This design comes from an exercise in tuning for small area on the open sky130 flow, not from production work.
In this exercise RTL edits were held to simulation tests only and were not proved equivalent to the original.

**config.mk**
```make
export PLATFORM = sky130hd
export DESIGN_NAME = execute
export DESIGN_NICKNAME = execute
export VERILOG_FILES = /design/flow/design.v
export SDC_FILE = /design/flow/constraint.sdc
export NUM_CORES = 8
export LEC_CHECK = 0
export CAP_MARGIN = 30
export CORE_MARGIN = 2
export CORE_UTILIZATION = 25
export PLACE_DENSITY = 0.35
export SLEW_MARGIN = 20
```
**constraint.sdc**
```tcl
create_clock -name core_clock -period 20.0 [get_ports {iCLOCK}]
set_input_delay 4.0000 -clock core_clock [delete_from_list [all_inputs] [get_ports {iCLOCK}]]
set_output_delay 4.0000 -clock core_clock [all_outputs]
set_load 0.01 [all_outputs]
```
**design.v**
```verilog
`default_nettype none
module execute_adder #(
		parameter P_N = 32
	)(
		input wire [P_N-1:0] iDATA_0,
		input wire [P_N-1:0] iDATA_1,
		input wire [4:0] iADDER_CMD,
		output wire [P_N-1:0] oDATA,
		output wire oSF,
		output wire oOF,				
		output wire oCF,
		output wire oPF,
		output wire oZF
	);
	assign {oZF, oPF, oOF, oSF, oCF, oDATA} = func_adder_execution(iADDER_CMD, iDATA_0, iDATA_1);
	function [36:0] func_adder_execution;
		input [4:0] func_cmd;
		input [31:0] func_data0;
		input [31:0] func_data1;
		reg [32:0] func_pri_op0;
		reg [32:0] func_pri_op1;
		reg [32:0] func_pri_out;
		begin
			case(func_cmd)
				5'h01 :
					begin
						func_pri_op0 = {1'b0, func_data0};
						func_pri_op1 = {1'b0, func_data1};
						func_pri_out = func_pri_op0 + func_pri_op1; 
						func_adder_execution = {(func_pri_out[31:0] == {32{1'h0}}), func_pri_out[0], (func_pri_op0[31] == func_pri_op1[31] && func_pri_op0[31] != func_pri_out[31]), func_pri_out[31], func_pri_out[32], func_pri_out[31:0]};
					end
				5'h02 :
					begin
						func_pri_op0 = {1'b0, func_data0};
						func_pri_op1 = ({1'b0, ~func_data1} + 32'h1);
						func_pri_out = func_pri_op0 + func_pri_op1;
						func_adder_execution = {(func_pri_out[31:0] == {32{1'h0}}), func_pri_out[0],( func_data0[31] != func_data1[31] && func_data0[31] != func_pri_out[31]), func_pri_out[31], func_pri_out[32], func_pri_out[31:0]};
					end
				5'h03:
					begin
						func_pri_op0 = {1'b0, func_data0};
						func_pri_op1 = {1'b0, func_data1};
						func_pri_out = ~func_data0 + {{P_N-1{1'b0}}, 1'b1};
						func_adder_execution = {5'h0, func_pri_out[31:0]};
					end
				5'h04	:
					begin
						func_pri_op0 = {1'b0, func_data0};
						func_pri_op1 = {1'b0, func_data1};
						func_pri_out = func_pri_op0 + func_pri_op1; 
						func_adder_execution = {(func_pri_out[31:0] == {32{1'h0}}), func_pri_out[0], (func_pri_op0[31] == func_pri_op1[31] && func_pri_op0[31] != func_pri_out[31]), func_pri_out[31], func_pri_out[32], 31'h0 , func_pri_out[32]};
					end
				5'h05 :
					begin
						func_pri_op0 = {1'b0, func_data0};
						func_pri_op1 = {1'b0, func_data1};
						func_pri_out = {1'b0, {24{func_data1[7]}}, func_data1[7:0]};
						func_adder_execution = {5'h0, func_pri_out[31:0]};
					end
				5'h06 :
					begin
						func_pri_op0 = {1'b0, func_data0};
						func_pri_op1 = {1'b0, func_data1};
						func_pri_out = {1'b0, {16{func_data1[15]}}, func_data1[15:0]};
						func_adder_execution = {5'h0, func_pri_out[31:0]};
					end
				5'h07 :
					if(func_data0[31] && func_data1[31])begin	
						func_adder_execution = (!(func_data0[30:0] > func_data1[30:0]))? {5'h0, func_data0} : {5'h0, func_data0};
					end
					else if(!func_data0[31] && !func_data1[31])begin	
						func_adder_execution = (func_data0[30:0] > func_data1[30:0])? {5'h0, func_data0} : {5'h0, func_data0};
					end
					else if(!func_data0[31] && func_data1[31])begin	
						func_adder_execution = {5'h0, func_data0};
					end
					else begin	
						func_adder_execution = {5'h0, func_data1};
					end
				5'h08 :
					if(func_data0[31] && func_data1[31])begin	
						func_adder_execution = (func_data0[30:0] > func_data1[30:0])? {5'h0, func_data0} : {5'h0, func_data0};
					end
					else if(!func_data0[31] && !func_data1[31])begin	
						func_adder_execution = (!(func_data0[30:0] > func_data1[30:0]))? {5'h0, func_data0} : {5'h0, func_data0};
					end
					else if(!func_data0[31] && func_data1[31])begin	
						func_adder_execution = {5'h0, func_data1};
					end
					else begin	
						func_adder_execution = {5'h0, func_data0};
					end
				5'h09 : 
					begin	
						func_adder_execution = (func_data0 > func_data1)? {5'h0, func_data0} : {5'h0, func_data1};
					end
				5'h0a : 
					begin	
						func_adder_execution = (func_data0 < func_data1)? {5'h0, func_data0} : {5'h0, func_data1};
					end
				default:
					begin
						func_pri_op0 = {1'b0, func_data0};
						func_pri_op1 = {1'b0, func_data1};
						func_pri_out = {33{1'b0}};
						func_adder_execution = {37{1'h0}};
					end
			endcase
		end
	endfunction
endmodule
`default_nettype wire
`default_nettype none
module execute_adder_calc(
		input wire [4:0] iCMD,
		input wire iLOADSTORE_MODE,		 
		input wire [31:0] iSOURCE0,
		input wire [31:0] iSOURCE1,
		input wire iADV_ACTIVE,
		input wire [31:0] iADV_DATA,
		input wire [31:0] iSPR,
		input wire [31:0] iPSR,
		input wire [31:0] iPDTR,
		input wire [31:0] iKPDTR,
		input wire [31:0] iPC,
		output wire oOUT_SPR_VALID,
		output wire [31:0] oOUT_SPR,
		output wire [31:0] oOUT_DATA,
		output wire oLDST_RW,
		output wire [31:0] oLDST_ADDR,
		output wire [31:0] oLDST_DATA,
		output wire [1:0] oLDST_ORDER,
		output wire [3:0] oLDST_MASK,
		output wire [1:0] oLOAD_SHIFT
	);
	function [3:0] func_bytemask;
		input [1:0] func_order;
		input [1:0] func_address;
		begin
			case(func_order)
				2'h0 :
					begin
						if(func_address[1:0] == 2'h0)begin
							func_bytemask = 4'b0001;
						end
						else if(func_address[1:0] == 2'h1)begin
							func_bytemask = 4'b0010;
						end
						else if(func_address[1:0] == 2'h2)begin
							func_bytemask = 4'b0100;
						end
						else begin
							func_bytemask = 4'b1000;
						end
					end
				2'h1 :
					begin
						if(func_address[1:0] == 2'h0)begin
							func_bytemask = 4'b0011;
						end
						else if(func_address[1:0] == 2'h2)begin
							func_bytemask = 4'b1100;
						end
						else begin
							func_bytemask = 4'b0000;
						end
					end
				2'h2 :
					begin
						func_bytemask = 4'b1111;
					end
				default:
					begin
						func_bytemask = 4'b0000;
					end
			endcase
		end
	endfunction
	function [31:0] func_store_data8;
		input [1:0] func_shift;
		input [31:0] func_data;
		begin
			case(func_shift)
				2'h0 : func_store_data8 = {24'h0, func_data[7:0]};
				2'h1 : func_store_data8 = {16'h0, func_data[7:0], 8'h0};
				2'h2 : func_store_data8 = {8'h0, func_data[7:0], 16'h0};
				2'h3 : func_store_data8 = {func_data[7:0], 24'h0};
			endcase
		end
	endfunction
	function [31:0] func_store_data16;
		input [1:0] func_shift;
		input [31:0] func_data;
		begin
			case(func_shift)
				2'h0 : func_store_data16 = {16'h0, func_data[15:0]};
				2'h2 : func_store_data16 = {func_data[15:0], 16'h0};
				default : func_store_data16 = 32'hxxxxxxxx;
			endcase
		end
	endfunction
	reg spr_valid;
	reg [31:0] spr;
	reg [31:0] data;
	reg [31:0] ldst_addr;
	reg [31:0] ldst_data;
	reg ldst_rw;
	reg [1:0] ldst_order;
	reg [3:0] ldst_load_mask;
	reg [1:0] ldst_load_shift;
	always @* begin
		if(iLOADSTORE_MODE)begin
			case(iCMD)
				5'h02:
					begin
						spr_valid = 1'b0;
						spr = iSPR;
						data = 32'h0;
						ldst_addr = iSOURCE1;
						ldst_data = iSOURCE0;
						ldst_rw = 1'b0;
						ldst_order = 2'h0;
						ldst_load_mask = func_bytemask(2'h0, iSOURCE1[1:0]);
						ldst_load_shift = iSOURCE1[1:0];
					end
				5'h03:
					begin
						spr_valid = 1'b0;
						spr = iSPR;
						data = 32'h0;
						ldst_addr = iSOURCE1;
						ldst_data = iSOURCE0;
						ldst_rw = 1'b0;
						ldst_order = 2'h1;
						ldst_load_mask = func_bytemask(2'h1, iSOURCE1[1:0]);
						ldst_load_shift = (iSOURCE1[1:0] == 2'h0)? 2'h0 : 2'h2;
					end
				5'h04:
					begin
						spr_valid = 1'b0;
						spr = iSPR;
						data = 32'h0;
						ldst_addr = iSOURCE1;
						ldst_data = iSOURCE0;
						ldst_rw = 1'b0;
						ldst_order = 2'h2;
						ldst_load_mask = func_bytemask(2'h2, iSOURCE1[1:0]);
						ldst_load_shift = 2'h0;
					end
				5'h05:
					begin
						spr_valid = 1'b0;
						spr = iSPR;
						data = 32'h0;
						ldst_addr = iSOURCE1;
						ldst_data = func_store_data8(iSOURCE1[1:0], iSOURCE0);
						ldst_rw = 1'b1;
						ldst_order = 2'h0;
						ldst_load_mask = func_bytemask(2'h0, iSOURCE1[1:0]);
						ldst_load_shift = iSOURCE1[1:0];
					end
				5'h06:
					begin
						spr_valid = 1'b0;
						spr = iSPR;
						data = 32'h0;
						ldst_addr = iSOURCE1;
						ldst_data = func_store_data16((iSOURCE1[1:0] == 2'h0)? 2'h0 : 2'h2, iSOURCE0);
						ldst_rw = 1'b1;
						ldst_order = 2'h1;
						ldst_load_mask = func_bytemask(2'h1, iSOURCE1[1:0]);
						ldst_load_shift = (iSOURCE1[1:0] == 2'h0)? 2'h0 : 2'h2;
					end
				5'h07:
					begin
						spr_valid = 1'b0;
						spr = iSPR;
						data = 32'h0;
						ldst_addr = iSOURCE1;
						ldst_data = iSOURCE0;
						ldst_rw = 1'b1;
						ldst_order = 2'h2;
						ldst_load_mask = func_bytemask(2'h2, iSOURCE1[1:0]);
						ldst_load_shift = 2'h0;
					end
				5'h00:
					begin
						spr_valid = 1'b1;
						spr = iSPR - 32'h4;
						data = 32'h0;
						ldst_addr = iSPR - 32'h4;
						ldst_data = iSOURCE0;
						ldst_rw = 1'b1;
						ldst_order = 2'h2;
						ldst_load_mask = 4'hf;
						ldst_load_shift = 2'h0;
					end
				5'h01:
					begin
						spr_valid = 1'b1;
						spr = iSPR + 32'h4;
						data = 32'h0;
						ldst_addr = iSPR;
						ldst_data = 32'h0;
						ldst_rw = 1'b0;
						ldst_order = 2'h2;
						ldst_load_mask = 4'hf;
						ldst_load_shift = 2'h0;
					end
				5'h08:
					begin
						spr_valid = 1'b0;
						spr = iSPR;
						data = 32'h0;
						ldst_addr = iSOURCE1 + iADV_DATA;
						ldst_data = iSOURCE0;
						ldst_rw = 1'b0;
						ldst_order = 2'h0;
						ldst_load_mask = func_bytemask(2'h0, (iSOURCE1[1:0] + iADV_DATA[1:0]));
						ldst_load_shift = iSOURCE1[1:0] + iADV_DATA[1:0];
					end
				5'h09:
					begin
						spr_valid = 1'b0;
						spr = iSPR;
						data = 32'h0;
						ldst_addr = iSOURCE1 + {iADV_DATA[30:0], 1'b0};
						ldst_data = iSOURCE0;
						ldst_rw = 1'b0;
						ldst_order = 2'h1;
						ldst_load_mask = func_bytemask(2'h1, (iSOURCE1[1:0] + {iADV_DATA[0], 1'b0}));
						ldst_load_shift = (iSOURCE1[1:0] + {iADV_DATA[0], 1'b0} == 2'h0)? 2'h0 : 2'h2; 
					end
				5'h0a:
					begin
						spr_valid = 1'b0;
						spr = iSPR;
						data = 32'h0;
						ldst_addr = iSOURCE1 + {iADV_DATA[29:0], 2'b00};
						ldst_data = iSOURCE0;
						ldst_rw = 1'b0;
						ldst_order = 2'h2;
						ldst_load_mask = func_bytemask(2'h2, iSOURCE1[1:0]);
						ldst_load_shift = 2'h0;
					end
				5'h0b:
					begin
						spr_valid = 1'b0;
						spr = iSPR;
						data = 32'h0;
						ldst_addr = iSOURCE1 + iADV_DATA;
						ldst_data = func_store_data8(iSOURCE1[1:0] + iADV_DATA[1:0], iSOURCE0); 
						ldst_rw = 1'b1;
						ldst_order = 2'h0;
						ldst_load_mask = func_bytemask(2'h0, (iSOURCE1[1:0] + iADV_DATA[1:0]));
						ldst_load_shift = iSOURCE1[1:0] + iADV_DATA[1:0];
					end
				5'h0c:
					begin
						spr_valid = 1'b0;
						spr = iSPR;
						data = 32'h0;
						ldst_addr = iSOURCE1 + {iADV_DATA[30:0], 1'b0};
						ldst_data = func_store_data16((iSOURCE1[1:0] + {iADV_DATA[0], 1'b0} == 2'h0)? 2'h0 : 2'h2, iSOURCE0); 
						ldst_rw = 1'b1;
						ldst_order = 2'h1;
						ldst_load_mask = func_bytemask(2'h1, (iSOURCE1[1:0] + {iADV_DATA[0], 1'b0}));
						ldst_load_shift = (iSOURCE1[1:0] + {iADV_DATA[0], 1'b0} == 2'h0)? 2'h0 : 2'h2;
					end
				5'h0d:
					begin
						spr_valid = 1'b0;
						spr = iSPR;
						data = 32'h0;
						ldst_addr = iSOURCE1 + {iADV_DATA[29:0], 2'b00};
						ldst_data = iSOURCE0;
						ldst_rw = 1'b1;
						ldst_order = 2'h2;
						ldst_load_mask = func_bytemask(2'h2, iSOURCE1[1:0]);
						ldst_load_shift = 2'h0;
					end
				default:
					begin
						spr_valid = 1'b0;
						spr = iSPR;
						data = 32'h0;
						ldst_addr = iSOURCE1;
						ldst_data = 32'h0;
						ldst_rw = 1'b0;
						ldst_order = 2'h0;
						ldst_load_mask = 4'h0;
						ldst_load_shift = 2'h0;
					end
			endcase
		end
		else begin
			case(iCMD)
				5'h00:
					begin
						spr_valid = 1'b1;
						spr = iSPR;
						data = iSPR;
						ldst_addr = iSOURCE1;
						ldst_data = iSPR;
						ldst_rw = 1'b0;
						ldst_order = 2'h2;
						ldst_load_mask = 4'h0;
						ldst_load_shift = 2'h0;
					end
				5'h01:
					begin
						spr_valid = 1'b1;
						spr = iSOURCE0;
						data = 32'h0;
						ldst_addr = iSOURCE0;
						ldst_data = iSOURCE0;
						ldst_rw = 1'b1;
						ldst_order = 2'h2;
						ldst_load_mask = 4'h0;
						ldst_load_shift = 2'h0;
					end
				5'h02:
					begin
						spr_valid = 1'b1;
						spr = iSOURCE0 + iSOURCE1;
						data = 32'h0;
						ldst_addr = iSOURCE0;
						ldst_data = iSOURCE0;
						ldst_rw = 1'b1;
						ldst_order = 2'h2;
						ldst_load_mask = 4'h0;
						ldst_load_shift = 2'h0;
					end
				default:
					begin
						spr_valid = 1'b1;
						spr = iSOURCE0 + iSOURCE1;
						data = 32'h0;
						ldst_addr = iSOURCE0;
						ldst_data = iSOURCE0 + iSOURCE1;
						ldst_rw = 1'b1;
						ldst_order = 2'h2;
						ldst_load_mask = 4'h0;
						ldst_load_shift = 2'h0;
					end
			endcase
		end
	end
	assign oOUT_SPR_VALID = spr_valid;
	assign oOUT_SPR = spr;
	assign oOUT_DATA = data;
	assign oLDST_RW = ldst_rw;
	assign oLDST_ADDR = ldst_addr;
	assign oLDST_DATA = ldst_data;
	assign oLDST_ORDER = ldst_order;
	assign oLDST_MASK = ldst_load_mask;
	assign oLOAD_SHIFT = ldst_load_shift;
endmodule
`default_nettype wire
`default_nettype none
module execute_branch(
		input wire [31:0] iDATA_0,
		input wire [31:0] iDATA_1,		
		input wire [31:0] iPC,
		input wire [4:0] iFLAG,
		input wire [3:0] iCC,
		input wire [4:0] iCMD,
		output wire [31:0] oBRANCH_ADDR,
		output wire oJUMP_VALID,
		output wire oNOT_JUMP_VALID,
		output wire oIB_VALID,
		output wire oIDTS_VALID,
		output wire oHALT_VALID
	);
	assign oBRANCH_ADDR = func_branch_addr(
		iCMD,
		iPC,
		iDATA_1
	);
	function [31:0] func_branch_addr;
		input [4:0] func_cmd;
		input [31:0] func_pc;
		input [31:0] func_source1;
		begin
			case(func_cmd)
				5'h00:
					begin
						func_branch_addr = func_source1 + func_pc;
					end
				5'h01:
					begin
						func_branch_addr = func_source1 + func_pc;
					end
				5'h02:
					begin
						func_branch_addr = func_source1;
					end
				5'h04:
					begin
						func_branch_addr = 32'h0;
					end
				default:
					begin
						func_branch_addr = 32'h0;
					end
			endcase
		end
	endfunction
	assign oJUMP_VALID = (iCMD != 5'h04 )? func_ex_branch_check(iCC, iFLAG) : 1'b0;
	assign oNOT_JUMP_VALID = (iCMD != 5'h04 )? !func_ex_branch_check(iCC, iFLAG) : 1'b0;
	assign oIB_VALID = (iCMD == 5'h04)? 1'b1 : 1'b0;
	assign oIDTS_VALID = 1'b0; 
	assign oHALT_VALID = (iCMD == 5'h05)? 1'b1 : 1'b0;
	function func_ex_branch_check;
		input [3:0] func_ex_branch_check_cc;
		input [4:0] func_ex_branch_check_flag;
		begin
			case(func_ex_branch_check_cc)
				4'h0 : func_ex_branch_check = 1'b1;
				4'h1 : 
					begin
						if(func_ex_branch_check_flag[0])begin
							func_ex_branch_check = 1'b1;
						end
						else begin
							func_ex_branch_check = 1'b0;
						end
					end
				4'h2 : 
					begin
						if(!func_ex_branch_check_flag[0])begin
							func_ex_branch_check = 1'b1;
						end
						else begin
							func_ex_branch_check = 1'b0;
						end
					end
				4'h3 : 
					begin
						func_ex_branch_check = func_ex_branch_check_flag[4];
					end
				4'h4 : 
					begin
						func_ex_branch_check = !func_ex_branch_check_flag[4];
					end
				4'h5 : 
					begin
						if(!func_ex_branch_check_flag[1])begin
							func_ex_branch_check = 1'b1;
						end
						else begin
							func_ex_branch_check = 1'b0;
						end
					end
				4'h6 : 
					begin
						if(func_ex_branch_check_flag[1])begin
							func_ex_branch_check = 1'b1;
						end
						else begin
							func_ex_branch_check = 1'b0;
						end
					end
				4'h7 : 
					begin
						if(func_ex_branch_check_flag[3])begin
							func_ex_branch_check = 1'b1;
						end
						else begin
							func_ex_branch_check = 1'b0;
						end
					end
				4'h8 : 
					begin
						func_ex_branch_check = func_ex_branch_check_flag[2];
					end
				4'h9 : 
					begin
						func_ex_branch_check = !func_ex_branch_check_flag[2];
					end
				4'hA : 
					begin
						func_ex_branch_check = func_ex_branch_check_flag[2] && !func_ex_branch_check_flag[0];
					end
				4'hB : 
					begin
						func_ex_branch_check = !func_ex_branch_check_flag[2] || func_ex_branch_check_flag[0];
					end
				4'hC : 
					begin
						func_ex_branch_check = (func_ex_branch_check_flag[4] && func_ex_branch_check_flag[3]) || (!func_ex_branch_check_flag[4] && !func_ex_branch_check_flag[3]);
					end
				4'hD : 
					begin
						func_ex_branch_check = (func_ex_branch_check_flag[4] && !func_ex_branch_check_flag[3]) || (!func_ex_branch_check_flag[4] && func_ex_branch_check_flag[3]);
					end
				4'hE : 
					begin
						func_ex_branch_check = !((func_ex_branch_check_flag[4] ^ func_ex_branch_check_flag[3]) || func_ex_branch_check_flag[0]);
					end
				4'hF : 
					begin
						func_ex_branch_check = (func_ex_branch_check_flag[4] ^ func_ex_branch_check_flag[3]) || func_ex_branch_check_flag[0];
					end
				default : func_ex_branch_check = 1'b1;
			endcase
		end
	endfunction
endmodule
`default_nettype wire
`default_nettype none
module execute_branch_predict(
		input wire iSTATE_NORMAL,
		input wire iPREV_VALID,
		input wire iPREV_EX_BRANCH,
		input wire iPREV_BRANCH_PREDICT_ENA,
		input wire [31:0] iPREV_BRANCH_PREDICT_ADDR,
		input wire iPREV_BRANCH_VALID,
		input wire iPREV_BRANCH_IB_VALID,
		input wire [31:0] iPREV_JUMP_ADDR,
		input wire iNEXT_BUSY,
		output wire oNEXT_PREDICT_HIT
	);
	reg predict_hit;
	always @* begin
		if(iSTATE_NORMAL)begin	
			if(iPREV_VALID && iPREV_EX_BRANCH && !iNEXT_BUSY)begin
				if(iPREV_BRANCH_VALID)begin
						if(iPREV_BRANCH_PREDICT_ENA && iPREV_BRANCH_PREDICT_ADDR == iPREV_JUMP_ADDR)begin
							predict_hit = 1'b1;
						end
						else begin
							predict_hit = 1'b0;
						end
				end
				else if(iPREV_BRANCH_IB_VALID)begin
					predict_hit = 1'b0;
				end
				else begin
						predict_hit = 1'b0;
				end
			end
			else begin
				predict_hit = 1'b0;
			end
		end
		else begin
			predict_hit = 1'b0;
		end
	end
	assign oNEXT_PREDICT_HIT = predict_hit;
endmodule
`default_nettype wire
`default_nettype none
module execute_flag_register(
		input wire iCLOCK,
		input wire inRESET,
		input wire iRESET_SYNC,
		input wire iCTRL_HOLD,
		input wire iPFLAGR_VALID,
		input wire [4:0] iPFLAGR,
		input wire iPREV_INST_VALID,
		input wire iPREV_BUSY,
		input wire iPREV_FLAG_WRITE,
		input wire iSHIFT_VALID,
		input wire [4:0] iSHIFT_FLAG,
		input wire iADDER_VALID,
		input wire [4:0] iADDER_FLAG,
		input wire iMUL_VALID,
		input wire [4:0] iMUL_FLAG,
		input wire iLOGIC_VALID,
		input wire [4:0] iLOGIC_FLAG,
		output wire [4:0] oFLAG
	);
	reg [4:0] b_sysreg_flags;
	always@(posedge iCLOCK or negedge inRESET)begin
		if(!inRESET)begin
			b_sysreg_flags <= 5'h0;
		end
		else if(iRESET_SYNC)begin
			b_sysreg_flags <= 5'h0;
		end
		else if(iPFLAGR_VALID)begin
			b_sysreg_flags <= iPFLAGR;
		end
		else if(iCTRL_HOLD)begin
			b_sysreg_flags <= b_sysreg_flags;
		end
		else begin
			if(!iPREV_BUSY && iPREV_INST_VALID)begin
				if(iPREV_FLAG_WRITE)begin
					if(iSHIFT_VALID)begin
						b_sysreg_flags <= iSHIFT_FLAG;
					end
					else if(iADDER_VALID)begin
						b_sysreg_flags <= iADDER_FLAG;
					end
					else if(iMUL_VALID)begin
						b_sysreg_flags <= iMUL_FLAG;
					end
					else if(iLOGIC_VALID)begin
						b_sysreg_flags <= iLOGIC_FLAG;
					end
				end
			end
		end
	end 
	assign oFLAG = b_sysreg_flags;
endmodule
`default_nettype wire 
`default_nettype none
module execute_forwarding(
		input wire iCLOCK,
		input wire inRESET,
		input wire iRESET_SYNC,
		input wire iWB_GR_VALID,
		input wire [31:0] iWB_GR_DATA,
		input wire [4:0] iWB_GR_DEST,
		input wire iWB_GR_DEST_SYSREG,
		input wire iWB_SPR_VALID,
		input wire [31:0] iWB_SPR_DATA,
		input wire iWR_FRCR_VALID,				
		input wire [63:0] iWR_FRCR_DATA,		
		input wire iPREV_WB_GR_VALID,
		input wire [31:0] iPREV_WB_GR_DATA,
		input wire [4:0] iPREV_WB_GR_DEST,
		input wire iPREV_WB_GR_DEST_SYSREG,
		input wire iPREV_WB_SPR_VALID,
		input wire [31:0] iPREV_WB_SPR_DATA,
		input wire iPREV_WB_FRCR_VALID,				
		input wire [63:0] iPREV_WB_FRCR_DATA,		
		input wire iPREVIOUS_SOURCE_SYSREG,
		input wire [4:0] iPREVIOUS_SOURCE_POINTER,
		input wire iPREVIOUS_SOURCE_IMM,
		input wire [31:0] iPREVIOUS_SOURCE_DATA,
		input wire [31:0] iPREVIOUS_SOURCE_PSR,
		output wire [31:0] oNEXT_SOURCE_DATA,
		output wire [31:0] oNEXT_SOURCE_SPR,
		output wire [31:0] oNEXT_SOURCE_PSR
	);
	function [31:0] func_forwarding_rewrite;
		input func_src_settle;  
		input [4:0] func_src_pointer;
		input func_src_sysreg;
		input [31:0] func_src_data;
		input func_prev_valid;
		input func_prev_sysreg;
		input func_prev_spr_writeback;
		input func_prev_frcr_writeback;	
		input [4:0] func_prev_dest_pointer;
		input [31:0] func_prev_spr;
		input [63:0] func_prev_frcr;	
		input [31:0] func_prev_gr_data;
		begin
			if(!func_src_settle)begin
				if(func_src_sysreg && func_src_pointer == 5'h04 && (func_prev_spr_writeback || (func_prev_valid && func_prev_sysreg && func_prev_dest_pointer == 5'h04)))begin
					func_forwarding_rewrite = func_prev_spr;
				end
				else if(func_prev_valid && func_src_sysreg && func_src_pointer == 5'h0a && func_prev_dest_pointer == 5'h0c)begin
					func_forwarding_rewrite = func_prev_frcr[31:0];
				end
				else if(func_prev_valid && func_src_sysreg && func_src_pointer == 5'h0b && func_prev_dest_pointer == 5'h0c)begin
					func_forwarding_rewrite = func_prev_frcr[63:32];
				end
				else if(func_prev_valid && !func_src_sysreg && !func_prev_sysreg && func_src_pointer == func_prev_dest_pointer)begin
					func_forwarding_rewrite = func_prev_gr_data;
				end
				else begin
					func_forwarding_rewrite = func_src_data;
				end
			end
			else begin
				func_forwarding_rewrite = func_src_data;
			end
		end
	endfunction
	function [31:0] func_forwarding_reqrite_spr;
		input [31:0] func_prev_data;
		input func_cuur_valid;
		input [31:0] func_cuur_data;
		begin
			if(func_cuur_valid)begin
				func_forwarding_reqrite_spr = func_cuur_data;
			end
			else begin
				func_forwarding_reqrite_spr = func_prev_data;
			end
		end
	endfunction
	function [31:0] func_forwarding_rewrite_sysreg;
		input [4:0] func_target_sysreg;
		input [31:0] func_src_data;
		input func_prev_valid;
		input func_prev_sysreg;
		input [4:0] func_prev_dest_pointer;
		input [31:0] func_prev_data;
		begin
			if(func_prev_valid && func_prev_sysreg && func_prev_dest_pointer == func_target_sysreg)begin
				func_forwarding_rewrite_sysreg = func_prev_data;
			end
			else begin
				func_forwarding_rewrite_sysreg = func_src_data;
			end
		end
	endfunction
	wire [31:0] prev_forwarding_data = func_forwarding_rewrite(
		iPREVIOUS_SOURCE_IMM,
		iPREVIOUS_SOURCE_POINTER,
		iPREVIOUS_SOURCE_SYSREG,
		iPREVIOUS_SOURCE_DATA,
		iPREV_WB_GR_VALID,
		iPREV_WB_GR_DEST_SYSREG,
		iPREV_WB_SPR_VALID,
		iPREV_WB_FRCR_VALID,	
		iPREV_WB_GR_DEST,
		iPREV_WB_SPR_DATA,
		iPREV_WB_FRCR_DATA,		
		iPREV_WB_GR_DATA
	);
	wire [31:0] cuur_forwarding_data = func_forwarding_rewrite(
		iPREVIOUS_SOURCE_IMM,
		iPREVIOUS_SOURCE_POINTER,
		iPREVIOUS_SOURCE_SYSREG,
		prev_forwarding_data,
		iWB_GR_VALID,
		iWB_GR_DEST_SYSREG,
		iWB_SPR_VALID,
		iWR_FRCR_VALID,
		iWB_GR_DEST,
		iWB_SPR_DATA,
		iWR_FRCR_DATA,
		iWB_GR_DATA
	);
	wire [31:0] cuur_forwarding_spr = func_forwarding_reqrite_spr(
		iPREV_WB_SPR_DATA,
		iWB_SPR_VALID,
		iWB_SPR_DATA
	);
	wire [31:0] prev_forwarding_psr = func_forwarding_rewrite_sysreg(
		5'h05,
		iPREVIOUS_SOURCE_PSR,
		iWB_GR_VALID,
		iWB_GR_DEST_SYSREG,
		iWB_GR_DEST,
		iWB_GR_DATA
	);
	wire [31:0] cuur_forwarding_psr = func_forwarding_rewrite_sysreg(
		5'h05,
		prev_forwarding_psr,
		iWB_GR_VALID,
		iWB_GR_DEST_SYSREG,
		iWB_GR_DEST,
		iWB_GR_DATA
	);
	assign oNEXT_SOURCE_DATA = cuur_forwarding_data;
	assign oNEXT_SOURCE_SPR = cuur_forwarding_spr;
	assign oNEXT_SOURCE_PSR = cuur_forwarding_psr;
endmodule
`default_nettype wire
`default_nettype none
module execute_forwarding_register(
		input wire iCLOCK,
		input wire inRESET,
		input wire iRESET_SYNC,
		input wire iWB_GR_VALID,
		input wire [31:0] iWB_GR_DATA,
		input wire [4:0] iWB_GR_DEST,
		input wire iWB_GR_DEST_SYSREG,
		input wire iWB_SPR_VALID,
		input wire [31:0] iWB_SPR_DATA,
		input wire iWB_AUTO_SPR_VALID,
		input wire [31:0] iWB_AUTO_SPR_DATA,
		input wire [31:0] iCUUR_SPR_DATA,
		input wire iWB_FRCR_VALID,			
		input wire [63:0] iWB_FRCR_DATA,	
		input wire [63:0] iCUUR_FRCR_DATA,	
		output wire oFDR_GR_VALID,
		output wire [31:0] oFDR_GR_DATA,
		output wire [4:0] oFDR_GR_DEST,
		output wire oFDR_GR_DEST_SYSREG,
		output wire oFDR_SPR_VALID,
		output wire [31:0] oFDR_SPR_DATA,
		output wire oFDR_FRCR_VALID,				
		output wire [63:0] oFDR_FRCR_DATA			
	);
	reg b_ex_history_valid;
	reg [31:0] b_ex_history_data;
	reg [4:0] b_ex_history_destination;
	reg b_ex_history_destination_sysreg;
	reg b_fwdng_spr_valid;
	reg [31:0] b_fwdng_spr;
	reg b_fwdng_frcr_valid;
	reg [63:0] b_fwdng_frcr;
	always@(posedge iCLOCK or negedge inRESET)begin
		if(!inRESET)begin
			b_ex_history_valid <= 1'h0;
			b_ex_history_data <= 32'h0;
			b_ex_history_destination <= 5'h0;
			b_ex_history_destination_sysreg <= 1'h0;
		end
		else if(iRESET_SYNC)begin
			b_ex_history_valid <= 1'h0;
			b_ex_history_data <= 32'h0;
			b_ex_history_destination <= 5'h0;
			b_ex_history_destination_sysreg <= 1'h0;
		end
		else begin
			if(iWB_GR_VALID)begin
				b_ex_history_valid <= iWB_GR_VALID;
				b_ex_history_data <= iWB_GR_DATA;
				b_ex_history_destination <= iWB_GR_DEST;
				b_ex_history_destination_sysreg <= iWB_GR_DEST_SYSREG;
			end
		end
	end
	always@(posedge iCLOCK or negedge inRESET)begin
		if(!inRESET)begin
			b_fwdng_spr_valid <= 1'h0;
			b_fwdng_spr <= 32'h0;
		end
		else if(iRESET_SYNC)begin
			b_fwdng_spr_valid <= 1'h0;
			b_fwdng_spr <= 32'h0;
		end
		else begin
			if(iWB_SPR_VALID)begin
				b_fwdng_spr_valid <= iWB_SPR_VALID;
				b_fwdng_spr <= iWB_SPR_DATA;
			end
			else if(iWB_AUTO_SPR_VALID)begin
				b_fwdng_spr_valid <= iWB_SPR_VALID;
				b_fwdng_spr <= iWB_AUTO_SPR_DATA;
			end
			else begin
				b_fwdng_spr_valid <= 1'b1;
				b_fwdng_spr <= iCUUR_SPR_DATA;
			end
		end
	end
	always@(posedge iCLOCK or negedge inRESET)begin
		if(!inRESET)begin
			b_fwdng_frcr_valid <= 1'h0;
			b_fwdng_frcr <= 64'h0;
		end
		else if(iRESET_SYNC)begin
			b_fwdng_frcr_valid <= 1'h0;
			b_fwdng_frcr <= 64'h0;
		end
		else begin
			if(iWB_FRCR_VALID)begin
				b_fwdng_frcr_valid <= iWB_FRCR_VALID;
				b_fwdng_frcr <= iWB_FRCR_DATA;
			end
			else begin
				b_fwdng_frcr_valid <= 1'h1;
				b_fwdng_frcr <= iCUUR_FRCR_DATA;
			end
		end
	end
	assign oFDR_GR_VALID = b_ex_history_valid;
	assign oFDR_GR_DATA = b_ex_history_data;
	assign oFDR_GR_DEST = b_ex_history_destination;
	assign oFDR_GR_DEST_SYSREG = b_ex_history_destination_sysreg;
	assign oFDR_SPR_VALID = b_fwdng_spr_valid;
	assign oFDR_SPR_DATA = b_fwdng_spr;
	assign oFDR_FRCR_VALID = b_fwdng_frcr_valid;
	assign oFDR_FRCR_DATA = b_fwdng_frcr;
endmodule
`default_nettype wire
`default_nettype none
module execute_jump(
		input wire iCLOCK,
		input wire inRESET,
		input wire iRESET_SYNC,
		input wire iEVENT_HOLD,
		input wire iEVENT_START,
		input wire iEVENT_IRQ_FRONT2BACK,
		input wire iEVENT_IRQ_BACK2FRONT,
		input wire iEVENT_END,
		input wire iSTATE_NORMAL,
		input wire iPREV_VALID,
		input wire iPREV_EX_BRANCH,
		input wire iPREV_EX_SYS_REG,
		input wire [31:0] iPREV_PC,
		input wire iPREV_BRANCH_PREDICT_ENA,
		input wire iPREV_BRANCH_PREDICT_HIT,
		input wire iPREV_BRANCH_NORMAL_JUMP_INST,
		input wire iPREV_BRANCH_PREDICT_MISS_VALID,			 
		input wire iPREV_BRANCH_PREDICT_ADDR_MISS_VALID,	 
		input wire iPREV_BRANCH_IB_VALID,
		input wire [31:0] iPREV_BRANCH_ADDR,
		input wire iPREV_SYSREG_IDT_VALID,
		input wire iPREV_SYSREG_PDT_VALID,
		input wire iPREV_SYSREG_PSR_VALID,
		input wire [31:0] iPREV_SYSREG_ADDR,
		input wire iNEXT_BUSY,
		output wire oNEXT_PREDICT_ENA,
		output wire oNEXT_PREDICT_HIT,
		output wire oNEXT_JUMP_VALID,
		output wire [31:0] oNEXT_JUMP_ADDR,
		output wire oNEXT_NORMAL_JUMP_INST,
		output wire oNEXT_TYPE_BRANCH_VALID,
		output wire oNEXT_TYPE_BRANCH_IB_VALID,
		output wire oNEXT_TYPE_SYSREG_IDT_VALID,
		output wire oNEXT_TYPE_SYSREG_PDT_VALID,
		output wire oNEXT_TYPE_SYSREG_PSR_VALID
	);
	wire jump_condition = iPREV_BRANCH_PREDICT_MISS_VALID || iPREV_BRANCH_PREDICT_ADDR_MISS_VALID; 
	reg b_predict_ena;
	reg b_predict_hit;
	reg b_jump_valid;
	always@(posedge iCLOCK or negedge inRESET)begin
		if(!inRESET)begin
			b_predict_ena <= 1'b0;
			b_predict_hit <= 1'b0;
			b_jump_valid <= 1'b0;
		end
		else if(iRESET_SYNC || iEVENT_HOLD || iEVENT_END)begin
			b_predict_ena <= 1'b0;
			b_predict_hit <= 1'b0;
			b_jump_valid <= 1'b0;
		end
		else begin
			if(iSTATE_NORMAL)begin	
				if(!iNEXT_BUSY)begin
					if(iPREV_VALID && iPREV_EX_BRANCH)begin 
						b_predict_ena <= iPREV_BRANCH_PREDICT_ENA;
						b_predict_hit <= iPREV_BRANCH_PREDICT_HIT;
						b_jump_valid <= jump_condition;
					end
					else begin
						b_predict_ena <= 1'b0;
						b_predict_hit <= 1'b0;
						b_jump_valid <= 1'b0;
					end
				end		
			end
			else begin		
				b_predict_ena <= 1'b0;
				b_predict_hit <= 1'b0;
				b_jump_valid <= 1'b0;
			end
		end
	end
	reg [31:0] b_jump_addr;
	always@(posedge iCLOCK or negedge inRESET)begin
		if(!inRESET)begin
			b_jump_addr <= 32'h0;
		end
		else if(iRESET_SYNC || iEVENT_HOLD || iEVENT_END)begin
			b_jump_addr <= 32'h0;
		end
		else begin
			if(iSTATE_NORMAL)begin	
				if(!iNEXT_BUSY)begin
					if(iPREV_VALID)begin
						if(iPREV_EX_BRANCH)begin
							if(iPREV_BRANCH_PREDICT_ADDR_MISS_VALID || iPREV_BRANCH_IB_VALID)begin
								b_jump_addr <= iPREV_BRANCH_ADDR;
							end
							else if(iPREV_BRANCH_PREDICT_MISS_VALID)begin
								b_jump_addr <= iPREV_PC;
							end
						end
						else if(iPREV_EX_SYS_REG) begin
							b_jump_addr <= iPREV_SYSREG_ADDR;
						end
					end
					else begin
						b_jump_addr <= 32'h0;
					end
				end		
			end
			else begin
				b_jump_addr <= 32'h0;
			end
		end
	end
	reg b_branch_normal_valid;
	reg b_branch_ib_valid;
	always@(posedge iCLOCK or negedge inRESET)begin
		if(!inRESET)begin
			b_branch_normal_valid <= 1'b0;
			b_branch_ib_valid <= 1'b0;
		end
		else if(iRESET_SYNC || iEVENT_HOLD || iEVENT_END)begin
			b_branch_normal_valid <= 1'b0;
			b_branch_ib_valid <= 1'b0;
		end
		else begin
			if(iSTATE_NORMAL)begin	
				if(!iNEXT_BUSY)begin
					if(iPREV_VALID && iPREV_EX_BRANCH)begin 
						b_branch_normal_valid <= iPREV_BRANCH_PREDICT_MISS_VALID || iPREV_BRANCH_PREDICT_ADDR_MISS_VALID;
						b_branch_ib_valid <= iPREV_BRANCH_IB_VALID;
					end
					else begin
						b_branch_normal_valid <= 1'b0;
						b_branch_ib_valid <= 1'b0;
					end
				end
			end
			else begin
				b_branch_normal_valid <= 1'b0;
				b_branch_ib_valid <= 1'b0;
			end
		end
	end
	reg b_branch_normal_jump_inst;
	always@(posedge iCLOCK or negedge inRESET)begin
		if(!inRESET)begin
			b_branch_normal_jump_inst <= 1'b0;
		end
		else if(iRESET_SYNC || iEVENT_HOLD || iEVENT_END)begin
			b_branch_normal_jump_inst <= 1'b0;
		end
		else begin
			if(iSTATE_NORMAL)begin	
				if(!iNEXT_BUSY)begin
					if(iPREV_VALID && iPREV_EX_BRANCH)begin 
						b_branch_normal_jump_inst <= iPREV_BRANCH_NORMAL_JUMP_INST;
					end
					else begin
						b_branch_normal_jump_inst <= 1'b0;
					end
				end
			end
			else begin
				b_branch_normal_jump_inst <= 1'b0;
			end
		end
	end
	reg b_sysreg_idt_valid;
	reg b_sysreg_pdt_valid;
	reg b_sysreg_psr_valid;
	always@(posedge iCLOCK or negedge inRESET)begin
		if(!inRESET)begin
			b_sysreg_idt_valid <= 1'b0;
			b_sysreg_pdt_valid <= 1'b0;
			b_sysreg_psr_valid <= 1'b0;
		end
		else if(iRESET_SYNC || iEVENT_HOLD || iEVENT_END)begin
			b_sysreg_idt_valid <= 1'b0;
			b_sysreg_pdt_valid <= 1'b0;
			b_sysreg_psr_valid <= 1'b0;
		end
		else begin
			if(iSTATE_NORMAL)begin	
				if(!iNEXT_BUSY)begin
					if(iPREV_VALID && iPREV_EX_SYS_REG)begin 
						b_sysreg_idt_valid <= iPREV_SYSREG_IDT_VALID;
						b_sysreg_pdt_valid <= iPREV_SYSREG_PDT_VALID;
						b_sysreg_psr_valid <= iPREV_SYSREG_PSR_VALID;
					end
					else begin
						b_sysreg_idt_valid <= 1'b0;
						b_sysreg_pdt_valid <= 1'b0;
						b_sysreg_psr_valid <= 1'b0;
					end
				end
			end
			else begin
				b_sysreg_idt_valid <= 1'b0;
				b_sysreg_pdt_valid <= 1'b0;
				b_sysreg_psr_valid <= 1'b0;
			end
		end
	end
	assign oNEXT_PREDICT_ENA = b_predict_ena;
	assign oNEXT_PREDICT_HIT = b_predict_hit;
	assign oNEXT_JUMP_VALID = b_jump_valid;
	assign oNEXT_JUMP_ADDR  = b_jump_addr;
	assign oNEXT_NORMAL_JUMP_INST = b_branch_normal_jump_inst;
	assign oNEXT_TYPE_BRANCH_VALID = b_branch_normal_valid;
	assign oNEXT_TYPE_BRANCH_IB_VALID = b_branch_ib_valid;
	assign oNEXT_TYPE_SYSREG_IDT_VALID = b_sysreg_idt_valid;
	assign oNEXT_TYPE_SYSREG_PDT_VALID = b_sysreg_pdt_valid;
	assign oNEXT_TYPE_SYSREG_PSR_VALID = b_sysreg_psr_valid;
endmodule  
`default_nettype wire
`default_nettype none
module execute_load_data(
		input wire iSHIFT_ENABLE,
		input wire [3:0] iMASK,
		input wire [1:0] iSHIFT,
		input wire [31:0] iDATA,
		output wire [31:0] oDATA
	);
	assign oDATA = func_load_fairing(
		iSHIFT_ENABLE,
		iMASK,
		iSHIFT,
		iDATA
	);
	function [31:0] func_load_fairing;	
		input func_shift_enable;
		input [3:0] func_mask;
		input [1:0] func_shift;
		input [31:0] func_data;
		reg [7:0] func_tmp0, func_tmp1, func_tmp2, func_tmp3;
		begin
			if(func_shift_enable)begin
				if(func_mask == 4'hf)begin
					func_load_fairing = func_data;
				end
				else if(func_mask == 4'b0001)begin
					func_load_fairing = {24'h0, func_data[31:24]};
				end
				else if(func_mask == 4'b0010)begin
					func_load_fairing = {24'h0, func_data[23:16]};
				end
				else if(func_mask == 4'b0100)begin
					func_load_fairing = {24'h0, func_data[15:8]};
				end
				else if(func_mask == 4'b1000)begin
					func_load_fairing = {24'h0, func_data[7:0]};
				end
				else if(func_mask == 4'b0011)begin
					func_load_fairing = {16'h0, func_data[31:16]};
				end
				else begin
					func_load_fairing = {16'h0, func_data[15:0]};
				end
			end
			else begin
				if(func_mask == 4'hf)begin
					func_load_fairing = func_data;
				end
				else if(func_mask == 4'b0001)begin
					func_load_fairing = {24'h0, func_data[31:24]};
				end
				else if(func_mask == 4'b0010)begin
					func_load_fairing = {24'h0, func_data[23:16]};
				end
				else if(func_mask == 4'b0100)begin
					func_load_fairing = {24'h0, func_data[15:8]};
				end
				else if(func_mask == 4'b1000)begin
					func_load_fairing = {24'h0, func_data[7:0]};
				end
				else if(func_mask == 4'b0011)begin
					func_load_fairing = {16'h0, func_data[31:16]};
				end
				else begin
					func_load_fairing = {16'h0, func_data[15:0]};
				end
			end
		end
	endfunction
endmodule
`default_nettype wire 
`default_nettype none
module execute_load_store(
		input wire iCLOCK,
		input wire inRESET,
		input wire iRESET_SYNC,
		input wire iEVENT_HOLD,
		input wire iEVENT_START,
		input wire iEVENT_IRQ_FRONT2BACK,
		input wire iEVENT_IRQ_BACK2FRONT,
		input wire iEVENT_END,
		input wire iSTATE_NORMAL,
		input wire iSTATE_LOAD,
		input wire iSTATE_STORE,
		input wire iPREV_VALID,
		input wire iPREV_EX_LDST,
		input wire [31:0] iPREV_PSR,
		input wire [31:0] iPREV_TIDR,
		input wire iPREV_SPR_VALID,
		input wire [31:0] iPREV_SPR,
		input wire iPREV_LDST_RW,
		input wire [31:0] iPREV_LDST_PDT,
		input wire [31:0] iPREV_LDST_ADDR,
		input wire [31:0] iPREV_LDST_DATA,
		input wire [1:0] iPREV_LDST_ORDER,
		input wire [3:0] iPREV_LDST_MASK,
		input wire [1:0] iPREV_LOAD_SHIFT,
		output wire oLDST_REQ,
		input wire iLDST_BUSY,
		output wire oLDST_RW,
		output wire [31:0] oLDST_PDT,
		output wire [31:0] oLDST_ADDR,
		output wire [31:0] oLDST_DATA,
		output wire [1:0] oLDST_ORDER,
		output wire [3:0] oLDST_MASK,
		output wire [13:0] oLDST_ASID,
		output wire [1:0] oLDST_MMUMOD,
		output wire [2:0] oLDST_MMUPS,
		input wire iLDST_VALID,
		input wire iNEXT_BUSY,
		output wire oNEXT_VALID,
		output wire oNEXT_SPR_VALID,
		output wire [31:0] oNEXT_SPR,
		output wire [1:0] oNEXT_SHIFT,
		output wire [3:0] oNEXT_MASK
	);
	reg [1:0] b_state;
	localparam PL_STT_IDLE = 2'h0;
	localparam PL_STT_REQ = 2'h1;
	localparam PL_STT_WAIT = 2'h2;
	wire condition_start_load_store = iPREV_VALID && iPREV_EX_LDST && iSTATE_NORMAL && !iNEXT_BUSY;
	always@(posedge iCLOCK or negedge inRESET)begin
		if(!inRESET)begin
			b_state <= PL_STT_IDLE;
		end
		else if(iRESET_SYNC || iEVENT_HOLD || iEVENT_END)begin
			b_state <= PL_STT_IDLE;
		end
		else begin
			case(b_state)
				PL_STT_IDLE:
					begin
						if(condition_start_load_store)begin
							b_state <= PL_STT_REQ;
						end
					end
				PL_STT_REQ:
					begin
						if(!iLDST_BUSY)begin
							b_state <= PL_STT_WAIT;
						end
					end
				PL_STT_WAIT:
					begin
						if(iLDST_VALID)begin
							b_state <= PL_STT_IDLE;
						end
					end
				default:
					begin
						b_state <= PL_STT_IDLE;
					end
			endcase
		end
	end
	reg b_spr_valid;
	reg [31:0] b_spr;
	reg [1:0] b_shift;
	reg [3:0] b_mask;
	always@(posedge iCLOCK or negedge inRESET)begin
		if(!inRESET)begin
			b_spr_valid <= 1'b0;
			b_spr <= 32'h0;
			b_shift <= 2'h0;
			b_mask <= 4'h0;
		end
		else if(iRESET_SYNC || iEVENT_HOLD || iEVENT_END)begin
			b_spr_valid <= 1'b0;
			b_spr <= 32'h0;
			b_shift <= 2'h0;
			b_mask <= 4'h0;
		end
		else begin
			if(condition_start_load_store)begin	
				b_spr_valid <= iPREV_SPR_VALID;
				b_spr <= iPREV_SPR;
				b_shift <= iPREV_LOAD_SHIFT;
				b_mask <= iPREV_LDST_MASK;
			end
		end
	end
	assign oNEXT_VALID = (b_state == PL_STT_WAIT) && iLDST_VALID;
	assign oNEXT_SPR_VALID = b_spr_valid;
	assign oNEXT_SPR = b_spr;
	assign oNEXT_SHIFT = b_shift;
	assign oNEXT_MASK = b_mask;
	reg b_ldst_rw;
	reg [31:0] b_ldst_pdt;
	reg [31:0] b_ldst_addr;
	reg [31:0] b_ldst_data;
	reg [1:0] b_ldst_order;
	reg [3:0] b_ldst_mask;
	reg [13:0] b_ldst_asid;
	reg [1:0] b_ldst_mmumod;
	reg [2:0] b_ldst_mmups;
	always@(posedge iCLOCK or negedge inRESET)begin
		if(!inRESET)begin
			b_ldst_rw <= 1'b0;
			b_ldst_pdt <= 32'h0;
			b_ldst_addr <= 32'h0;
			b_ldst_data <= 32'h0;
			b_ldst_order <= 2'h0;
			b_ldst_mask <= 4'h0;
			b_ldst_asid <= 14'h0;
			b_ldst_mmumod <= 2'h0;
			b_ldst_mmups <= 3'h0;
		end
		else if(iRESET_SYNC || iEVENT_HOLD || iEVENT_END)begin
			b_ldst_rw <= 1'b0;
			b_ldst_pdt <= 32'h0;
			b_ldst_addr <= 32'h0;
			b_ldst_data <= 32'h0;
			b_ldst_order <= 2'h0;
			b_ldst_mask <= 4'h0;
			b_ldst_asid <= 14'h0;
			b_ldst_mmumod <= 2'h0;
			b_ldst_mmups <= 3'h0;
		end
		else begin
			if(iSTATE_NORMAL)begin	
				if(!iNEXT_BUSY)begin
					if(iPREV_VALID && iPREV_EX_LDST)begin
						b_ldst_rw <= iPREV_LDST_RW;
						b_ldst_pdt <= iPREV_LDST_PDT;
						b_ldst_addr <= iPREV_LDST_ADDR;
						b_ldst_data <= iPREV_LDST_DATA;
						b_ldst_order <= iPREV_LDST_ORDER;
						b_ldst_mask <= iPREV_LDST_MASK;
						b_ldst_asid <= iPREV_TIDR[31:18];
						b_ldst_mmumod <= iPREV_PSR[1:0];
						b_ldst_mmups <= iPREV_PSR[9:7];
					end
				end
			end
		end
	end
	assign oLDST_REQ = (b_state == PL_STT_REQ) && !iLDST_BUSY;
	assign oLDST_RW = b_ldst_rw;
	assign oLDST_PDT = b_ldst_pdt;
	assign oLDST_ADDR = b_ldst_addr;
	assign oLDST_DATA = b_ldst_data;
	assign oLDST_ORDER = b_ldst_order;
	assign oLDST_MASK = b_ldst_mask;
	assign oLDST_ASID = b_ldst_asid;
	assign oLDST_MMUMOD = b_ldst_mmumod;
	assign oLDST_MMUPS = b_ldst_mmups;
endmodule  
`default_nettype wire
`default_nettype none
module execute_logic #(
		parameter P_N = 32
	)(
		input wire [4:0] iCONTROL_CMD,
		input wire [P_N-1:0] iDATA_0,
		input wire [P_N-1:0] iDATA_1,
		output wire [P_N-1:0] oDATA,
		output wire oSF,
		output wire oOF,				
		output wire oCF,
		output wire oPF,
		output wire oZF
	);
	wire [31:0] result_data;
	assign result_data = f_logic(iCONTROL_CMD, iDATA_0, iDATA_1);
	function [P_N-1 : 0] f_logic;
		input [4 : 0] f_cmd;
		input [P_N-1 : 0] f_data0;
		input [P_N-1 : 0] f_data1;
		begin
			case(f_cmd)
				5'h0 : f_logic		=		f_data0;														 
				5'h1 : f_logic		=		f_data1;														 
				5'h2 : f_logic		=		~f_data0;														 
				5'h3 : f_logic		=		~f_data1;														 
				5'h4 : f_logic		=		f_data0 & f_data1;												 
				5'h5 : f_logic		=		f_data0 | f_data1;												 
				5'h6 : f_logic		=		f_data0 ^ f_data1;												 
				5'h7 : f_logic		=		~(f_data0 & f_data1);											 
				5'h8 : f_logic		=		~(f_data0 | f_data1);											 
				5'h9 : f_logic		=		~(f_data0 ^ f_data1);											 
				5'hA : f_logic		=		f_data0 | (32'h0000_0001 << f_data1[4:0]);						 
				5'hB : f_logic		=		f_data0 & (32'hFFFF_FFFF ^ (32'h0000_0001 << f_data1[4:0]));	 
				5'hC : f_logic		=		{f_data0[0], f_data0[1], f_data0[2], f_data0[3],				 
											f_data0[4], f_data0[5], f_data0[6], f_data0[7],
											f_data0[8], f_data0[9], f_data0[10], f_data0[11],
											f_data0[12], f_data0[13], f_data0[14], f_data0[15],
											f_data0[16], f_data0[17], f_data0[18], f_data0[19],
											f_data0[20], f_data0[21], f_data0[22], f_data0[23],
											f_data0[24], f_data0[25], f_data0[26], f_data0[27],
											f_data0[28], f_data0[29], f_data0[30], f_data0[31]};
				5'hD : f_logic		=		{f_data0[7:0], f_data0[15:8], f_data0[23:16], f_data0[31:24]};	 
				5'hE : f_logic		=		{{31{1'b0}}, f_data0[f_data1[4:0]]};								 
				5'hF : 					
					begin
						case(f_data1[1:0])
							2'h0: f_logic	=	{{24{1'b0}}, f_data0[7:0]};
							2'h1: f_logic	=	{{24{1'b0}}, f_data0[15:8]};
							2'h2: f_logic	=	{{24{1'b0}}, f_data0[23:16]};
							2'h3: f_logic	=	{{24{1'b0}}, f_data0[31:24]};
						endcase
					end				
				5'h10 : f_logic		=		{f_data0[31:16], f_data1[15:0]};								 
				5'h11 : f_logic		=		{f_data1[15:0], f_data0[15:0]};									 
				5'h12 : f_logic		=		{{16{f_data1[15]}}, f_data1[15:0]};								 
				5'h14 : f_logic		=		{16'h0, f_data1[15:0]};											 
				5'h15 : f_logic		=		32'h0;															 
				5'h16 : f_logic		=		{32{1'b1}};															 
				default :
					begin
						f_logic		=		f_data0;
					end
			endcase
		end
	endfunction
	assign oDATA = result_data;
	assign oSF = result_data[31];
	assign oOF = 1'b0;
	assign oCF = 1'b0;
	assign oPF = result_data[0];
	assign oZF = (result_data == {P_N{1'b0}})? 1'b1 : 1'b0;
endmodule
`default_nettype wire
`default_nettype none
module execute_logic_decode(
		input wire [4:0] iPREV_INST,
		output wire [4:0] oNEXT_INST
	);
	function [4:0] func_logic_select;
		input [4:0] func_logic_select_cmd;
		begin
			case(func_logic_select_cmd)
				5'h00	:	func_logic_select = 5'h00;
				5'h01	:	func_logic_select = 5'h01;
				5'h02		:	func_logic_select = 5'h04;
				5'h03		:	func_logic_select = 5'h05;
				5'h04		:	func_logic_select = 5'h06;
				5'h05		:	func_logic_select = 5'h02;
				5'h06		:	func_logic_select = 5'h07;
				5'h07		:	func_logic_select = 5'h08;
				5'h08		:	func_logic_select = 5'h09;
				5'h09		:	func_logic_select = 5'h04;
				5'h0A		:	func_logic_select = 5'h10;
				5'h0B		:	func_logic_select = 5'h11;
				5'h0C		:	func_logic_select = 5'h0A;
				5'h0D		:	func_logic_select = 5'h0B;
				5'h0E		:	func_logic_select = 5'h15;
				5'h0F		:	func_logic_select = 5'h16;
				5'h10	:	func_logic_select = 5'h0C;
				5'h11	:	func_logic_select = 5'h0D;
				5'h12	:	func_logic_select = 5'h0E;
				5'h13	:	func_logic_select = 5'h0F;
				5'h14		:	func_logic_select = 5'h12;
				5'h15		:	func_logic_select = 5'h01;
				5'h16		:	func_logic_select = 5'h14;
				default
					begin
						func_logic_select = 5'h00;
					end
			endcase
		end
	endfunction
	assign oNEXT_INST = func_logic_select(iPREV_INST);
endmodule
`default_nettype wire 
`default_nettype none
module execute_mul(
		input wire [4:0] iCMD,
		input wire [31:0] iDATA_0,
		input wire [31:0] iDATA_1,
		output wire [31:0] oDATA,
		output wire [4:0] oFLAGS
	);
	wire [63:0]	mul_tmp;
	wire mul_sf_l;
	wire mul_cf_l;
	wire mul_of_l;
	wire mul_pf_l;
	wire mul_zf_l;
	wire mul_sf_h;
	wire mul_cf_h;
	wire mul_of_h;
	wire mul_pf_h;
	wire mul_zf_h;
	assign mul_tmp = iDATA_0 * iDATA_1;
	assign mul_sf_l = mul_tmp[31];
	assign mul_cf_l = mul_tmp[32];
	assign mul_of_l = mul_tmp[31] ^ mul_tmp[32];
	assign mul_pf_l = mul_tmp[0];
	assign mul_zf_l = (mul_tmp == {64{1'b0}})? 1'b1 : 1'b0;
	assign mul_sf_h = mul_tmp[63];
	assign mul_cf_h = 1'b0;
	assign mul_of_h = 1'b0;
	assign mul_pf_h = mul_tmp[32];
	assign mul_zf_h = (mul_tmp == {64{1'b0}})? 1'b1 : 1'b0;
	assign oFLAGS = (iCMD == 5'h02 || iCMD == 5'h04)? {mul_sf_h, mul_of_h, mul_cf_h, mul_pf_h, mul_zf_h} : {mul_sf_l, mul_of_l, mul_cf_l, mul_pf_l, mul_zf_l};
	assign oDATA = (iCMD == 5'h02 || iCMD == 5'h04)? mul_tmp[63:32] : mul_tmp[31:0];
endmodule
`default_nettype wire 
`default_nettype none
module execute_shift #(
		parameter P_N	= 32
	)(
		input wire [2:0] iCONTROL_MODE,			
		input wire [P_N-1:0] iDATA_0,
		input wire [P_N-1:0] iDATA_1,
		output wire [P_N-1:0] oDATA,
		output wire oSF,
		output wire oOF,				
		output wire oCF,
		output wire oPF,
		output wire oZF
	);
	function [31:0] func_sar;
		input [31:0] func_sar_data;
		input [4:0] func_sar_shift;
		begin
			case(func_sar_shift)
				5'd0 : func_sar = func_sar_data;
				5'd1 : func_sar = {{1{func_sar_data[31]}}, func_sar_data[31:1]};
				5'd2 : func_sar = {{2{func_sar_data[31]}}, func_sar_data[31:2]};
				5'd3 : func_sar = {{3{func_sar_data[31]}}, func_sar_data[31:3]};
				5'd4 : func_sar = {{4{func_sar_data[31]}}, func_sar_data[31:4]};
				5'd5 : func_sar = {{5{func_sar_data[31]}}, func_sar_data[31:5]};
				5'd6 : func_sar = {{6{func_sar_data[31]}}, func_sar_data[31:6]};
				5'd7 : func_sar = {{7{func_sar_data[31]}}, func_sar_data[31:7]};
				5'd8 : func_sar = {{8{func_sar_data[31]}}, func_sar_data[31:8]};
				5'd9 : func_sar = {{9{func_sar_data[31]}}, func_sar_data[31:9]};
				5'd10 : func_sar = {{10{func_sar_data[31]}}, func_sar_data[31:10]};
				5'd11 : func_sar = {{11{func_sar_data[31]}}, func_sar_data[31:11]};
				5'd12 : func_sar = {{12{func_sar_data[31]}}, func_sar_data[31:12]};
				5'd13 : func_sar = {{13{func_sar_data[31]}}, func_sar_data[31:13]};
				5'd14 : func_sar = {{14{func_sar_data[31]}}, func_sar_data[31:14]};
				5'd15 : func_sar = {{15{func_sar_data[31]}}, func_sar_data[31:15]};
				5'd16 : func_sar = {{16{func_sar_data[31]}}, func_sar_data[31:16]};
				5'd17 : func_sar = {{17{func_sar_data[31]}}, func_sar_data[31:17]};
				5'd18 : func_sar = {{18{func_sar_data[31]}}, func_sar_data[31:18]};
				5'd19 : func_sar = {{19{func_sar_data[31]}}, func_sar_data[31:19]};
				5'd20 : func_sar = {{20{func_sar_data[31]}}, func_sar_data[31:20]};
				5'd21 : func_sar = {{21{func_sar_data[31]}}, func_sar_data[31:21]};
				5'd22 : func_sar = {{22{func_sar_data[31]}}, func_sar_data[31:22]};
				5'd23 : func_sar = {{23{func_sar_data[31]}}, func_sar_data[31:23]};
				5'd24 : func_sar = {{24{func_sar_data[31]}}, func_sar_data[31:24]};
				5'd25 : func_sar = {{25{func_sar_data[31]}}, func_sar_data[31:25]};
				5'd26 : func_sar = {{26{func_sar_data[31]}}, func_sar_data[31:26]};
				5'd27 : func_sar = {{27{func_sar_data[31]}}, func_sar_data[31:27]};
				5'd28 : func_sar = {{28{func_sar_data[31]}}, func_sar_data[31:28]};
				5'd29 : func_sar = {{29{func_sar_data[31]}}, func_sar_data[31:29]};
				5'd30 : func_sar = {{30{func_sar_data[31]}}, func_sar_data[31:30]};
				5'd31 : func_sar = {{31{func_sar_data[31]}}, func_sar_data[31:31]};
			endcase
		end
	endfunction
	function [31:0] func_shr;
		input [31:0] func_shr_data;
		input [4:0] func_shr_shift;
		begin
			case(func_shr_shift)
				5'd0 : func_shr = func_shr_data;
				5'd1 : func_shr = {{1{1'b0}}, func_shr_data[31:1]};
				5'd2 : func_shr = {{2{1'b0}}, func_shr_data[31:2]};
				5'd3 : func_shr = {{3{1'b0}}, func_shr_data[31:3]};
				5'd4 : func_shr = {{4{1'b0}}, func_shr_data[31:4]};
				5'd5 : func_shr = {{5{1'b0}}, func_shr_data[31:5]};
				5'd6 : func_shr = {{6{1'b0}}, func_shr_data[31:6]};
				5'd7 : func_shr = {{7{1'b0}}, func_shr_data[31:7]};
				5'd8 : func_shr = {{8{1'b0}}, func_shr_data[31:8]};
				5'd9 : func_shr = {{9{1'b0}}, func_shr_data[31:9]};
				5'd10 : func_shr = {{10{1'b0}}, func_shr_data[31:10]};
				5'd11 : func_shr = {{11{1'b0}}, func_shr_data[31:11]};
				5'd12 : func_shr = {{12{1'b0}}, func_shr_data[31:12]};
				5'd13 : func_shr = {{13{1'b0}}, func_shr_data[31:13]};
				5'd14 : func_shr = {{14{1'b0}}, func_shr_data[31:14]};
				5'd15 : func_shr = {{15{1'b0}}, func_shr_data[31:15]};
				5'd16 : func_shr = {{16{1'b0}}, func_shr_data[31:16]};
				5'd17 : func_shr = {{17{1'b0}}, func_shr_data[31:17]};
				5'd18 : func_shr = {{18{1'b0}}, func_shr_data[31:18]};
				5'd19 : func_shr = {{19{1'b0}}, func_shr_data[31:19]};
				5'd20 : func_shr = {{20{1'b0}}, func_shr_data[31:20]};
				5'd21 : func_shr = {{21{1'b0}}, func_shr_data[31:21]};
				5'd22 : func_shr = {{22{1'b0}}, func_shr_data[31:22]};
				5'd23 : func_shr = {{23{1'b0}}, func_shr_data[31:23]};
				5'd24 : func_shr = {{24{1'b0}}, func_shr_data[31:24]};
				5'd25 : func_shr = {{25{1'b0}}, func_shr_data[31:25]};
				5'd26 : func_shr = {{26{1'b0}}, func_shr_data[31:26]};
				5'd27 : func_shr = {{27{1'b0}}, func_shr_data[31:27]};
				5'd28 : func_shr = {{28{1'b0}}, func_shr_data[31:28]};
				5'd29 : func_shr = {{29{1'b0}}, func_shr_data[31:29]};
				5'd30 : func_shr = {{30{1'b0}}, func_shr_data[31:30]};
				5'd31 : func_shr = {{31{1'b0}}, func_shr_data[31:31]};
			endcase
		end
	endfunction
	function [31:0] func_shl;
		input [31:0] func_shl_data;
		input [4:0] func_shl_shift;
		begin
			case(func_shl_shift)
				5'd0 : func_shl = func_shl_data;
				5'd1 : func_shl = {func_shl_data[30:0], 1'b0};
				5'd2 : func_shl = {func_shl_data[29:0], {2{1'b0}}};
				5'd3 : func_shl = {func_shl_data[28:0], {3{1'b0}}};
				5'd4 : func_shl = {func_shl_data[27:0], {4{1'b0}}};
				5'd5 : func_shl = {func_shl_data[26:0], {5{1'b0}}};
				5'd6 : func_shl = {func_shl_data[25:0], {6{1'b0}}};
				5'd7 : func_shl = {func_shl_data[24:0], {7{1'b0}}};
				5'd8 : func_shl = {func_shl_data[23:0], {8{1'b0}}};
				5'd9 : func_shl = {func_shl_data[22:0], {9{1'b0}}};
				5'd10 : func_shl = {func_shl_data[21:0], {10{1'b0}}};
				5'd11 : func_shl = {func_shl_data[20:0], {11{1'b0}}};
				5'd12 : func_shl = {func_shl_data[19:0], {12{1'b0}}};
				5'd13 : func_shl = {func_shl_data[18:0], {13{1'b0}}};
				5'd14 : func_shl = {func_shl_data[17:0], {14{1'b0}}};
				5'd15 : func_shl = {func_shl_data[16:0], {15{1'b0}}};
				5'd16 : func_shl = {func_shl_data[15:0], {16{1'b0}}};
				5'd17 : func_shl = {func_shl_data[14:0], {17{1'b0}}};
				5'd18 : func_shl = {func_shl_data[13:0], {18{1'b0}}};
				5'd19 : func_shl = {func_shl_data[12:0], {19{1'b0}}};
				5'd20 : func_shl = {func_shl_data[11:0], {20{1'b0}}};
				5'd21 : func_shl = {func_shl_data[10:0], {21{1'b0}}};
				5'd22 : func_shl = {func_shl_data[9:0], {22{1'b0}}};
				5'd23 : func_shl = {func_shl_data[8:0], {23{1'b0}}};
				5'd24 : func_shl = {func_shl_data[7:0], {24{1'b0}}};
				5'd25 : func_shl = {func_shl_data[6:0], {25{1'b0}}};
				5'd26 : func_shl = {func_shl_data[5:0], {26{1'b0}}};
				5'd27 : func_shl = {func_shl_data[4:0], {27{1'b0}}};
				5'd28 : func_shl = {func_shl_data[3:0], {28{1'b0}}};
				5'd29 : func_shl = {func_shl_data[2:0], {29{1'b0}}};
				5'd30 : func_shl = {func_shl_data[1:0], {30{1'b0}}};
				5'd31 : func_shl = {func_shl_data[0:0], {31{1'b0}}};
			endcase
		end
	endfunction
	function [31:0] func_rol;
		input [31:0] func_rol_data;
		input [4:0] func_rol_shift;
		begin
			case(func_rol_shift)
				5'd0 : func_rol = func_rol_data;
				5'd1 : func_rol = {func_rol_data[30:0], func_rol_data[31:31]};
				5'd2 : func_rol = {func_rol_data[29:0], func_rol_data[31:30]};
				5'd3 : func_rol = {func_rol_data[28:0], func_rol_data[31:29]};
				5'd4 : func_rol = {func_rol_data[27:0], func_rol_data[31:28]};
				5'd5 : func_rol = {func_rol_data[26:0], func_rol_data[31:27]};
				5'd6 : func_rol = {func_rol_data[25:0], func_rol_data[31:26]};
				5'd7 : func_rol = {func_rol_data[24:0], func_rol_data[31:25]};
				5'd8 : func_rol = {func_rol_data[23:0], func_rol_data[31:24]};
				5'd9 : func_rol = {func_rol_data[22:0], func_rol_data[31:23]};
				5'd10 : func_rol = {func_rol_data[21:0], func_rol_data[31:22]};
				5'd11 : func_rol = {func_rol_data[20:0], func_rol_data[31:21]};
				5'd12 : func_rol = {func_rol_data[19:0], func_rol_data[31:20]};
				5'd13 : func_rol = {func_rol_data[18:0], func_rol_data[31:19]};
				5'd14 : func_rol = {func_rol_data[17:0], func_rol_data[31:18]};
				5'd15 : func_rol = {func_rol_data[16:0], func_rol_data[31:17]};
				5'd16 : func_rol = {func_rol_data[15:0], func_rol_data[31:16]};
				5'd17 : func_rol = {func_rol_data[14:0], func_rol_data[31:15]};
				5'd18 : func_rol = {func_rol_data[13:0], func_rol_data[31:14]};
				5'd19 : func_rol = {func_rol_data[12:0], func_rol_data[31:13]};
				5'd20 : func_rol = {func_rol_data[11:0], func_rol_data[31:12]};
				5'd21 : func_rol = {func_rol_data[10:0], func_rol_data[31:11]};
				5'd22 : func_rol = {func_rol_data[9:0], func_rol_data[31:10]};
				5'd23 : func_rol = {func_rol_data[8:0], func_rol_data[31:9]};
				5'd24 : func_rol = {func_rol_data[7:0], func_rol_data[31:8]};
				5'd25 : func_rol = {func_rol_data[6:0], func_rol_data[31:7]};
				5'd26 : func_rol = {func_rol_data[5:0], func_rol_data[31:6]};
				5'd27 : func_rol = {func_rol_data[4:0], func_rol_data[31:5]};
				5'd28 : func_rol = {func_rol_data[3:0], func_rol_data[31:4]};
				5'd29 : func_rol = {func_rol_data[2:0], func_rol_data[31:3]};
				5'd30 : func_rol = {func_rol_data[1:0], func_rol_data[31:2]};
				5'd31 : func_rol = {func_rol_data[0:0], func_rol_data[31:1]};
			endcase
		end
	endfunction
	function [31:0] func_ror;
		input [31:0] func_ror_data;
		input [4:0] func_ror_shift;
		begin
			case(func_ror_shift)
				5'd0 : func_ror = func_ror_data;
				5'd1 : func_ror = {func_ror_data[0:0], func_ror_data[31:1]};
				5'd2 : func_ror = {func_ror_data[1:0], func_ror_data[31:2]};
				5'd3 : func_ror = {func_ror_data[2:0], func_ror_data[31:3]};
				5'd4 : func_ror = {func_ror_data[3:0], func_ror_data[31:4]};
				5'd5 : func_ror = {func_ror_data[4:0], func_ror_data[31:5]};
				5'd6 : func_ror = {func_ror_data[5:0], func_ror_data[31:6]};
				5'd7 : func_ror = {func_ror_data[6:0], func_ror_data[31:7]};
				5'd8 : func_ror = {func_ror_data[7:0], func_ror_data[31:8]};
				5'd9 : func_ror = {func_ror_data[8:0], func_ror_data[31:9]};
				5'd10 : func_ror = {func_ror_data[9:0], func_ror_data[31:10]};
				5'd11 : func_ror = {func_ror_data[10:0], func_ror_data[31:11]};
				5'd12 : func_ror = {func_ror_data[11:0], func_ror_data[31:12]};
				5'd13 : func_ror = {func_ror_data[12:0], func_ror_data[31:13]};
				5'd14 : func_ror = {func_ror_data[13:0], func_ror_data[31:14]};
				5'd15 : func_ror = {func_ror_data[14:0], func_ror_data[31:15]};
				5'd16 : func_ror = {func_ror_data[15:0], func_ror_data[31:16]};
				5'd17 : func_ror = {func_ror_data[16:0], func_ror_data[31:17]};
				5'd18 : func_ror = {func_ror_data[17:0], func_ror_data[31:18]};
				5'd19 : func_ror = {func_ror_data[18:0], func_ror_data[31:19]};
				5'd20 : func_ror = {func_ror_data[19:0], func_ror_data[31:20]};
				5'd21 : func_ror = {func_ror_data[20:0], func_ror_data[31:21]};
				5'd22 : func_ror = {func_ror_data[21:0], func_ror_data[31:22]};
				5'd23 : func_ror = {func_ror_data[22:0], func_ror_data[31:23]};
				5'd24 : func_ror = {func_ror_data[23:0], func_ror_data[31:24]};
				5'd25 : func_ror = {func_ror_data[24:0], func_ror_data[31:25]};
				5'd26 : func_ror = {func_ror_data[25:0], func_ror_data[31:26]};
				5'd27 : func_ror = {func_ror_data[26:0], func_ror_data[31:27]};
				5'd28 : func_ror = {func_ror_data[27:0], func_ror_data[31:28]};
				5'd29 : func_ror = {func_ror_data[28:0], func_ror_data[31:29]};
				5'd30 : func_ror = {func_ror_data[29:0], func_ror_data[31:30]};
				5'd31 : func_ror = {func_ror_data[30:0], func_ror_data[31:31]};
			endcase
		end
	endfunction
	reg [31:0] data_out;
	reg flag_cf;
	always @* begin
		case(iCONTROL_MODE)
			3'h0 :			 
				begin
					data_out = iDATA_0;
				end
			3'h1 :			 
				begin
					if(iDATA_1[5:0] < 6'd32)begin
						data_out = func_shl(iDATA_0, iDATA_1[4:0]);
					end
					else begin
						data_out = 32'h0;
					end
				end
			3'h2 :			 
				begin
					if(iDATA_1[5:0] < 6'd32)begin
						data_out = func_shr(iDATA_0, iDATA_1[4:0]);
					end
					else begin
						data_out = 32'h0;
					end
				end	
			3'h3 :			 
				begin
					if(iDATA_1[5:0] < 6'd32)begin
						data_out = func_sar(iDATA_0, iDATA_1[4:0]);
					end
					else begin
						data_out = {32{iDATA_0[31]}};
					end
				end
			3'h4 :			 
				begin
					data_out = func_rol(iDATA_0, iDATA_1[4:0]);
				end
			3'h5 :			 
				begin
					data_out = func_ror(iDATA_0, iDATA_1[4:0]);
				end
			default:		 
				begin
					data_out = iDATA_0;
				end
		endcase
	end
	always @* begin
		case(iCONTROL_MODE)
			3'h0 :			 
				begin
					flag_cf	= 1'b0;
				end
			3'h1 :			 
				begin
					if(iDATA_1[5:0] > 32 || iDATA_1[5:0] == 6'h0)begin
						flag_cf = 1'b0;
					end
					else begin
						flag_cf = iDATA_0[31-(iDATA_1[5:0]-1)];
					end
				end
			3'h2 :			 
				begin
					if(iDATA_1[5:0] > 32 || iDATA_1[5:0] == 6'h0)begin
						flag_cf = 1'b0;
					end
					else begin
						flag_cf = iDATA_0[iDATA_1[5:0]-1];
					end
				end	
			3'h3 :			 
				begin
					if(iDATA_1[5:0] == 6'h0)begin
						flag_cf = 1'b0;
					end
					else if(iDATA_1[5:0] > 32)begin
						flag_cf = iDATA_0[31];
					end
					else begin
						flag_cf = iDATA_0[iDATA_1[5:0]-1];
					end
				end
			3'h4 :			 
				begin
					if(iDATA_1[5:0] > 32 || iDATA_1[5:0] == 6'h0)begin
						flag_cf = 1'b0;
					end
					else begin
						flag_cf = iDATA_0[31-(iDATA_1[5:0]-1)];
					end
				end
			3'h5 :			 
				begin
					if(iDATA_1[5:0] > 32 || iDATA_1[5:0] == 6'h0)begin
						flag_cf = 1'b0;
					end
					else begin
						flag_cf = iDATA_0[iDATA_1[5:0]-1];
					end
				end
			default:		 
				begin
					flag_cf = 1'b0;
				end
		endcase
	end
	assign oDATA = data_out;
	assign oSF = data_out[P_N-1];
	assign oOF = 1'b0;
	assign oCF = flag_cf;
	assign oPF = data_out[0];
	assign oZF = (data_out == {32{1'b0}})? 1'b1 : 1'b0;
endmodule
`default_nettype wire
`default_nettype none
module execute_shift_decode(
		input wire [4:0] iPREV_INST,
		output wire [2:0] oNEXT_INST
	);
	function [2:0] func_shift_select;
		input [4:0] func_shift_select_cmd;
		begin
			case(func_shift_select_cmd)
				5'h00		:	func_shift_select = 3'h0;
				5'h01		:	func_shift_select = 3'h1;
				5'h02		:	func_shift_select = 3'h2;
				5'h03	:	func_shift_select = 3'h3;
				5'h04		:	func_shift_select = 3'h4;
				5'h05		:	func_shift_select = 3'h5;
				default					:	func_shift_select = 3'h0;
			endcase
		end
	endfunction
	assign oNEXT_INST = func_shift_select(iPREV_INST);
endmodule
`default_nettype wire 
`default_nettype none
 module execute_sys_reg(
		input wire [4:0] iCMD,
		input wire [31:0] iPC,
		input wire [31:0] iSOURCE0,
		input wire [31:0] iSOURCE1,
		output wire [31:0] oOUT,
		output wire oCTRL_IDT_VALID,
		output wire oCTRL_PSR_VALID,
		output wire [31:0] oCTRL_RELOAD_ADDR
	);
	reg [31:0] w_out;	
	always @* begin
		case(iCMD)
			5'h00 : w_out = iSOURCE0;
			5'h01 : w_out = iSOURCE1;
			5'h02 : w_out = {31'h0, iSOURCE0[2]};
			5'h03 : w_out = {iSOURCE0[31:3], iSOURCE1[0], iSOURCE0[1:0]};
			5'h04 : w_out = iSOURCE0;
			5'h05 : w_out = iSOURCE0;
			default	:	
				begin
					w_out = iSOURCE0;
				end
		endcase
	end
	assign oOUT = w_out;
	assign oCTRL_RELOAD_ADDR = iPC;
	assign oCTRL_IDT_VALID = (iCMD == 5'h04);
	assign oCTRL_PSR_VALID = (iCMD == 5'h05);
endmodule
`default_nettype wire
`default_nettype none
module execute(
		input wire iCLOCK,
		input wire inRESET,
		input wire iRESET_SYNC,
		input wire iEVENT_HOLD,
		input wire iEVENT_START,
		input wire iEVENT_IRQ_FRONT2BACK,
		input wire iEVENT_IRQ_BACK2FRONT,
		input wire iEVENT_END,
		output wire oEXCEPTION_LOCK,
		input wire [31:0] iSYSREG_PFLAGR,
		output wire [31:0] oSYSREG_FLAGR,
		input wire iPREV_VALID,
		input wire iPREV_BRANCH_PREDICT,
		input wire [31:0] iPREV_BRANCH_PREDICT_ADDR,
		input wire [31:0] iPREV_SYSREG_PSR,
		input wire [63:0] iPREV_SYSREG_FRCR,
		input wire iPREV_DESTINATION_SYSREG,
		input wire [4:0] iPREV_DESTINATION,
		input wire iPREV_WRITEBACK,
		input wire iPREV_FLAGS_WRITEBACK,
		input wire [4:0] iPREV_CMD,
		input wire [3:0] iPREV_CC_AFE,
		input wire [31:0] iPREV_SPR,
		input wire [31:0] iPREV_SOURCE0,
		input wire [31:0] iPREV_SOURCE1,
		input wire [5:0] iPREV_ADV_DATA,
		input wire [4:0] iPREV_SOURCE0_POINTER,
		input wire [4:0] iPREV_SOURCE1_POINTER,
		input wire iPREV_SOURCE0_SYSREG,
		input wire iPREV_SOURCE1_SYSREG,
		input wire iPREV_SOURCE1_IMM,
		input wire iPREV_SOURCE0_FLAGS,
		input wire iPREV_ADV_ACTIVE,
		input wire iPREV_EX_SYS_REG,
		input wire iPREV_EX_SYS_LDST,
		input wire iPREV_EX_LOGIC,
		input wire iPREV_EX_SHIFT,
		input wire iPREV_EX_ADDER,
		input wire iPREV_EX_MUL,
		input wire iPREV_EX_LDST,
		input wire iPREV_EX_BRANCH,
		input wire [31:0] iPREV_PC,
		output wire oPREV_LOCK,
		output wire oDATAIO_REQ,
		input wire iDATAIO_BUSY,
		output wire [1:0] oDATAIO_ORDER,	 
		output wire [3:0] oDATAIO_MASK,		 
		output wire oDATAIO_RW,				 
		output wire [31:0] oDATAIO_ADDR,
		output wire [31:0] oDATAIO_DATA,
		input wire iDATAIO_REQ,
		input wire iDATAIO_CACHE_HIT,
		input wire [31:0] iDATAIO_DATA,
		output wire oNEXT_VALID,
		output wire [31:0] oNEXT_DATA,
		output wire [4:0] oNEXT_DESTINATION,
		output wire oNEXT_DESTINATION_SYSREG,
		output wire oNEXT_WRITEBACK,
		output wire oNEXT_SPR_WRITEBACK,
		output wire [31:0] oNEXT_SPR,
		output wire [63:0] oNEXT_FRCR,
		output wire [31:0] oNEXT_PC,
		output wire [31:0] oBRANCH_ADDR,
		output wire oJUMP_VALID,
		output wire oINTR_VALID,
		output wire oIDTSET_VALID,
		output wire oPSRSET_VALID,
		output wire oBPREDICT_JUMP_INST,
		output wire oBPREDICT_PREDICT,				 
		output wire oBPREDICT_HIT,					 
		output wire oBPREDICT_JUMP,					 
		output wire [31:0] oBPREDICT_JUMP_ADDR,		 
		output wire [31:0] oBPREDICT_INST_ADDR,		 
		output wire [31:0] oDEBUG_PC
	);
	localparam L_PARAM_STT_NORMAL =  3'h0;
	localparam L_PARAM_STT_LOAD = 3'h2;
	localparam L_PARAM_STT_STORE = 3'h3;
	localparam L_PARAM_STT_BRANCH = 3'h4;
	localparam L_PARAM_STT_RELOAD = 3'h5;
	reg [2:0] b_state;
	reg b_valid;
	reg [31:0] b_sysreg_psr;
	reg b_load_store;
	reg b_writeback;
	reg b_destination_sysreg;
	reg [4:0] b_destination;
	reg [31:0] b_r_data;
	reg b_spr_writeback;
	reg [31:0] b_r_spr;
	reg b_ldst_pipe_valid;
	reg [1:0] b_ldst_pipe_order;
	reg [31:0] b_ldst_pipe_addr;
	reg [31:0] b_ldst_pipe_data;
	reg [3:0] b_ldst_pipe_mask;
	reg [1:0] b_load_pipe_shift;
	reg [1:0] b_load_pipe_mask;
	reg b_exception_valid;
	reg [6:0] b_exception_num;
	reg [31:0] b_exception_fi0r;
	reg [31:0] b_exception_fi1r;
	reg b_jump;
	reg b_psr;
	reg b_ib;
	reg [31:0] b_branch_addr;
	reg b_branch_predict;
	reg b_branch_predict_hit;
	reg [31:0] b_branch_predict_addr;
	reg [31:0] b_pc;
	reg [63:0] b_frcr;
	wire lock_condition = (b_state != L_PARAM_STT_NORMAL);
	wire io_lock_condition = iDATAIO_BUSY;
	assign oPREV_LOCK = lock_condition || iEVENT_HOLD || iEVENT_HOLD;
	wire [31:0] ex_module_source0;
	wire [31:0] ex_module_source1;
	wire forwarding_reg_gr_valid;
	wire [31:0] forwarding_reg_gr_data;
	wire [4:0] forwarding_reg_gr_dest;
	wire forwarding_reg_gr_dest_sysreg;
	wire forwarding_reg_spr_valid;
	wire [31:0] forwarding_reg_spr_data;
	wire forwarding_reg_frcr_valid;
	wire [63:0] forwarding_reg_frcr_data;
	wire [31:0] ex_module_spr;
	wire [31:0] ex_module_psr;
	wire [31:0] sys_reg_data;
	wire logic_sf;
	wire logic_of;
	wire logic_cf;
	wire logic_pf;
	wire logic_zf;
	wire [31:0] logic_data;
	wire [4:0] logic_flags = {logic_sf, logic_of, logic_cf, logic_pf, logic_zf};
	wire shift_sf, shift_of, shift_cf, shift_pf, shift_zf;
	wire [31:0] shift_data;
	wire [4:0] shift_flags = {shift_sf, shift_of, shift_cf, shift_pf, shift_zf};
	wire [31:0] adder_data;
	wire adder_sf, adder_of, adder_cf, adder_pf, adder_zf;
	wire [4:0] adder_flags = {adder_sf, adder_of, adder_cf, adder_pf, adder_zf};
	wire [4:0] mul_flags;
	wire [31:0] mul_data;
	wire [31:0] branch_branch_addr;
	wire branch_jump_valid;
	wire branch_not_jump_valid;
	wire branch_ib_valid;
	wire [4:0] sysreg_flags_register;
	execute_forwarding_register FORWARDING_REGISTER(
		.iCLOCK(iCLOCK),
		.inRESET(inRESET),
		.iRESET_SYNC(iEVENT_HOLD || iEVENT_START || iRESET_SYNC),
		.iWB_GR_VALID(b_valid && b_writeback),
		.iWB_GR_DATA(b_r_data),
		.iWB_GR_DEST(b_destination),
		.iWB_GR_DEST_SYSREG(b_destination_sysreg),
		.iWB_SPR_VALID(b_valid && b_spr_writeback),
		.iWB_SPR_DATA(b_r_spr),
		.iWB_AUTO_SPR_VALID(b_valid && b_destination_sysreg && b_writeback && b_destination == 5'h04),
		.iWB_AUTO_SPR_DATA(b_r_data),
		.iCUUR_SPR_DATA(iPREV_SPR),
		.iWB_FRCR_VALID(b_valid),	
		.iWB_FRCR_DATA(b_frcr),		
		.iCUUR_FRCR_DATA(iPREV_SYSREG_FRCR),	
		.oFDR_GR_VALID(forwarding_reg_gr_valid),
		.oFDR_GR_DATA(forwarding_reg_gr_data),
		.oFDR_GR_DEST(forwarding_reg_gr_dest),
		.oFDR_GR_DEST_SYSREG(forwarding_reg_gr_dest_sysreg),
		.oFDR_SPR_VALID(forwarding_reg_spr_valid),
		.oFDR_SPR_DATA(forwarding_reg_spr_data),
		.oFDR_FRCR_VALID(forwarding_reg_frcr_valid),	
		.oFDR_FRCR_DATA(forwarding_reg_frcr_data)	
	);
	execute_forwarding FORWARDING_RS0(
		.iCLOCK(iCLOCK),
		.inRESET(inRESET),
		.iRESET_SYNC(iEVENT_HOLD || iEVENT_START || iRESET_SYNC),
		.iWB_GR_VALID(b_valid && b_writeback),
		.iWB_GR_DATA(b_r_data),
		.iWB_GR_DEST(b_destination),
		.iWB_GR_DEST_SYSREG(b_destination_sysreg),
		.iWB_SPR_VALID(b_valid && b_spr_writeback),
		.iWB_SPR_DATA(b_r_spr),
		.iWR_FRCR_VALID(b_valid),				
		.iWR_FRCR_DATA(b_frcr),		
		.iPREV_WB_GR_VALID(forwarding_reg_gr_valid),
		.iPREV_WB_GR_DATA(forwarding_reg_gr_data),
		.iPREV_WB_GR_DEST(forwarding_reg_gr_dest),
		.iPREV_WB_GR_DEST_SYSREG(forwarding_reg_gr_dest_sysreg),
		.iPREV_WB_SPR_VALID(forwarding_reg_spr_valid),
		.iPREV_WB_SPR_DATA(forwarding_reg_spr_data),
		.iPREV_WB_FRCR_VALID(forwarding_reg_frcr_valid),				
		.iPREV_WB_FRCR_DATA(forwarding_reg_frcr_data),		
		.iPREVIOUS_SOURCE_SYSREG(iPREV_SOURCE0_SYSREG),
		.iPREVIOUS_SOURCE_POINTER(iPREV_SOURCE0_POINTER),
		.iPREVIOUS_SOURCE_IMM(1'b0 ),
		.iPREVIOUS_SOURCE_DATA(iPREV_SOURCE0),
		.iPREVIOUS_SOURCE_PSR(iPREV_SYSREG_PSR),
		.oNEXT_SOURCE_DATA(ex_module_source0),
		.oNEXT_SOURCE_SPR(ex_module_spr),
		.oNEXT_SOURCE_PSR(ex_module_psr)
	);
	execute_forwarding FORWARDING_RS1(
		.iCLOCK(iCLOCK),
		.inRESET(inRESET),
		.iRESET_SYNC(iEVENT_HOLD || iEVENT_START || iRESET_SYNC),
		.iWB_GR_VALID(b_valid && b_writeback),
		.iWB_GR_DATA(b_r_data),
		.iWB_GR_DEST(b_destination),
		.iWB_GR_DEST_SYSREG(b_destination_sysreg),
		.iWB_SPR_VALID(b_valid && b_spr_writeback),
		.iWB_SPR_DATA(b_r_spr),
		.iWR_FRCR_VALID(b_valid),				
		.iWR_FRCR_DATA(b_frcr),		
		.iPREV_WB_GR_VALID(forwarding_reg_gr_valid),
		.iPREV_WB_GR_DATA(forwarding_reg_gr_data),
		.iPREV_WB_GR_DEST(forwarding_reg_gr_dest),
		.iPREV_WB_GR_DEST_SYSREG(forwarding_reg_gr_dest_sysreg),
		.iPREV_WB_SPR_VALID(forwarding_reg_spr_valid),
		.iPREV_WB_SPR_DATA(forwarding_reg_spr_data),
		.iPREV_WB_FRCR_VALID(forwarding_reg_frcr_valid),				
		.iPREV_WB_FRCR_DATA(forwarding_reg_frcr_data),		
		.iPREVIOUS_SOURCE_SYSREG(iPREV_SOURCE1_SYSREG),
		.iPREVIOUS_SOURCE_POINTER(iPREV_SOURCE1_POINTER),
		.iPREVIOUS_SOURCE_IMM(iPREV_SOURCE1_IMM),
		.iPREVIOUS_SOURCE_DATA(iPREV_SOURCE1),
		.iPREVIOUS_SOURCE_PSR(iPREV_SYSREG_PSR),
		.oNEXT_SOURCE_DATA(ex_module_source1),
		.oNEXT_SOURCE_SPR(),
		.oNEXT_SOURCE_PSR()
	);
	execute_flag_register REG_FLAG(
		.iCLOCK(iCLOCK),
		.inRESET(inRESET),
		.iRESET_SYNC(iRESET_SYNC),
		.iCTRL_HOLD(iEVENT_HOLD || iEVENT_HOLD || iEVENT_START),
		.iPFLAGR_VALID(iEVENT_IRQ_BACK2FRONT),
		.iPFLAGR(iSYSREG_PFLAGR[4:0]),
		.iPREV_INST_VALID(iPREV_VALID),
		.iPREV_BUSY(lock_condition),
		.iPREV_FLAG_WRITE(iPREV_FLAGS_WRITEBACK),
		.iSHIFT_VALID(iPREV_EX_SHIFT),
		.iSHIFT_FLAG(shift_flags),
		.iADDER_VALID(iPREV_EX_ADDER),
		.iADDER_FLAG(adder_flags),
		.iMUL_VALID(iPREV_EX_MUL),
		.iMUL_FLAG(mul_flags),
		.iLOGIC_VALID(iPREV_EX_LOGIC),
		.iLOGIC_FLAG(logic_flags),
		.oFLAG(sysreg_flags_register)
	);
	wire [4:0] logic_cmd;
	execute_logic_decode EXE_LOGIC_DECODER(
		.iPREV_INST(iPREV_CMD),
		.oNEXT_INST(logic_cmd)
	);
	execute_logic #(32) EXE_LOGIC(
		.iCONTROL_CMD(logic_cmd),
		.iDATA_0(ex_module_source0),
		.iDATA_1(ex_module_source1),
		.oDATA(logic_data),
		.oSF(logic_sf),
		.oOF(logic_of),
		.oCF(logic_cf),
		.oPF(logic_pf),
		.oZF(logic_zf)
	);
	wire [2:0] shift_cmd;
	execute_shift_decode EXE_SHIFT_DECODER(
		.iPREV_INST(iPREV_CMD),
		.oNEXT_INST(shift_cmd)
	);
	execute_shift #(32) EXE_SHIFT(
		.iCONTROL_MODE(shift_cmd),
		.iDATA_0(ex_module_source0),
		.iDATA_1(ex_module_source1),
		.oDATA(shift_data),
		.oSF(shift_sf),
		.oOF(shift_of),
		.oCF(shift_cf),
		.oPF(shift_pf),
		.oZF(shift_zf)
	);
	execute_adder #(32) EXE_ADDER(
		.iDATA_0(ex_module_source0),
		.iDATA_1(ex_module_source1),
		.iADDER_CMD(iPREV_CMD),
		.oDATA(adder_data),
		.oSF(adder_sf),
		.oOF(adder_of),
		.oCF(adder_cf),
		.oPF(adder_pf),
		.oZF(adder_zf)
	);
	execute_mul EXE_MUL(
		.iCMD(iPREV_CMD),
		.iDATA_0(ex_module_source0),
		.iDATA_1(ex_module_source1),
		.oDATA(mul_data),
		.oFLAGS(mul_flags)
	);
	wire ldst_spr_valid;
	wire [31:0] ldst_spr;
	wire ldst_pipe_rw;
	wire [31:0] ldst_pipe_addr;
	wire [31:0] ldst_pipe_data;
	wire [1:0] ldst_pipe_order;
	wire [1:0] load_pipe_shift;
	wire [3:0] ldst_pipe_mask;
	execute_adder_calc LDST_CALC_ADDR(
		.iCMD(iPREV_CMD),
		.iLOADSTORE_MODE(iPREV_EX_LDST),
		.iSOURCE0(ex_module_source0),
		.iSOURCE1(ex_module_source1),
		.iADV_ACTIVE(iPREV_ADV_ACTIVE),
		.iADV_DATA({{26{iPREV_ADV_DATA[5]}}, iPREV_ADV_DATA}),
		.iSPR(ex_module_spr),
		.iPSR(ex_module_psr),
		.iPDTR(32'h0),
		.iKPDTR(32'h0),
		.iPC(iPREV_PC - 32'h4),
		.oOUT_SPR_VALID(ldst_spr_valid),
		.oOUT_SPR(ldst_spr),
		.oOUT_DATA(),
		.oLDST_RW(ldst_pipe_rw),
		.oLDST_ADDR(ldst_pipe_addr),
		.oLDST_DATA(ldst_pipe_data),
		.oLDST_ORDER(ldst_pipe_order),
		.oLDST_MASK(ldst_pipe_mask),
		.oLOAD_SHIFT(load_pipe_shift)
	);
	wire [1:0] load_shift;
	wire [3:0] load_mask;
	execute_load_store STAGE_LDST(
		.iCLOCK(iCLOCK),
		.inRESET(inRESET),
		.iRESET_SYNC(iRESET_SYNC),
		.iEVENT_HOLD(iEVENT_HOLD),
		.iEVENT_START(iEVENT_START),
		.iEVENT_IRQ_FRONT2BACK(iEVENT_IRQ_FRONT2BACK),
		.iEVENT_IRQ_BACK2FRONT(iEVENT_IRQ_BACK2FRONT),
		.iEVENT_END(iEVENT_END),
		.iSTATE_NORMAL(b_state == L_PARAM_STT_NORMAL),
		.iSTATE_LOAD(b_state == L_PARAM_STT_LOAD),
		.iSTATE_STORE(b_state == L_PARAM_STT_STORE),
		.iPREV_VALID(iPREV_VALID),
		.iPREV_EX_LDST(iPREV_EX_LDST),
		.iPREV_PSR(ex_module_psr),
		.iPREV_TIDR(32'h0),
		.iPREV_SPR_VALID(ldst_spr_valid),
		.iPREV_SPR(ldst_spr),
		.iPREV_LDST_RW(ldst_pipe_rw),
		.iPREV_LDST_PDT(32'h0),
		.iPREV_LDST_ADDR(ldst_pipe_addr),
		.iPREV_LDST_DATA(ldst_pipe_data),
		.iPREV_LDST_ORDER(ldst_pipe_order),
		.iPREV_LDST_MASK(ldst_pipe_mask),
		.iPREV_LOAD_SHIFT(load_pipe_shift),
		.oLDST_REQ(oDATAIO_REQ),
		.iLDST_BUSY(iEVENT_HOLD || io_lock_condition),
		.oLDST_RW(oDATAIO_RW),
		.oLDST_PDT(),
		.oLDST_ADDR(oDATAIO_ADDR),
		.oLDST_DATA(oDATAIO_DATA),
		.oLDST_ORDER(oDATAIO_ORDER),
		.oLDST_MASK(oDATAIO_MASK),
		.oLDST_ASID(),
		.oLDST_MMUMOD(),
		.oLDST_MMUPS(),
		.iLDST_VALID(iDATAIO_REQ),
		.iNEXT_BUSY(lock_condition),
		.oNEXT_VALID(),
		.oNEXT_SPR_VALID(),
		.oNEXT_SPR(),
		.oNEXT_SHIFT(load_shift),							 
		.oNEXT_MASK(load_mask)								 
	);
	wire [31:0] load_data;
	execute_load_data LOAD_MASK(
		.iSHIFT_ENABLE(!iDATAIO_CACHE_HIT),
		.iMASK(load_mask),
		.iSHIFT(load_shift),
		.iDATA(iDATAIO_DATA),
		.oDATA(load_data)
	);
	wire sysreg_ctrl_idt_valid;
	wire sysreg_ctrl_psr_valid;
	wire [31:0] sysreg_reload_addr;
	execute_sys_reg EXE_SYS_REG(
		.iCMD(iPREV_CMD),
		.iPC(iPREV_PC),
		.iSOURCE0(ex_module_source0),
		.iSOURCE1(ex_module_source1),
		.oOUT(sys_reg_data),
		.oCTRL_IDT_VALID(sysreg_ctrl_idt_valid),
		.oCTRL_PSR_VALID(sysreg_ctrl_psr_valid),
		.oCTRL_RELOAD_ADDR(sysreg_reload_addr)
	);
	execute_branch EXE_BRANCH(
		.iDATA_0(ex_module_source0),
		.iDATA_1(ex_module_source1),
		.iPC(iPREV_PC - 32'h4),
		.iFLAG(sysreg_flags_register),
		.iCC(iPREV_CC_AFE),
		.iCMD(iPREV_CMD),
		.oBRANCH_ADDR(branch_branch_addr),
		.oJUMP_VALID(branch_jump_valid),
		.oNOT_JUMP_VALID(branch_not_jump_valid),
		.oIB_VALID(branch_ib_valid),
		.oHALT_VALID()
	);
	wire branch_with_predict_predict_ena;
	wire branch_with_predict_predict_hit;
	wire branch_with_predict_branch_valid;
	wire branch_with_predict_ib_valid;
	wire [31:0] branch_with_predict_jump_addr;
	execute_branch_predict EXE_BRANCH_PREDICT(
		.iSTATE_NORMAL(b_state == L_PARAM_STT_NORMAL),
		.iPREV_VALID(iPREV_VALID),
		.iPREV_EX_BRANCH(iPREV_EX_BRANCH),
		.iPREV_BRANCH_PREDICT_ENA(iPREV_BRANCH_PREDICT),
		.iPREV_BRANCH_PREDICT_ADDR(iPREV_BRANCH_PREDICT_ADDR),
		.iPREV_BRANCH_VALID(branch_jump_valid),
		.iPREV_BRANCH_IB_VALID(branch_ib_valid),
		.iPREV_JUMP_ADDR(branch_branch_addr),
		.iNEXT_BUSY(lock_condition),
		.oNEXT_PREDICT_HIT(branch_with_predict_predict_hit)
	);
	wire branch_valid_with_predict_miss = branch_not_jump_valid && iPREV_BRANCH_PREDICT;											 
	wire branch_valid_with_predict_addr_miss = branch_jump_valid && !(iPREV_BRANCH_PREDICT && branch_with_predict_predict_hit);		 
	wire branch_valid_with_predict = branch_valid_with_predict_miss || branch_valid_with_predict_addr_miss;
	wire jump_stage_predict_ena;
	wire jump_stage_predict_hit;
	wire jump_stage_jump_valid;
	wire [31:0] jump_stage_jump_addr;
	wire jump_normal_jump_inst;
	wire jump_stage_branch_valid;
	wire jump_stage_branch_ib_valid;
	wire jump_stage_sysreg_idt_valid;
	wire jump_stage_sysreg_psr_valid;
	execute_jump STAGE_JUMP(
		.iCLOCK(iCLOCK),
		.inRESET(inRESET),
		.iRESET_SYNC(iRESET_SYNC),
		.iEVENT_HOLD(iEVENT_HOLD),
		.iEVENT_START(iEVENT_START),
		.iEVENT_IRQ_FRONT2BACK(iEVENT_IRQ_FRONT2BACK),
		.iEVENT_IRQ_BACK2FRONT(iEVENT_IRQ_BACK2FRONT),
		.iEVENT_END(iEVENT_END),
		.iSTATE_NORMAL(b_state == L_PARAM_STT_NORMAL),
		.iPREV_VALID(iPREV_VALID),
		.iPREV_EX_BRANCH(iPREV_EX_BRANCH),
		.iPREV_EX_SYS_REG(iPREV_EX_SYS_REG),
		.iPREV_PC(iPREV_PC),
		.iPREV_BRANCH_PREDICT_ENA(iPREV_BRANCH_PREDICT),
		.iPREV_BRANCH_PREDICT_HIT(branch_with_predict_predict_hit),
		.iPREV_BRANCH_NORMAL_JUMP_INST(branch_jump_valid || branch_not_jump_valid),		 
		.iPREV_BRANCH_PREDICT_MISS_VALID(branch_valid_with_predict_miss),
		.iPREV_BRANCH_PREDICT_ADDR_MISS_VALID(branch_valid_with_predict_addr_miss),
		.iPREV_BRANCH_IB_VALID(branch_ib_valid),
		.iPREV_BRANCH_ADDR(branch_branch_addr),
		.iPREV_SYSREG_IDT_VALID(sysreg_ctrl_idt_valid),
		.iPREV_SYSREG_PDT_VALID(1'b0),
		.iPREV_SYSREG_PSR_VALID(sysreg_ctrl_psr_valid),
		.iPREV_SYSREG_ADDR(sysreg_reload_addr),
		.iNEXT_BUSY(lock_condition),
		.oNEXT_PREDICT_ENA(jump_stage_predict_ena),
		.oNEXT_PREDICT_HIT(jump_stage_predict_hit),
		.oNEXT_JUMP_VALID(jump_stage_jump_valid),
		.oNEXT_JUMP_ADDR(jump_stage_jump_addr),
		.oNEXT_NORMAL_JUMP_INST(jump_normal_jump_inst),			 
		.oNEXT_TYPE_BRANCH_VALID(jump_stage_branch_valid),
		.oNEXT_TYPE_BRANCH_IB_VALID(jump_stage_branch_ib_valid),
		.oNEXT_TYPE_SYSREG_IDT_VALID(jump_stage_sysreg_idt_valid),
		.oNEXT_TYPE_SYSREG_PDT_VALID(),
		.oNEXT_TYPE_SYSREG_PSR_VALID(jump_stage_sysreg_psr_valid)
	);
	always@(posedge iCLOCK or negedge inRESET)begin
		if(!inRESET)begin
			b_state <= L_PARAM_STT_NORMAL;
		end
		else if(iEVENT_HOLD || iEVENT_START || iRESET_SYNC)begin
			b_state <= L_PARAM_STT_NORMAL;
		end
		else begin
			case(b_state)
				L_PARAM_STT_NORMAL:
					begin
						if(iPREV_VALID && !lock_condition)begin
							if(iPREV_EX_LDST)begin
								if(!ldst_pipe_rw)begin
									b_state <= L_PARAM_STT_LOAD;
								end
								else begin
									b_state <= L_PARAM_STT_STORE;
								end
							end
							else if(iPREV_EX_BRANCH)begin
								if(branch_ib_valid)begin
									b_state <= L_PARAM_STT_BRANCH;
								end
								else if(branch_valid_with_predict)begin
									b_state <= L_PARAM_STT_BRANCH;
								end
							end
							if(iPREV_EX_SYS_REG)begin
								if(sysreg_ctrl_idt_valid || sysreg_ctrl_psr_valid)begin
									b_state <= L_PARAM_STT_RELOAD;
								end
							end
						end
					end
				L_PARAM_STT_LOAD:
					begin
						if(iDATAIO_REQ)begin
							b_state <= L_PARAM_STT_NORMAL;
						end
					end
				L_PARAM_STT_STORE:
					begin
						if(iDATAIO_REQ)begin
							b_state <= L_PARAM_STT_NORMAL;
						end
					end
				L_PARAM_STT_BRANCH:
					begin
						b_state <= L_PARAM_STT_BRANCH;
					end
				L_PARAM_STT_RELOAD:
					begin
						b_state <= L_PARAM_STT_RELOAD;
					end
				default:
					begin
						b_state <= L_PARAM_STT_NORMAL;
					end
			endcase
		end
	end  
	always@(posedge iCLOCK or negedge inRESET)begin
		if(!inRESET)begin
			b_pc <= 32'h0;
		end
		else if(iEVENT_HOLD || iEVENT_START || iRESET_SYNC)begin
			b_pc <= 32'h0;
		end
		else begin
			case(b_state)
				L_PARAM_STT_NORMAL:
					begin
						if(iPREV_VALID && !lock_condition)begin
							b_pc <= iPREV_PC;
						end
					end
				default:
					begin
						b_pc <= b_pc;
					end
			endcase
		end
	end
	always@(posedge iCLOCK or negedge inRESET)begin
		if(!inRESET)begin
			b_frcr <= 64'h0;
		end
		else if(iEVENT_HOLD || iEVENT_START || iRESET_SYNC)begin
			b_frcr <= 64'h0;
		end
		else begin
			case(b_state)
				L_PARAM_STT_NORMAL:
					begin
						if(iPREV_VALID && !lock_condition)begin
							b_frcr <= iPREV_SYSREG_FRCR;
						end
					end
				default:
					begin
						b_frcr <= b_frcr;
					end
			endcase
		end
	end
	always@(posedge iCLOCK or negedge inRESET)begin
		if(!inRESET)begin
			b_r_data <= 32'h0;
		end
		else if(iEVENT_HOLD || iEVENT_START || iRESET_SYNC)begin
			b_r_data <= 32'h0;
		end
		else begin
			case(b_state)
				L_PARAM_STT_NORMAL:
					begin
						if(iPREV_VALID && !lock_condition)begin
							if(iPREV_EX_SYS_LDST)begin
								b_r_data <= ldst_spr;
							end
							else if(iPREV_EX_SYS_REG)begin
								b_r_data <= sys_reg_data;
							end
							else if(iPREV_EX_LOGIC)begin
								b_r_data <= logic_data;
							end
							else if(iPREV_EX_SHIFT)begin
								b_r_data <= shift_data;
							end
							else if(iPREV_EX_ADDER)begin
								b_r_data <= adder_data;
							end
							else if(iPREV_EX_MUL)begin
								b_r_data <= mul_data;
							end
							else begin
								b_r_data <= 32'h0;
							end
						end
					end
				L_PARAM_STT_LOAD:
					begin
						if(iDATAIO_REQ)begin
							b_r_data <= load_data;
						end
					end
				default:
					begin
						b_r_data <= 32'h0;
					end
			endcase
		end
	end
	always@(posedge iCLOCK or negedge inRESET)begin
		if(!inRESET)begin
			b_r_spr <= 32'h0;
		end
		else if(iEVENT_HOLD || iEVENT_START || iRESET_SYNC)begin
			b_r_spr <= 32'h0;
		end
		else begin
			case(b_state)
				L_PARAM_STT_NORMAL:
					begin
						if(iPREV_EX_LDST || iPREV_EX_SYS_LDST)begin
							b_r_spr <= ldst_spr;
						end
					end
				default:
					begin
						b_r_spr <= b_r_spr;
					end
			endcase
		end
	end
	always@(posedge iCLOCK or negedge inRESET)begin
		if(!inRESET)begin
			b_writeback <= 1'b0;
			b_destination_sysreg  <= 1'b0;
			b_destination <= 5'h0;
			b_spr_writeback <= 1'b0;
		end
		else if(iEVENT_HOLD || iRESET_SYNC || iEVENT_START)begin
			b_writeback <= 1'b0;
			b_destination_sysreg  <= 1'b0;
			b_destination <= 5'h0;
			b_spr_writeback <= 1'b0;
		end
		else if(b_state == L_PARAM_STT_NORMAL)begin
			if(iPREV_VALID && !lock_condition)begin
				if(iPREV_EX_LDST || iPREV_EX_SYS_LDST || iPREV_EX_SYS_REG || iPREV_EX_LOGIC || iPREV_EX_SHIFT || iPREV_EX_ADDER || iPREV_EX_MUL)begin
					b_writeback <= iPREV_WRITEBACK;
					b_destination_sysreg  <= iPREV_DESTINATION_SYSREG;
					b_destination <= iPREV_DESTINATION;
					b_spr_writeback <= (iPREV_EX_LDST || iPREV_EX_SYS_LDST) && ldst_spr_valid;
				end
				else if(iPREV_EX_BRANCH)begin
					b_writeback <= 1'b0;
					b_destination_sysreg  <= iPREV_DESTINATION_SYSREG;
					b_destination <= iPREV_DESTINATION;
					b_spr_writeback <= 1'b0;
				end
			end
		end
	end
	always@(posedge iCLOCK or negedge inRESET)begin
		if(!inRESET)begin
			b_valid <= 1'b0;
		end
		else if(iEVENT_HOLD || iEVENT_START || iRESET_SYNC)begin
			b_valid <= 1'b0;
		end
		else begin
			case(b_state)
				L_PARAM_STT_NORMAL:
					begin
						if(iPREV_VALID && !lock_condition && (iPREV_EX_LDST && !ldst_pipe_rw))begin
							b_valid <= 1'b0;
						end
						else if(iPREV_VALID && !lock_condition && iPREV_EX_BRANCH)begin
							if(branch_ib_valid)begin
								b_valid <= 1'b1;
							end
							else if(branch_valid_with_predict)begin
								b_valid <= 1'b1;
							end
							else if(branch_with_predict_predict_hit)begin
								b_valid <= 1'b1;
							end
							else begin
								b_valid <= 1'b1;
							end
						end
						else begin
							b_valid <= iPREV_VALID && !lock_condition;
						end
					end
				L_PARAM_STT_LOAD:
					begin
						if(iDATAIO_REQ)begin
							b_valid <= 1'b1;
						end
					end
				L_PARAM_STT_STORE:
					begin
						if(iDATAIO_REQ)begin
							b_valid <= 1'b1;
						end
					end
				default:
					begin
						b_valid <= 1'b0;
					end
			endcase
		end
	end
	assign oBPREDICT_JUMP_INST = jump_normal_jump_inst;			 
	assign oBPREDICT_PREDICT = jump_stage_predict_ena;
	assign oBPREDICT_HIT = jump_stage_predict_hit || (!jump_stage_jump_valid && !jump_stage_predict_ena && b_valid);
	assign oBPREDICT_JUMP = jump_stage_jump_valid;
	assign oBPREDICT_JUMP_ADDR = jump_stage_jump_addr;
	assign oBPREDICT_INST_ADDR = b_pc - 32'h00000004;
	assign oBRANCH_ADDR = jump_stage_jump_addr;
	assign oJUMP_VALID = jump_stage_jump_valid;
	assign oINTR_VALID = jump_stage_branch_ib_valid;
	assign oIDTSET_VALID = jump_stage_sysreg_idt_valid;
	assign oPSRSET_VALID = jump_stage_sysreg_psr_valid;
	assign oNEXT_VALID = b_valid && !iEVENT_HOLD;
	assign oNEXT_DATA = b_r_data;
	assign oNEXT_DESTINATION = b_destination;
	assign oNEXT_DESTINATION_SYSREG = b_destination_sysreg;
	assign oNEXT_WRITEBACK = b_writeback && (b_state != L_PARAM_STT_BRANCH);
	assign oNEXT_SPR_WRITEBACK = b_spr_writeback && (b_state != L_PARAM_STT_BRANCH);
	assign oNEXT_SPR = b_r_spr;
	assign oNEXT_FRCR = b_frcr;
	assign oNEXT_PC = b_pc;
	assign oEXCEPTION_LOCK = (b_state == L_PARAM_STT_LOAD) ||  (b_state == L_PARAM_STT_STORE) ||  (b_state == L_PARAM_STT_RELOAD);  
	assign oSYSREG_FLAGR = {27'h0, sysreg_flags_register};
	assign oDEBUG_PC = b_pc;
	function [31:0] func_assert_write_data;
		input [4:0] func_mask;
		input [31:0] func_data;
		begin
			if(func_mask == 4'hf)begin
				func_assert_write_data = func_data;
			end
			else if(func_mask == 4'b0011)begin
				func_assert_write_data = {16'h0, func_data[15:0]};
			end
			else if(func_mask == 4'b1100)begin
				func_assert_write_data = {16'h0, func_data[31:16]};
			end
			else if(func_mask == 4'b1000)begin
				func_assert_write_data = {24'h0, func_data[31:24]};
			end
			else if(func_mask == 4'b0100)begin
				func_assert_write_data = {24'h0, func_data[23:16]};
			end
			else if(func_mask == 4'b0010)begin
				func_assert_write_data = {24'h0, func_data[15:8]};
			end
			else if(func_mask == 4'b0001)begin
				func_assert_write_data = {24'h0, func_data[7:0]};
			end
			else begin
				func_assert_write_data = 32'h0;
			end
		end
	endfunction
	localparam time_ena = 0;
	wire [31:0] for_assertion_store_real_data = func_assert_write_data(oDATAIO_MASK, oDATAIO_DATA);
endmodule
`default_nettype wire
```
**run.sh**
```bash
#!/bin/bash
# synth_recipe.tcl (not shown) runs the flow's synth.tcl, then flattens the netlist and writes it again
# the make line also repeats each setting of config.mk as NAME=value (left out here)
make -C /OpenROAD-flow-scripts/flow DESIGN_CONFIG=/design/flow/config.mk WORK_HOME=/design/flow/orfs CLKGATE_MAP_FILE= SYNTH_SCRIPT=/design/flow/synth_recipe.tcl finish
```
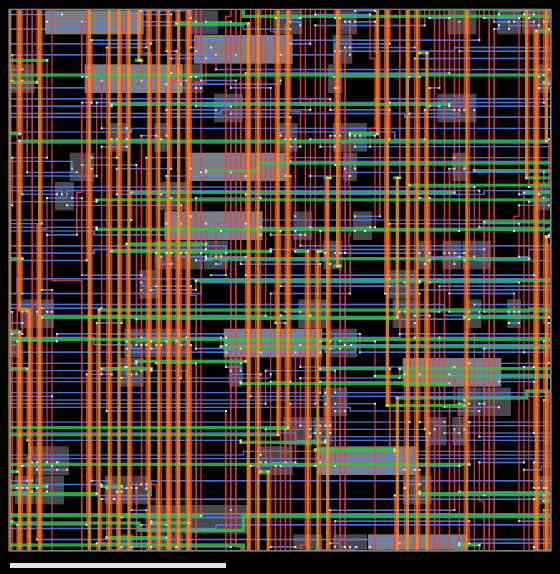
(images/zoom.png)
Scale bar: 20 µm. Window x 282 to 332, y 159 to 209 µm. Cells in gray, sequential cells in the stronger gray; small squares are vias.
| color | layer |
|---|---|
| blue | met1 |
| green | met3 |
| orange | met4 |
| red | met2 |
cells with their middle in the window: 73
netlist names of flops here include: `b_r_data` (7), `b_r_spr` (2)
sequential cells in the window: 9
most frequent: buf_4 (14), o21ai_0 (10), dfrtp_1 (9)

==> flow_metrics.tcl <==
set metrics [dict create \
    drt_first_iter_violations 22000 \
    cts_max_level 2 \
    fin_area_um2 114000 \
    drive_gt1_frac 0.122 \
    drc 0 \
    ant_nets 0 \
    cp-end-kind "flop" \
    dp.cells 18200 \
    start_util 0.251 \
    required_ns 20.55 \
    hold_slack_ns 0.484 \
    grt_pass1_wl_um 1220000 \
    hold_violations 0 \
    crit_top_cell "buf_4" \
    outcome "no timing/DRC/antenna violations" \
    synthTopCellsByCount "nand2_1 (1606), nor2_1 (1448), inv_1 (985), fa_1 (902), a21oi_1 (879)" \
    synth_warnings 16 \
    synth_top_flop_cell "dfrtp_1" \
    synth_top_area_share 0.195 \
    synthDistinctLibCells 121 \
    fin_nets 15100 \
    place.gp.congestion 1.12 \
    final-setup-viol-count 0 \
    wire_per_inst_um 51.6 \
    cts_resized 0 \
    overflow 0 \
    slowest_stage "nor2_1" \
    cts_root_buf "clkbuf_16" \
    hp-class "flop to flop" \
    dieArea_um2 376000 \
    seq_area_um2 10700 \
    clk_latency_ns 0.83 \
    min_period_over_period 0.912 \
    ys_async_sr_fraction 1.00 \
    vias 127000 \
    rsz0062_at_grt "no" \
    synth_edf_count 0 \
    startpoint_type "primary input" \
    netlist_top_cells_area "fa_1 (19%), dfrtp_1 (12%), nand2_1 (6.5%)" \
    preCtsSetupSlack_ns 1.63 \
    fin_cells 18500 \
    num_rows 223 \
    antenna_found_initial 203 \
    clk_pin_slew_worst_paths_ns 0.06 \
    via_per_inst 6.85 \
    cts_hold_buffers 0 \
    syn_area_um2 92800 \
    fin_ws_ns 1.76 \
    hold_path_depth 2 \
    wl_um 953000 \
    ff2ff_path_depth 43 \
    grt_pass1_vias 117000 \
    slew_headroom 0.136 \
    grt_start_max_net_pins 84 \
    worstPathMaxFanout 9 \
    ys_ff_latch 429 \
    maxCapViolations 0 \
    criticalPathCategory "primary input to flop" \
    clock-sinks 429 \
    first_pass_iters 8 \
    cts_buffer_depth 3 \
    final_max_slew_viol_count 0 \
    die_w_um 613 \
    syn_avg_cell_area_um2 7.38 \
    cp.arrival_ns 18.79 \
    max_freq_ghz 0.0548 \
    cpPeakStageDelay_ns 1.10 \
    die_h_um 613 \
    synthCells 12600 \
    grt_use_total 0.489 \
    yosysMostFrequentCell "nand2_1" \
    cts_tree "yes" \
    fill_cells 40100 \
    dp_hpwl_um 724000 \
    placeableCoreArea_um2 369000 \
    place_area_um2 111000 \
    syn2layout_area_growth_pct 22.5 \
    post-route-util 0.308 \
]
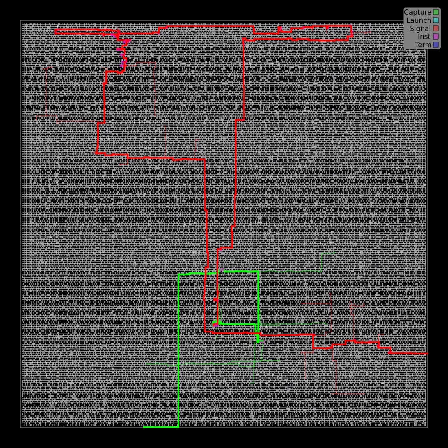
(images/final_worst_path.png)
Final TNS setup: 0 ns
minimum clock period: 18.24 ns

state kept, by name, indices dropped and copies added, names as in the netlist, 3 cells and up:
name / count
b_pc: 32
b_r_spr: 32
FORWARDING_REGISTER.b_ex_history_data: 32
STAGE_LDST.b_ldst_mask: 4
b_frcr: 64
REG_FLAG.b_sysreg_flags: 5
STAGE_LDST.b_ldst_addr: 32
b_state: 3
STAGE_LDST.b_ldst_data: 32
FORWARDING_REGISTER.b_fwdng_spr: 32
FORWARDING_REGISTER.b_fwdng_frcr: 64
b_destination: 5
b_r_data: 32
STAGE_LDST.b_mask: 4
FORWARDING_REGISTER.b_ex_history_destination: 5
STAGE_JUMP.b_jump_addr: 32
worst max-delay path, delay by kind of cell:
family / cells / cell delay, ns
adders and majority gates: 9 / 4.09
AOI/OAI and AO/OA: 12 / 3.60
and+or+nand+nor: 7 / 3.28
xor gates and xnor gates: 1 / 0.15
buffers and inverters: 13 / 3.55
final timing paths:
path                                       startpoint                         end  slack (ns)
min in group asynchronous                     inRESET  STAGE_LDST.b_ldst_addr[28]        3.20
setup reg to reg                     b_destination[4]                b_r_data[20]        4.62
setup / recovery             iPREV_SOURCE0_POINTER[1]                b_r_data[20]        1.76
hold reg to reg            STAGE_LDST.b_ldst_data[27]  STAGE_LDST.b_ldst_data[27]        0.48
max in group asynchronous                     inRESET                     b_pc[2]       14.67
hold / removal             STAGE_LDST.b_ldst_data[27]  STAGE_LDST.b_ldst_data[27]        0.48
cell type report:
class / instances / share of cell area
antenna: 174 / 0.00383
clock buffer: 78 / 0.0140
clock inverter: 26 / 0.00350
inverter: 1037 / 0.0343
multi-input combinational: 9964 / 0.655
sequential: 429 / 0.0945
tap: 4950 / 0.0545
timing repair buffer: 1823 / 0.141
per-layer routing:
metal,vias up,track usage,wire length [µm]
met2,12100,0.669,371000
met4,50,0.409,98800
met3,3915,0.209,122000
met1,64200,0.587,360000
met5,-,0.00568,440
li1,46300,-,-
cell usage in the layout, fill, tap and decap left out, types with 236 or more instances in the layout:
master and count:
ha_1 471, dfrtp_1 428, fa_1 902, inv_1 960, clkdlybuf4s50_1 692, buf_4 1042, a21oi_1 871, o21ai_0 605
o22ai_1 405, nor2_1 1415, nand2_1 1580, nor3_1 236
cells by family after synthesis:
kind of cell / count (synthesis) / share of synthesized area
and+or+nand+nor: 4338 / 0.208
AOI/OAI and AO/OA: 3700 / 0.268
buffers and inverters: 2207 / 0.0959
muxes: 207 / 0.0243
adders and majority gates: 1377 / 0.259
DFF: 429 / 0.116
other: 1 / 0.0000404
xor gates and xnor gates: 315 / 0.0297

-- static timing again, ports no longer ideal --
In the flow no input, the clock included, has a driving cell. The finished layout below was timed again as built, in two steps.
Step 1 sets driving cells, clkbuf_16 on the clock port and buf_2 on the other inputs (assumed; they add their load-dependent delay and slew).
Step 2, shift: input delay + t, output delay - t, t = (earliest + latest rising clock arrival at the registers) / 2. This alone moves slack from input paths to output paths.
Three values: ideal, step 1, step 2; two values: the first two.
t (ns): 0.857
setup slack, ns: 1.759 / 1.784 / 0.927
worst data-port slew with drivers (ns): 0.32
After both steps setup and hold are still met in this run. For this run, drivers alone change the setup slack by +0.025 ns; drivers and shift together by -0.832 ns.
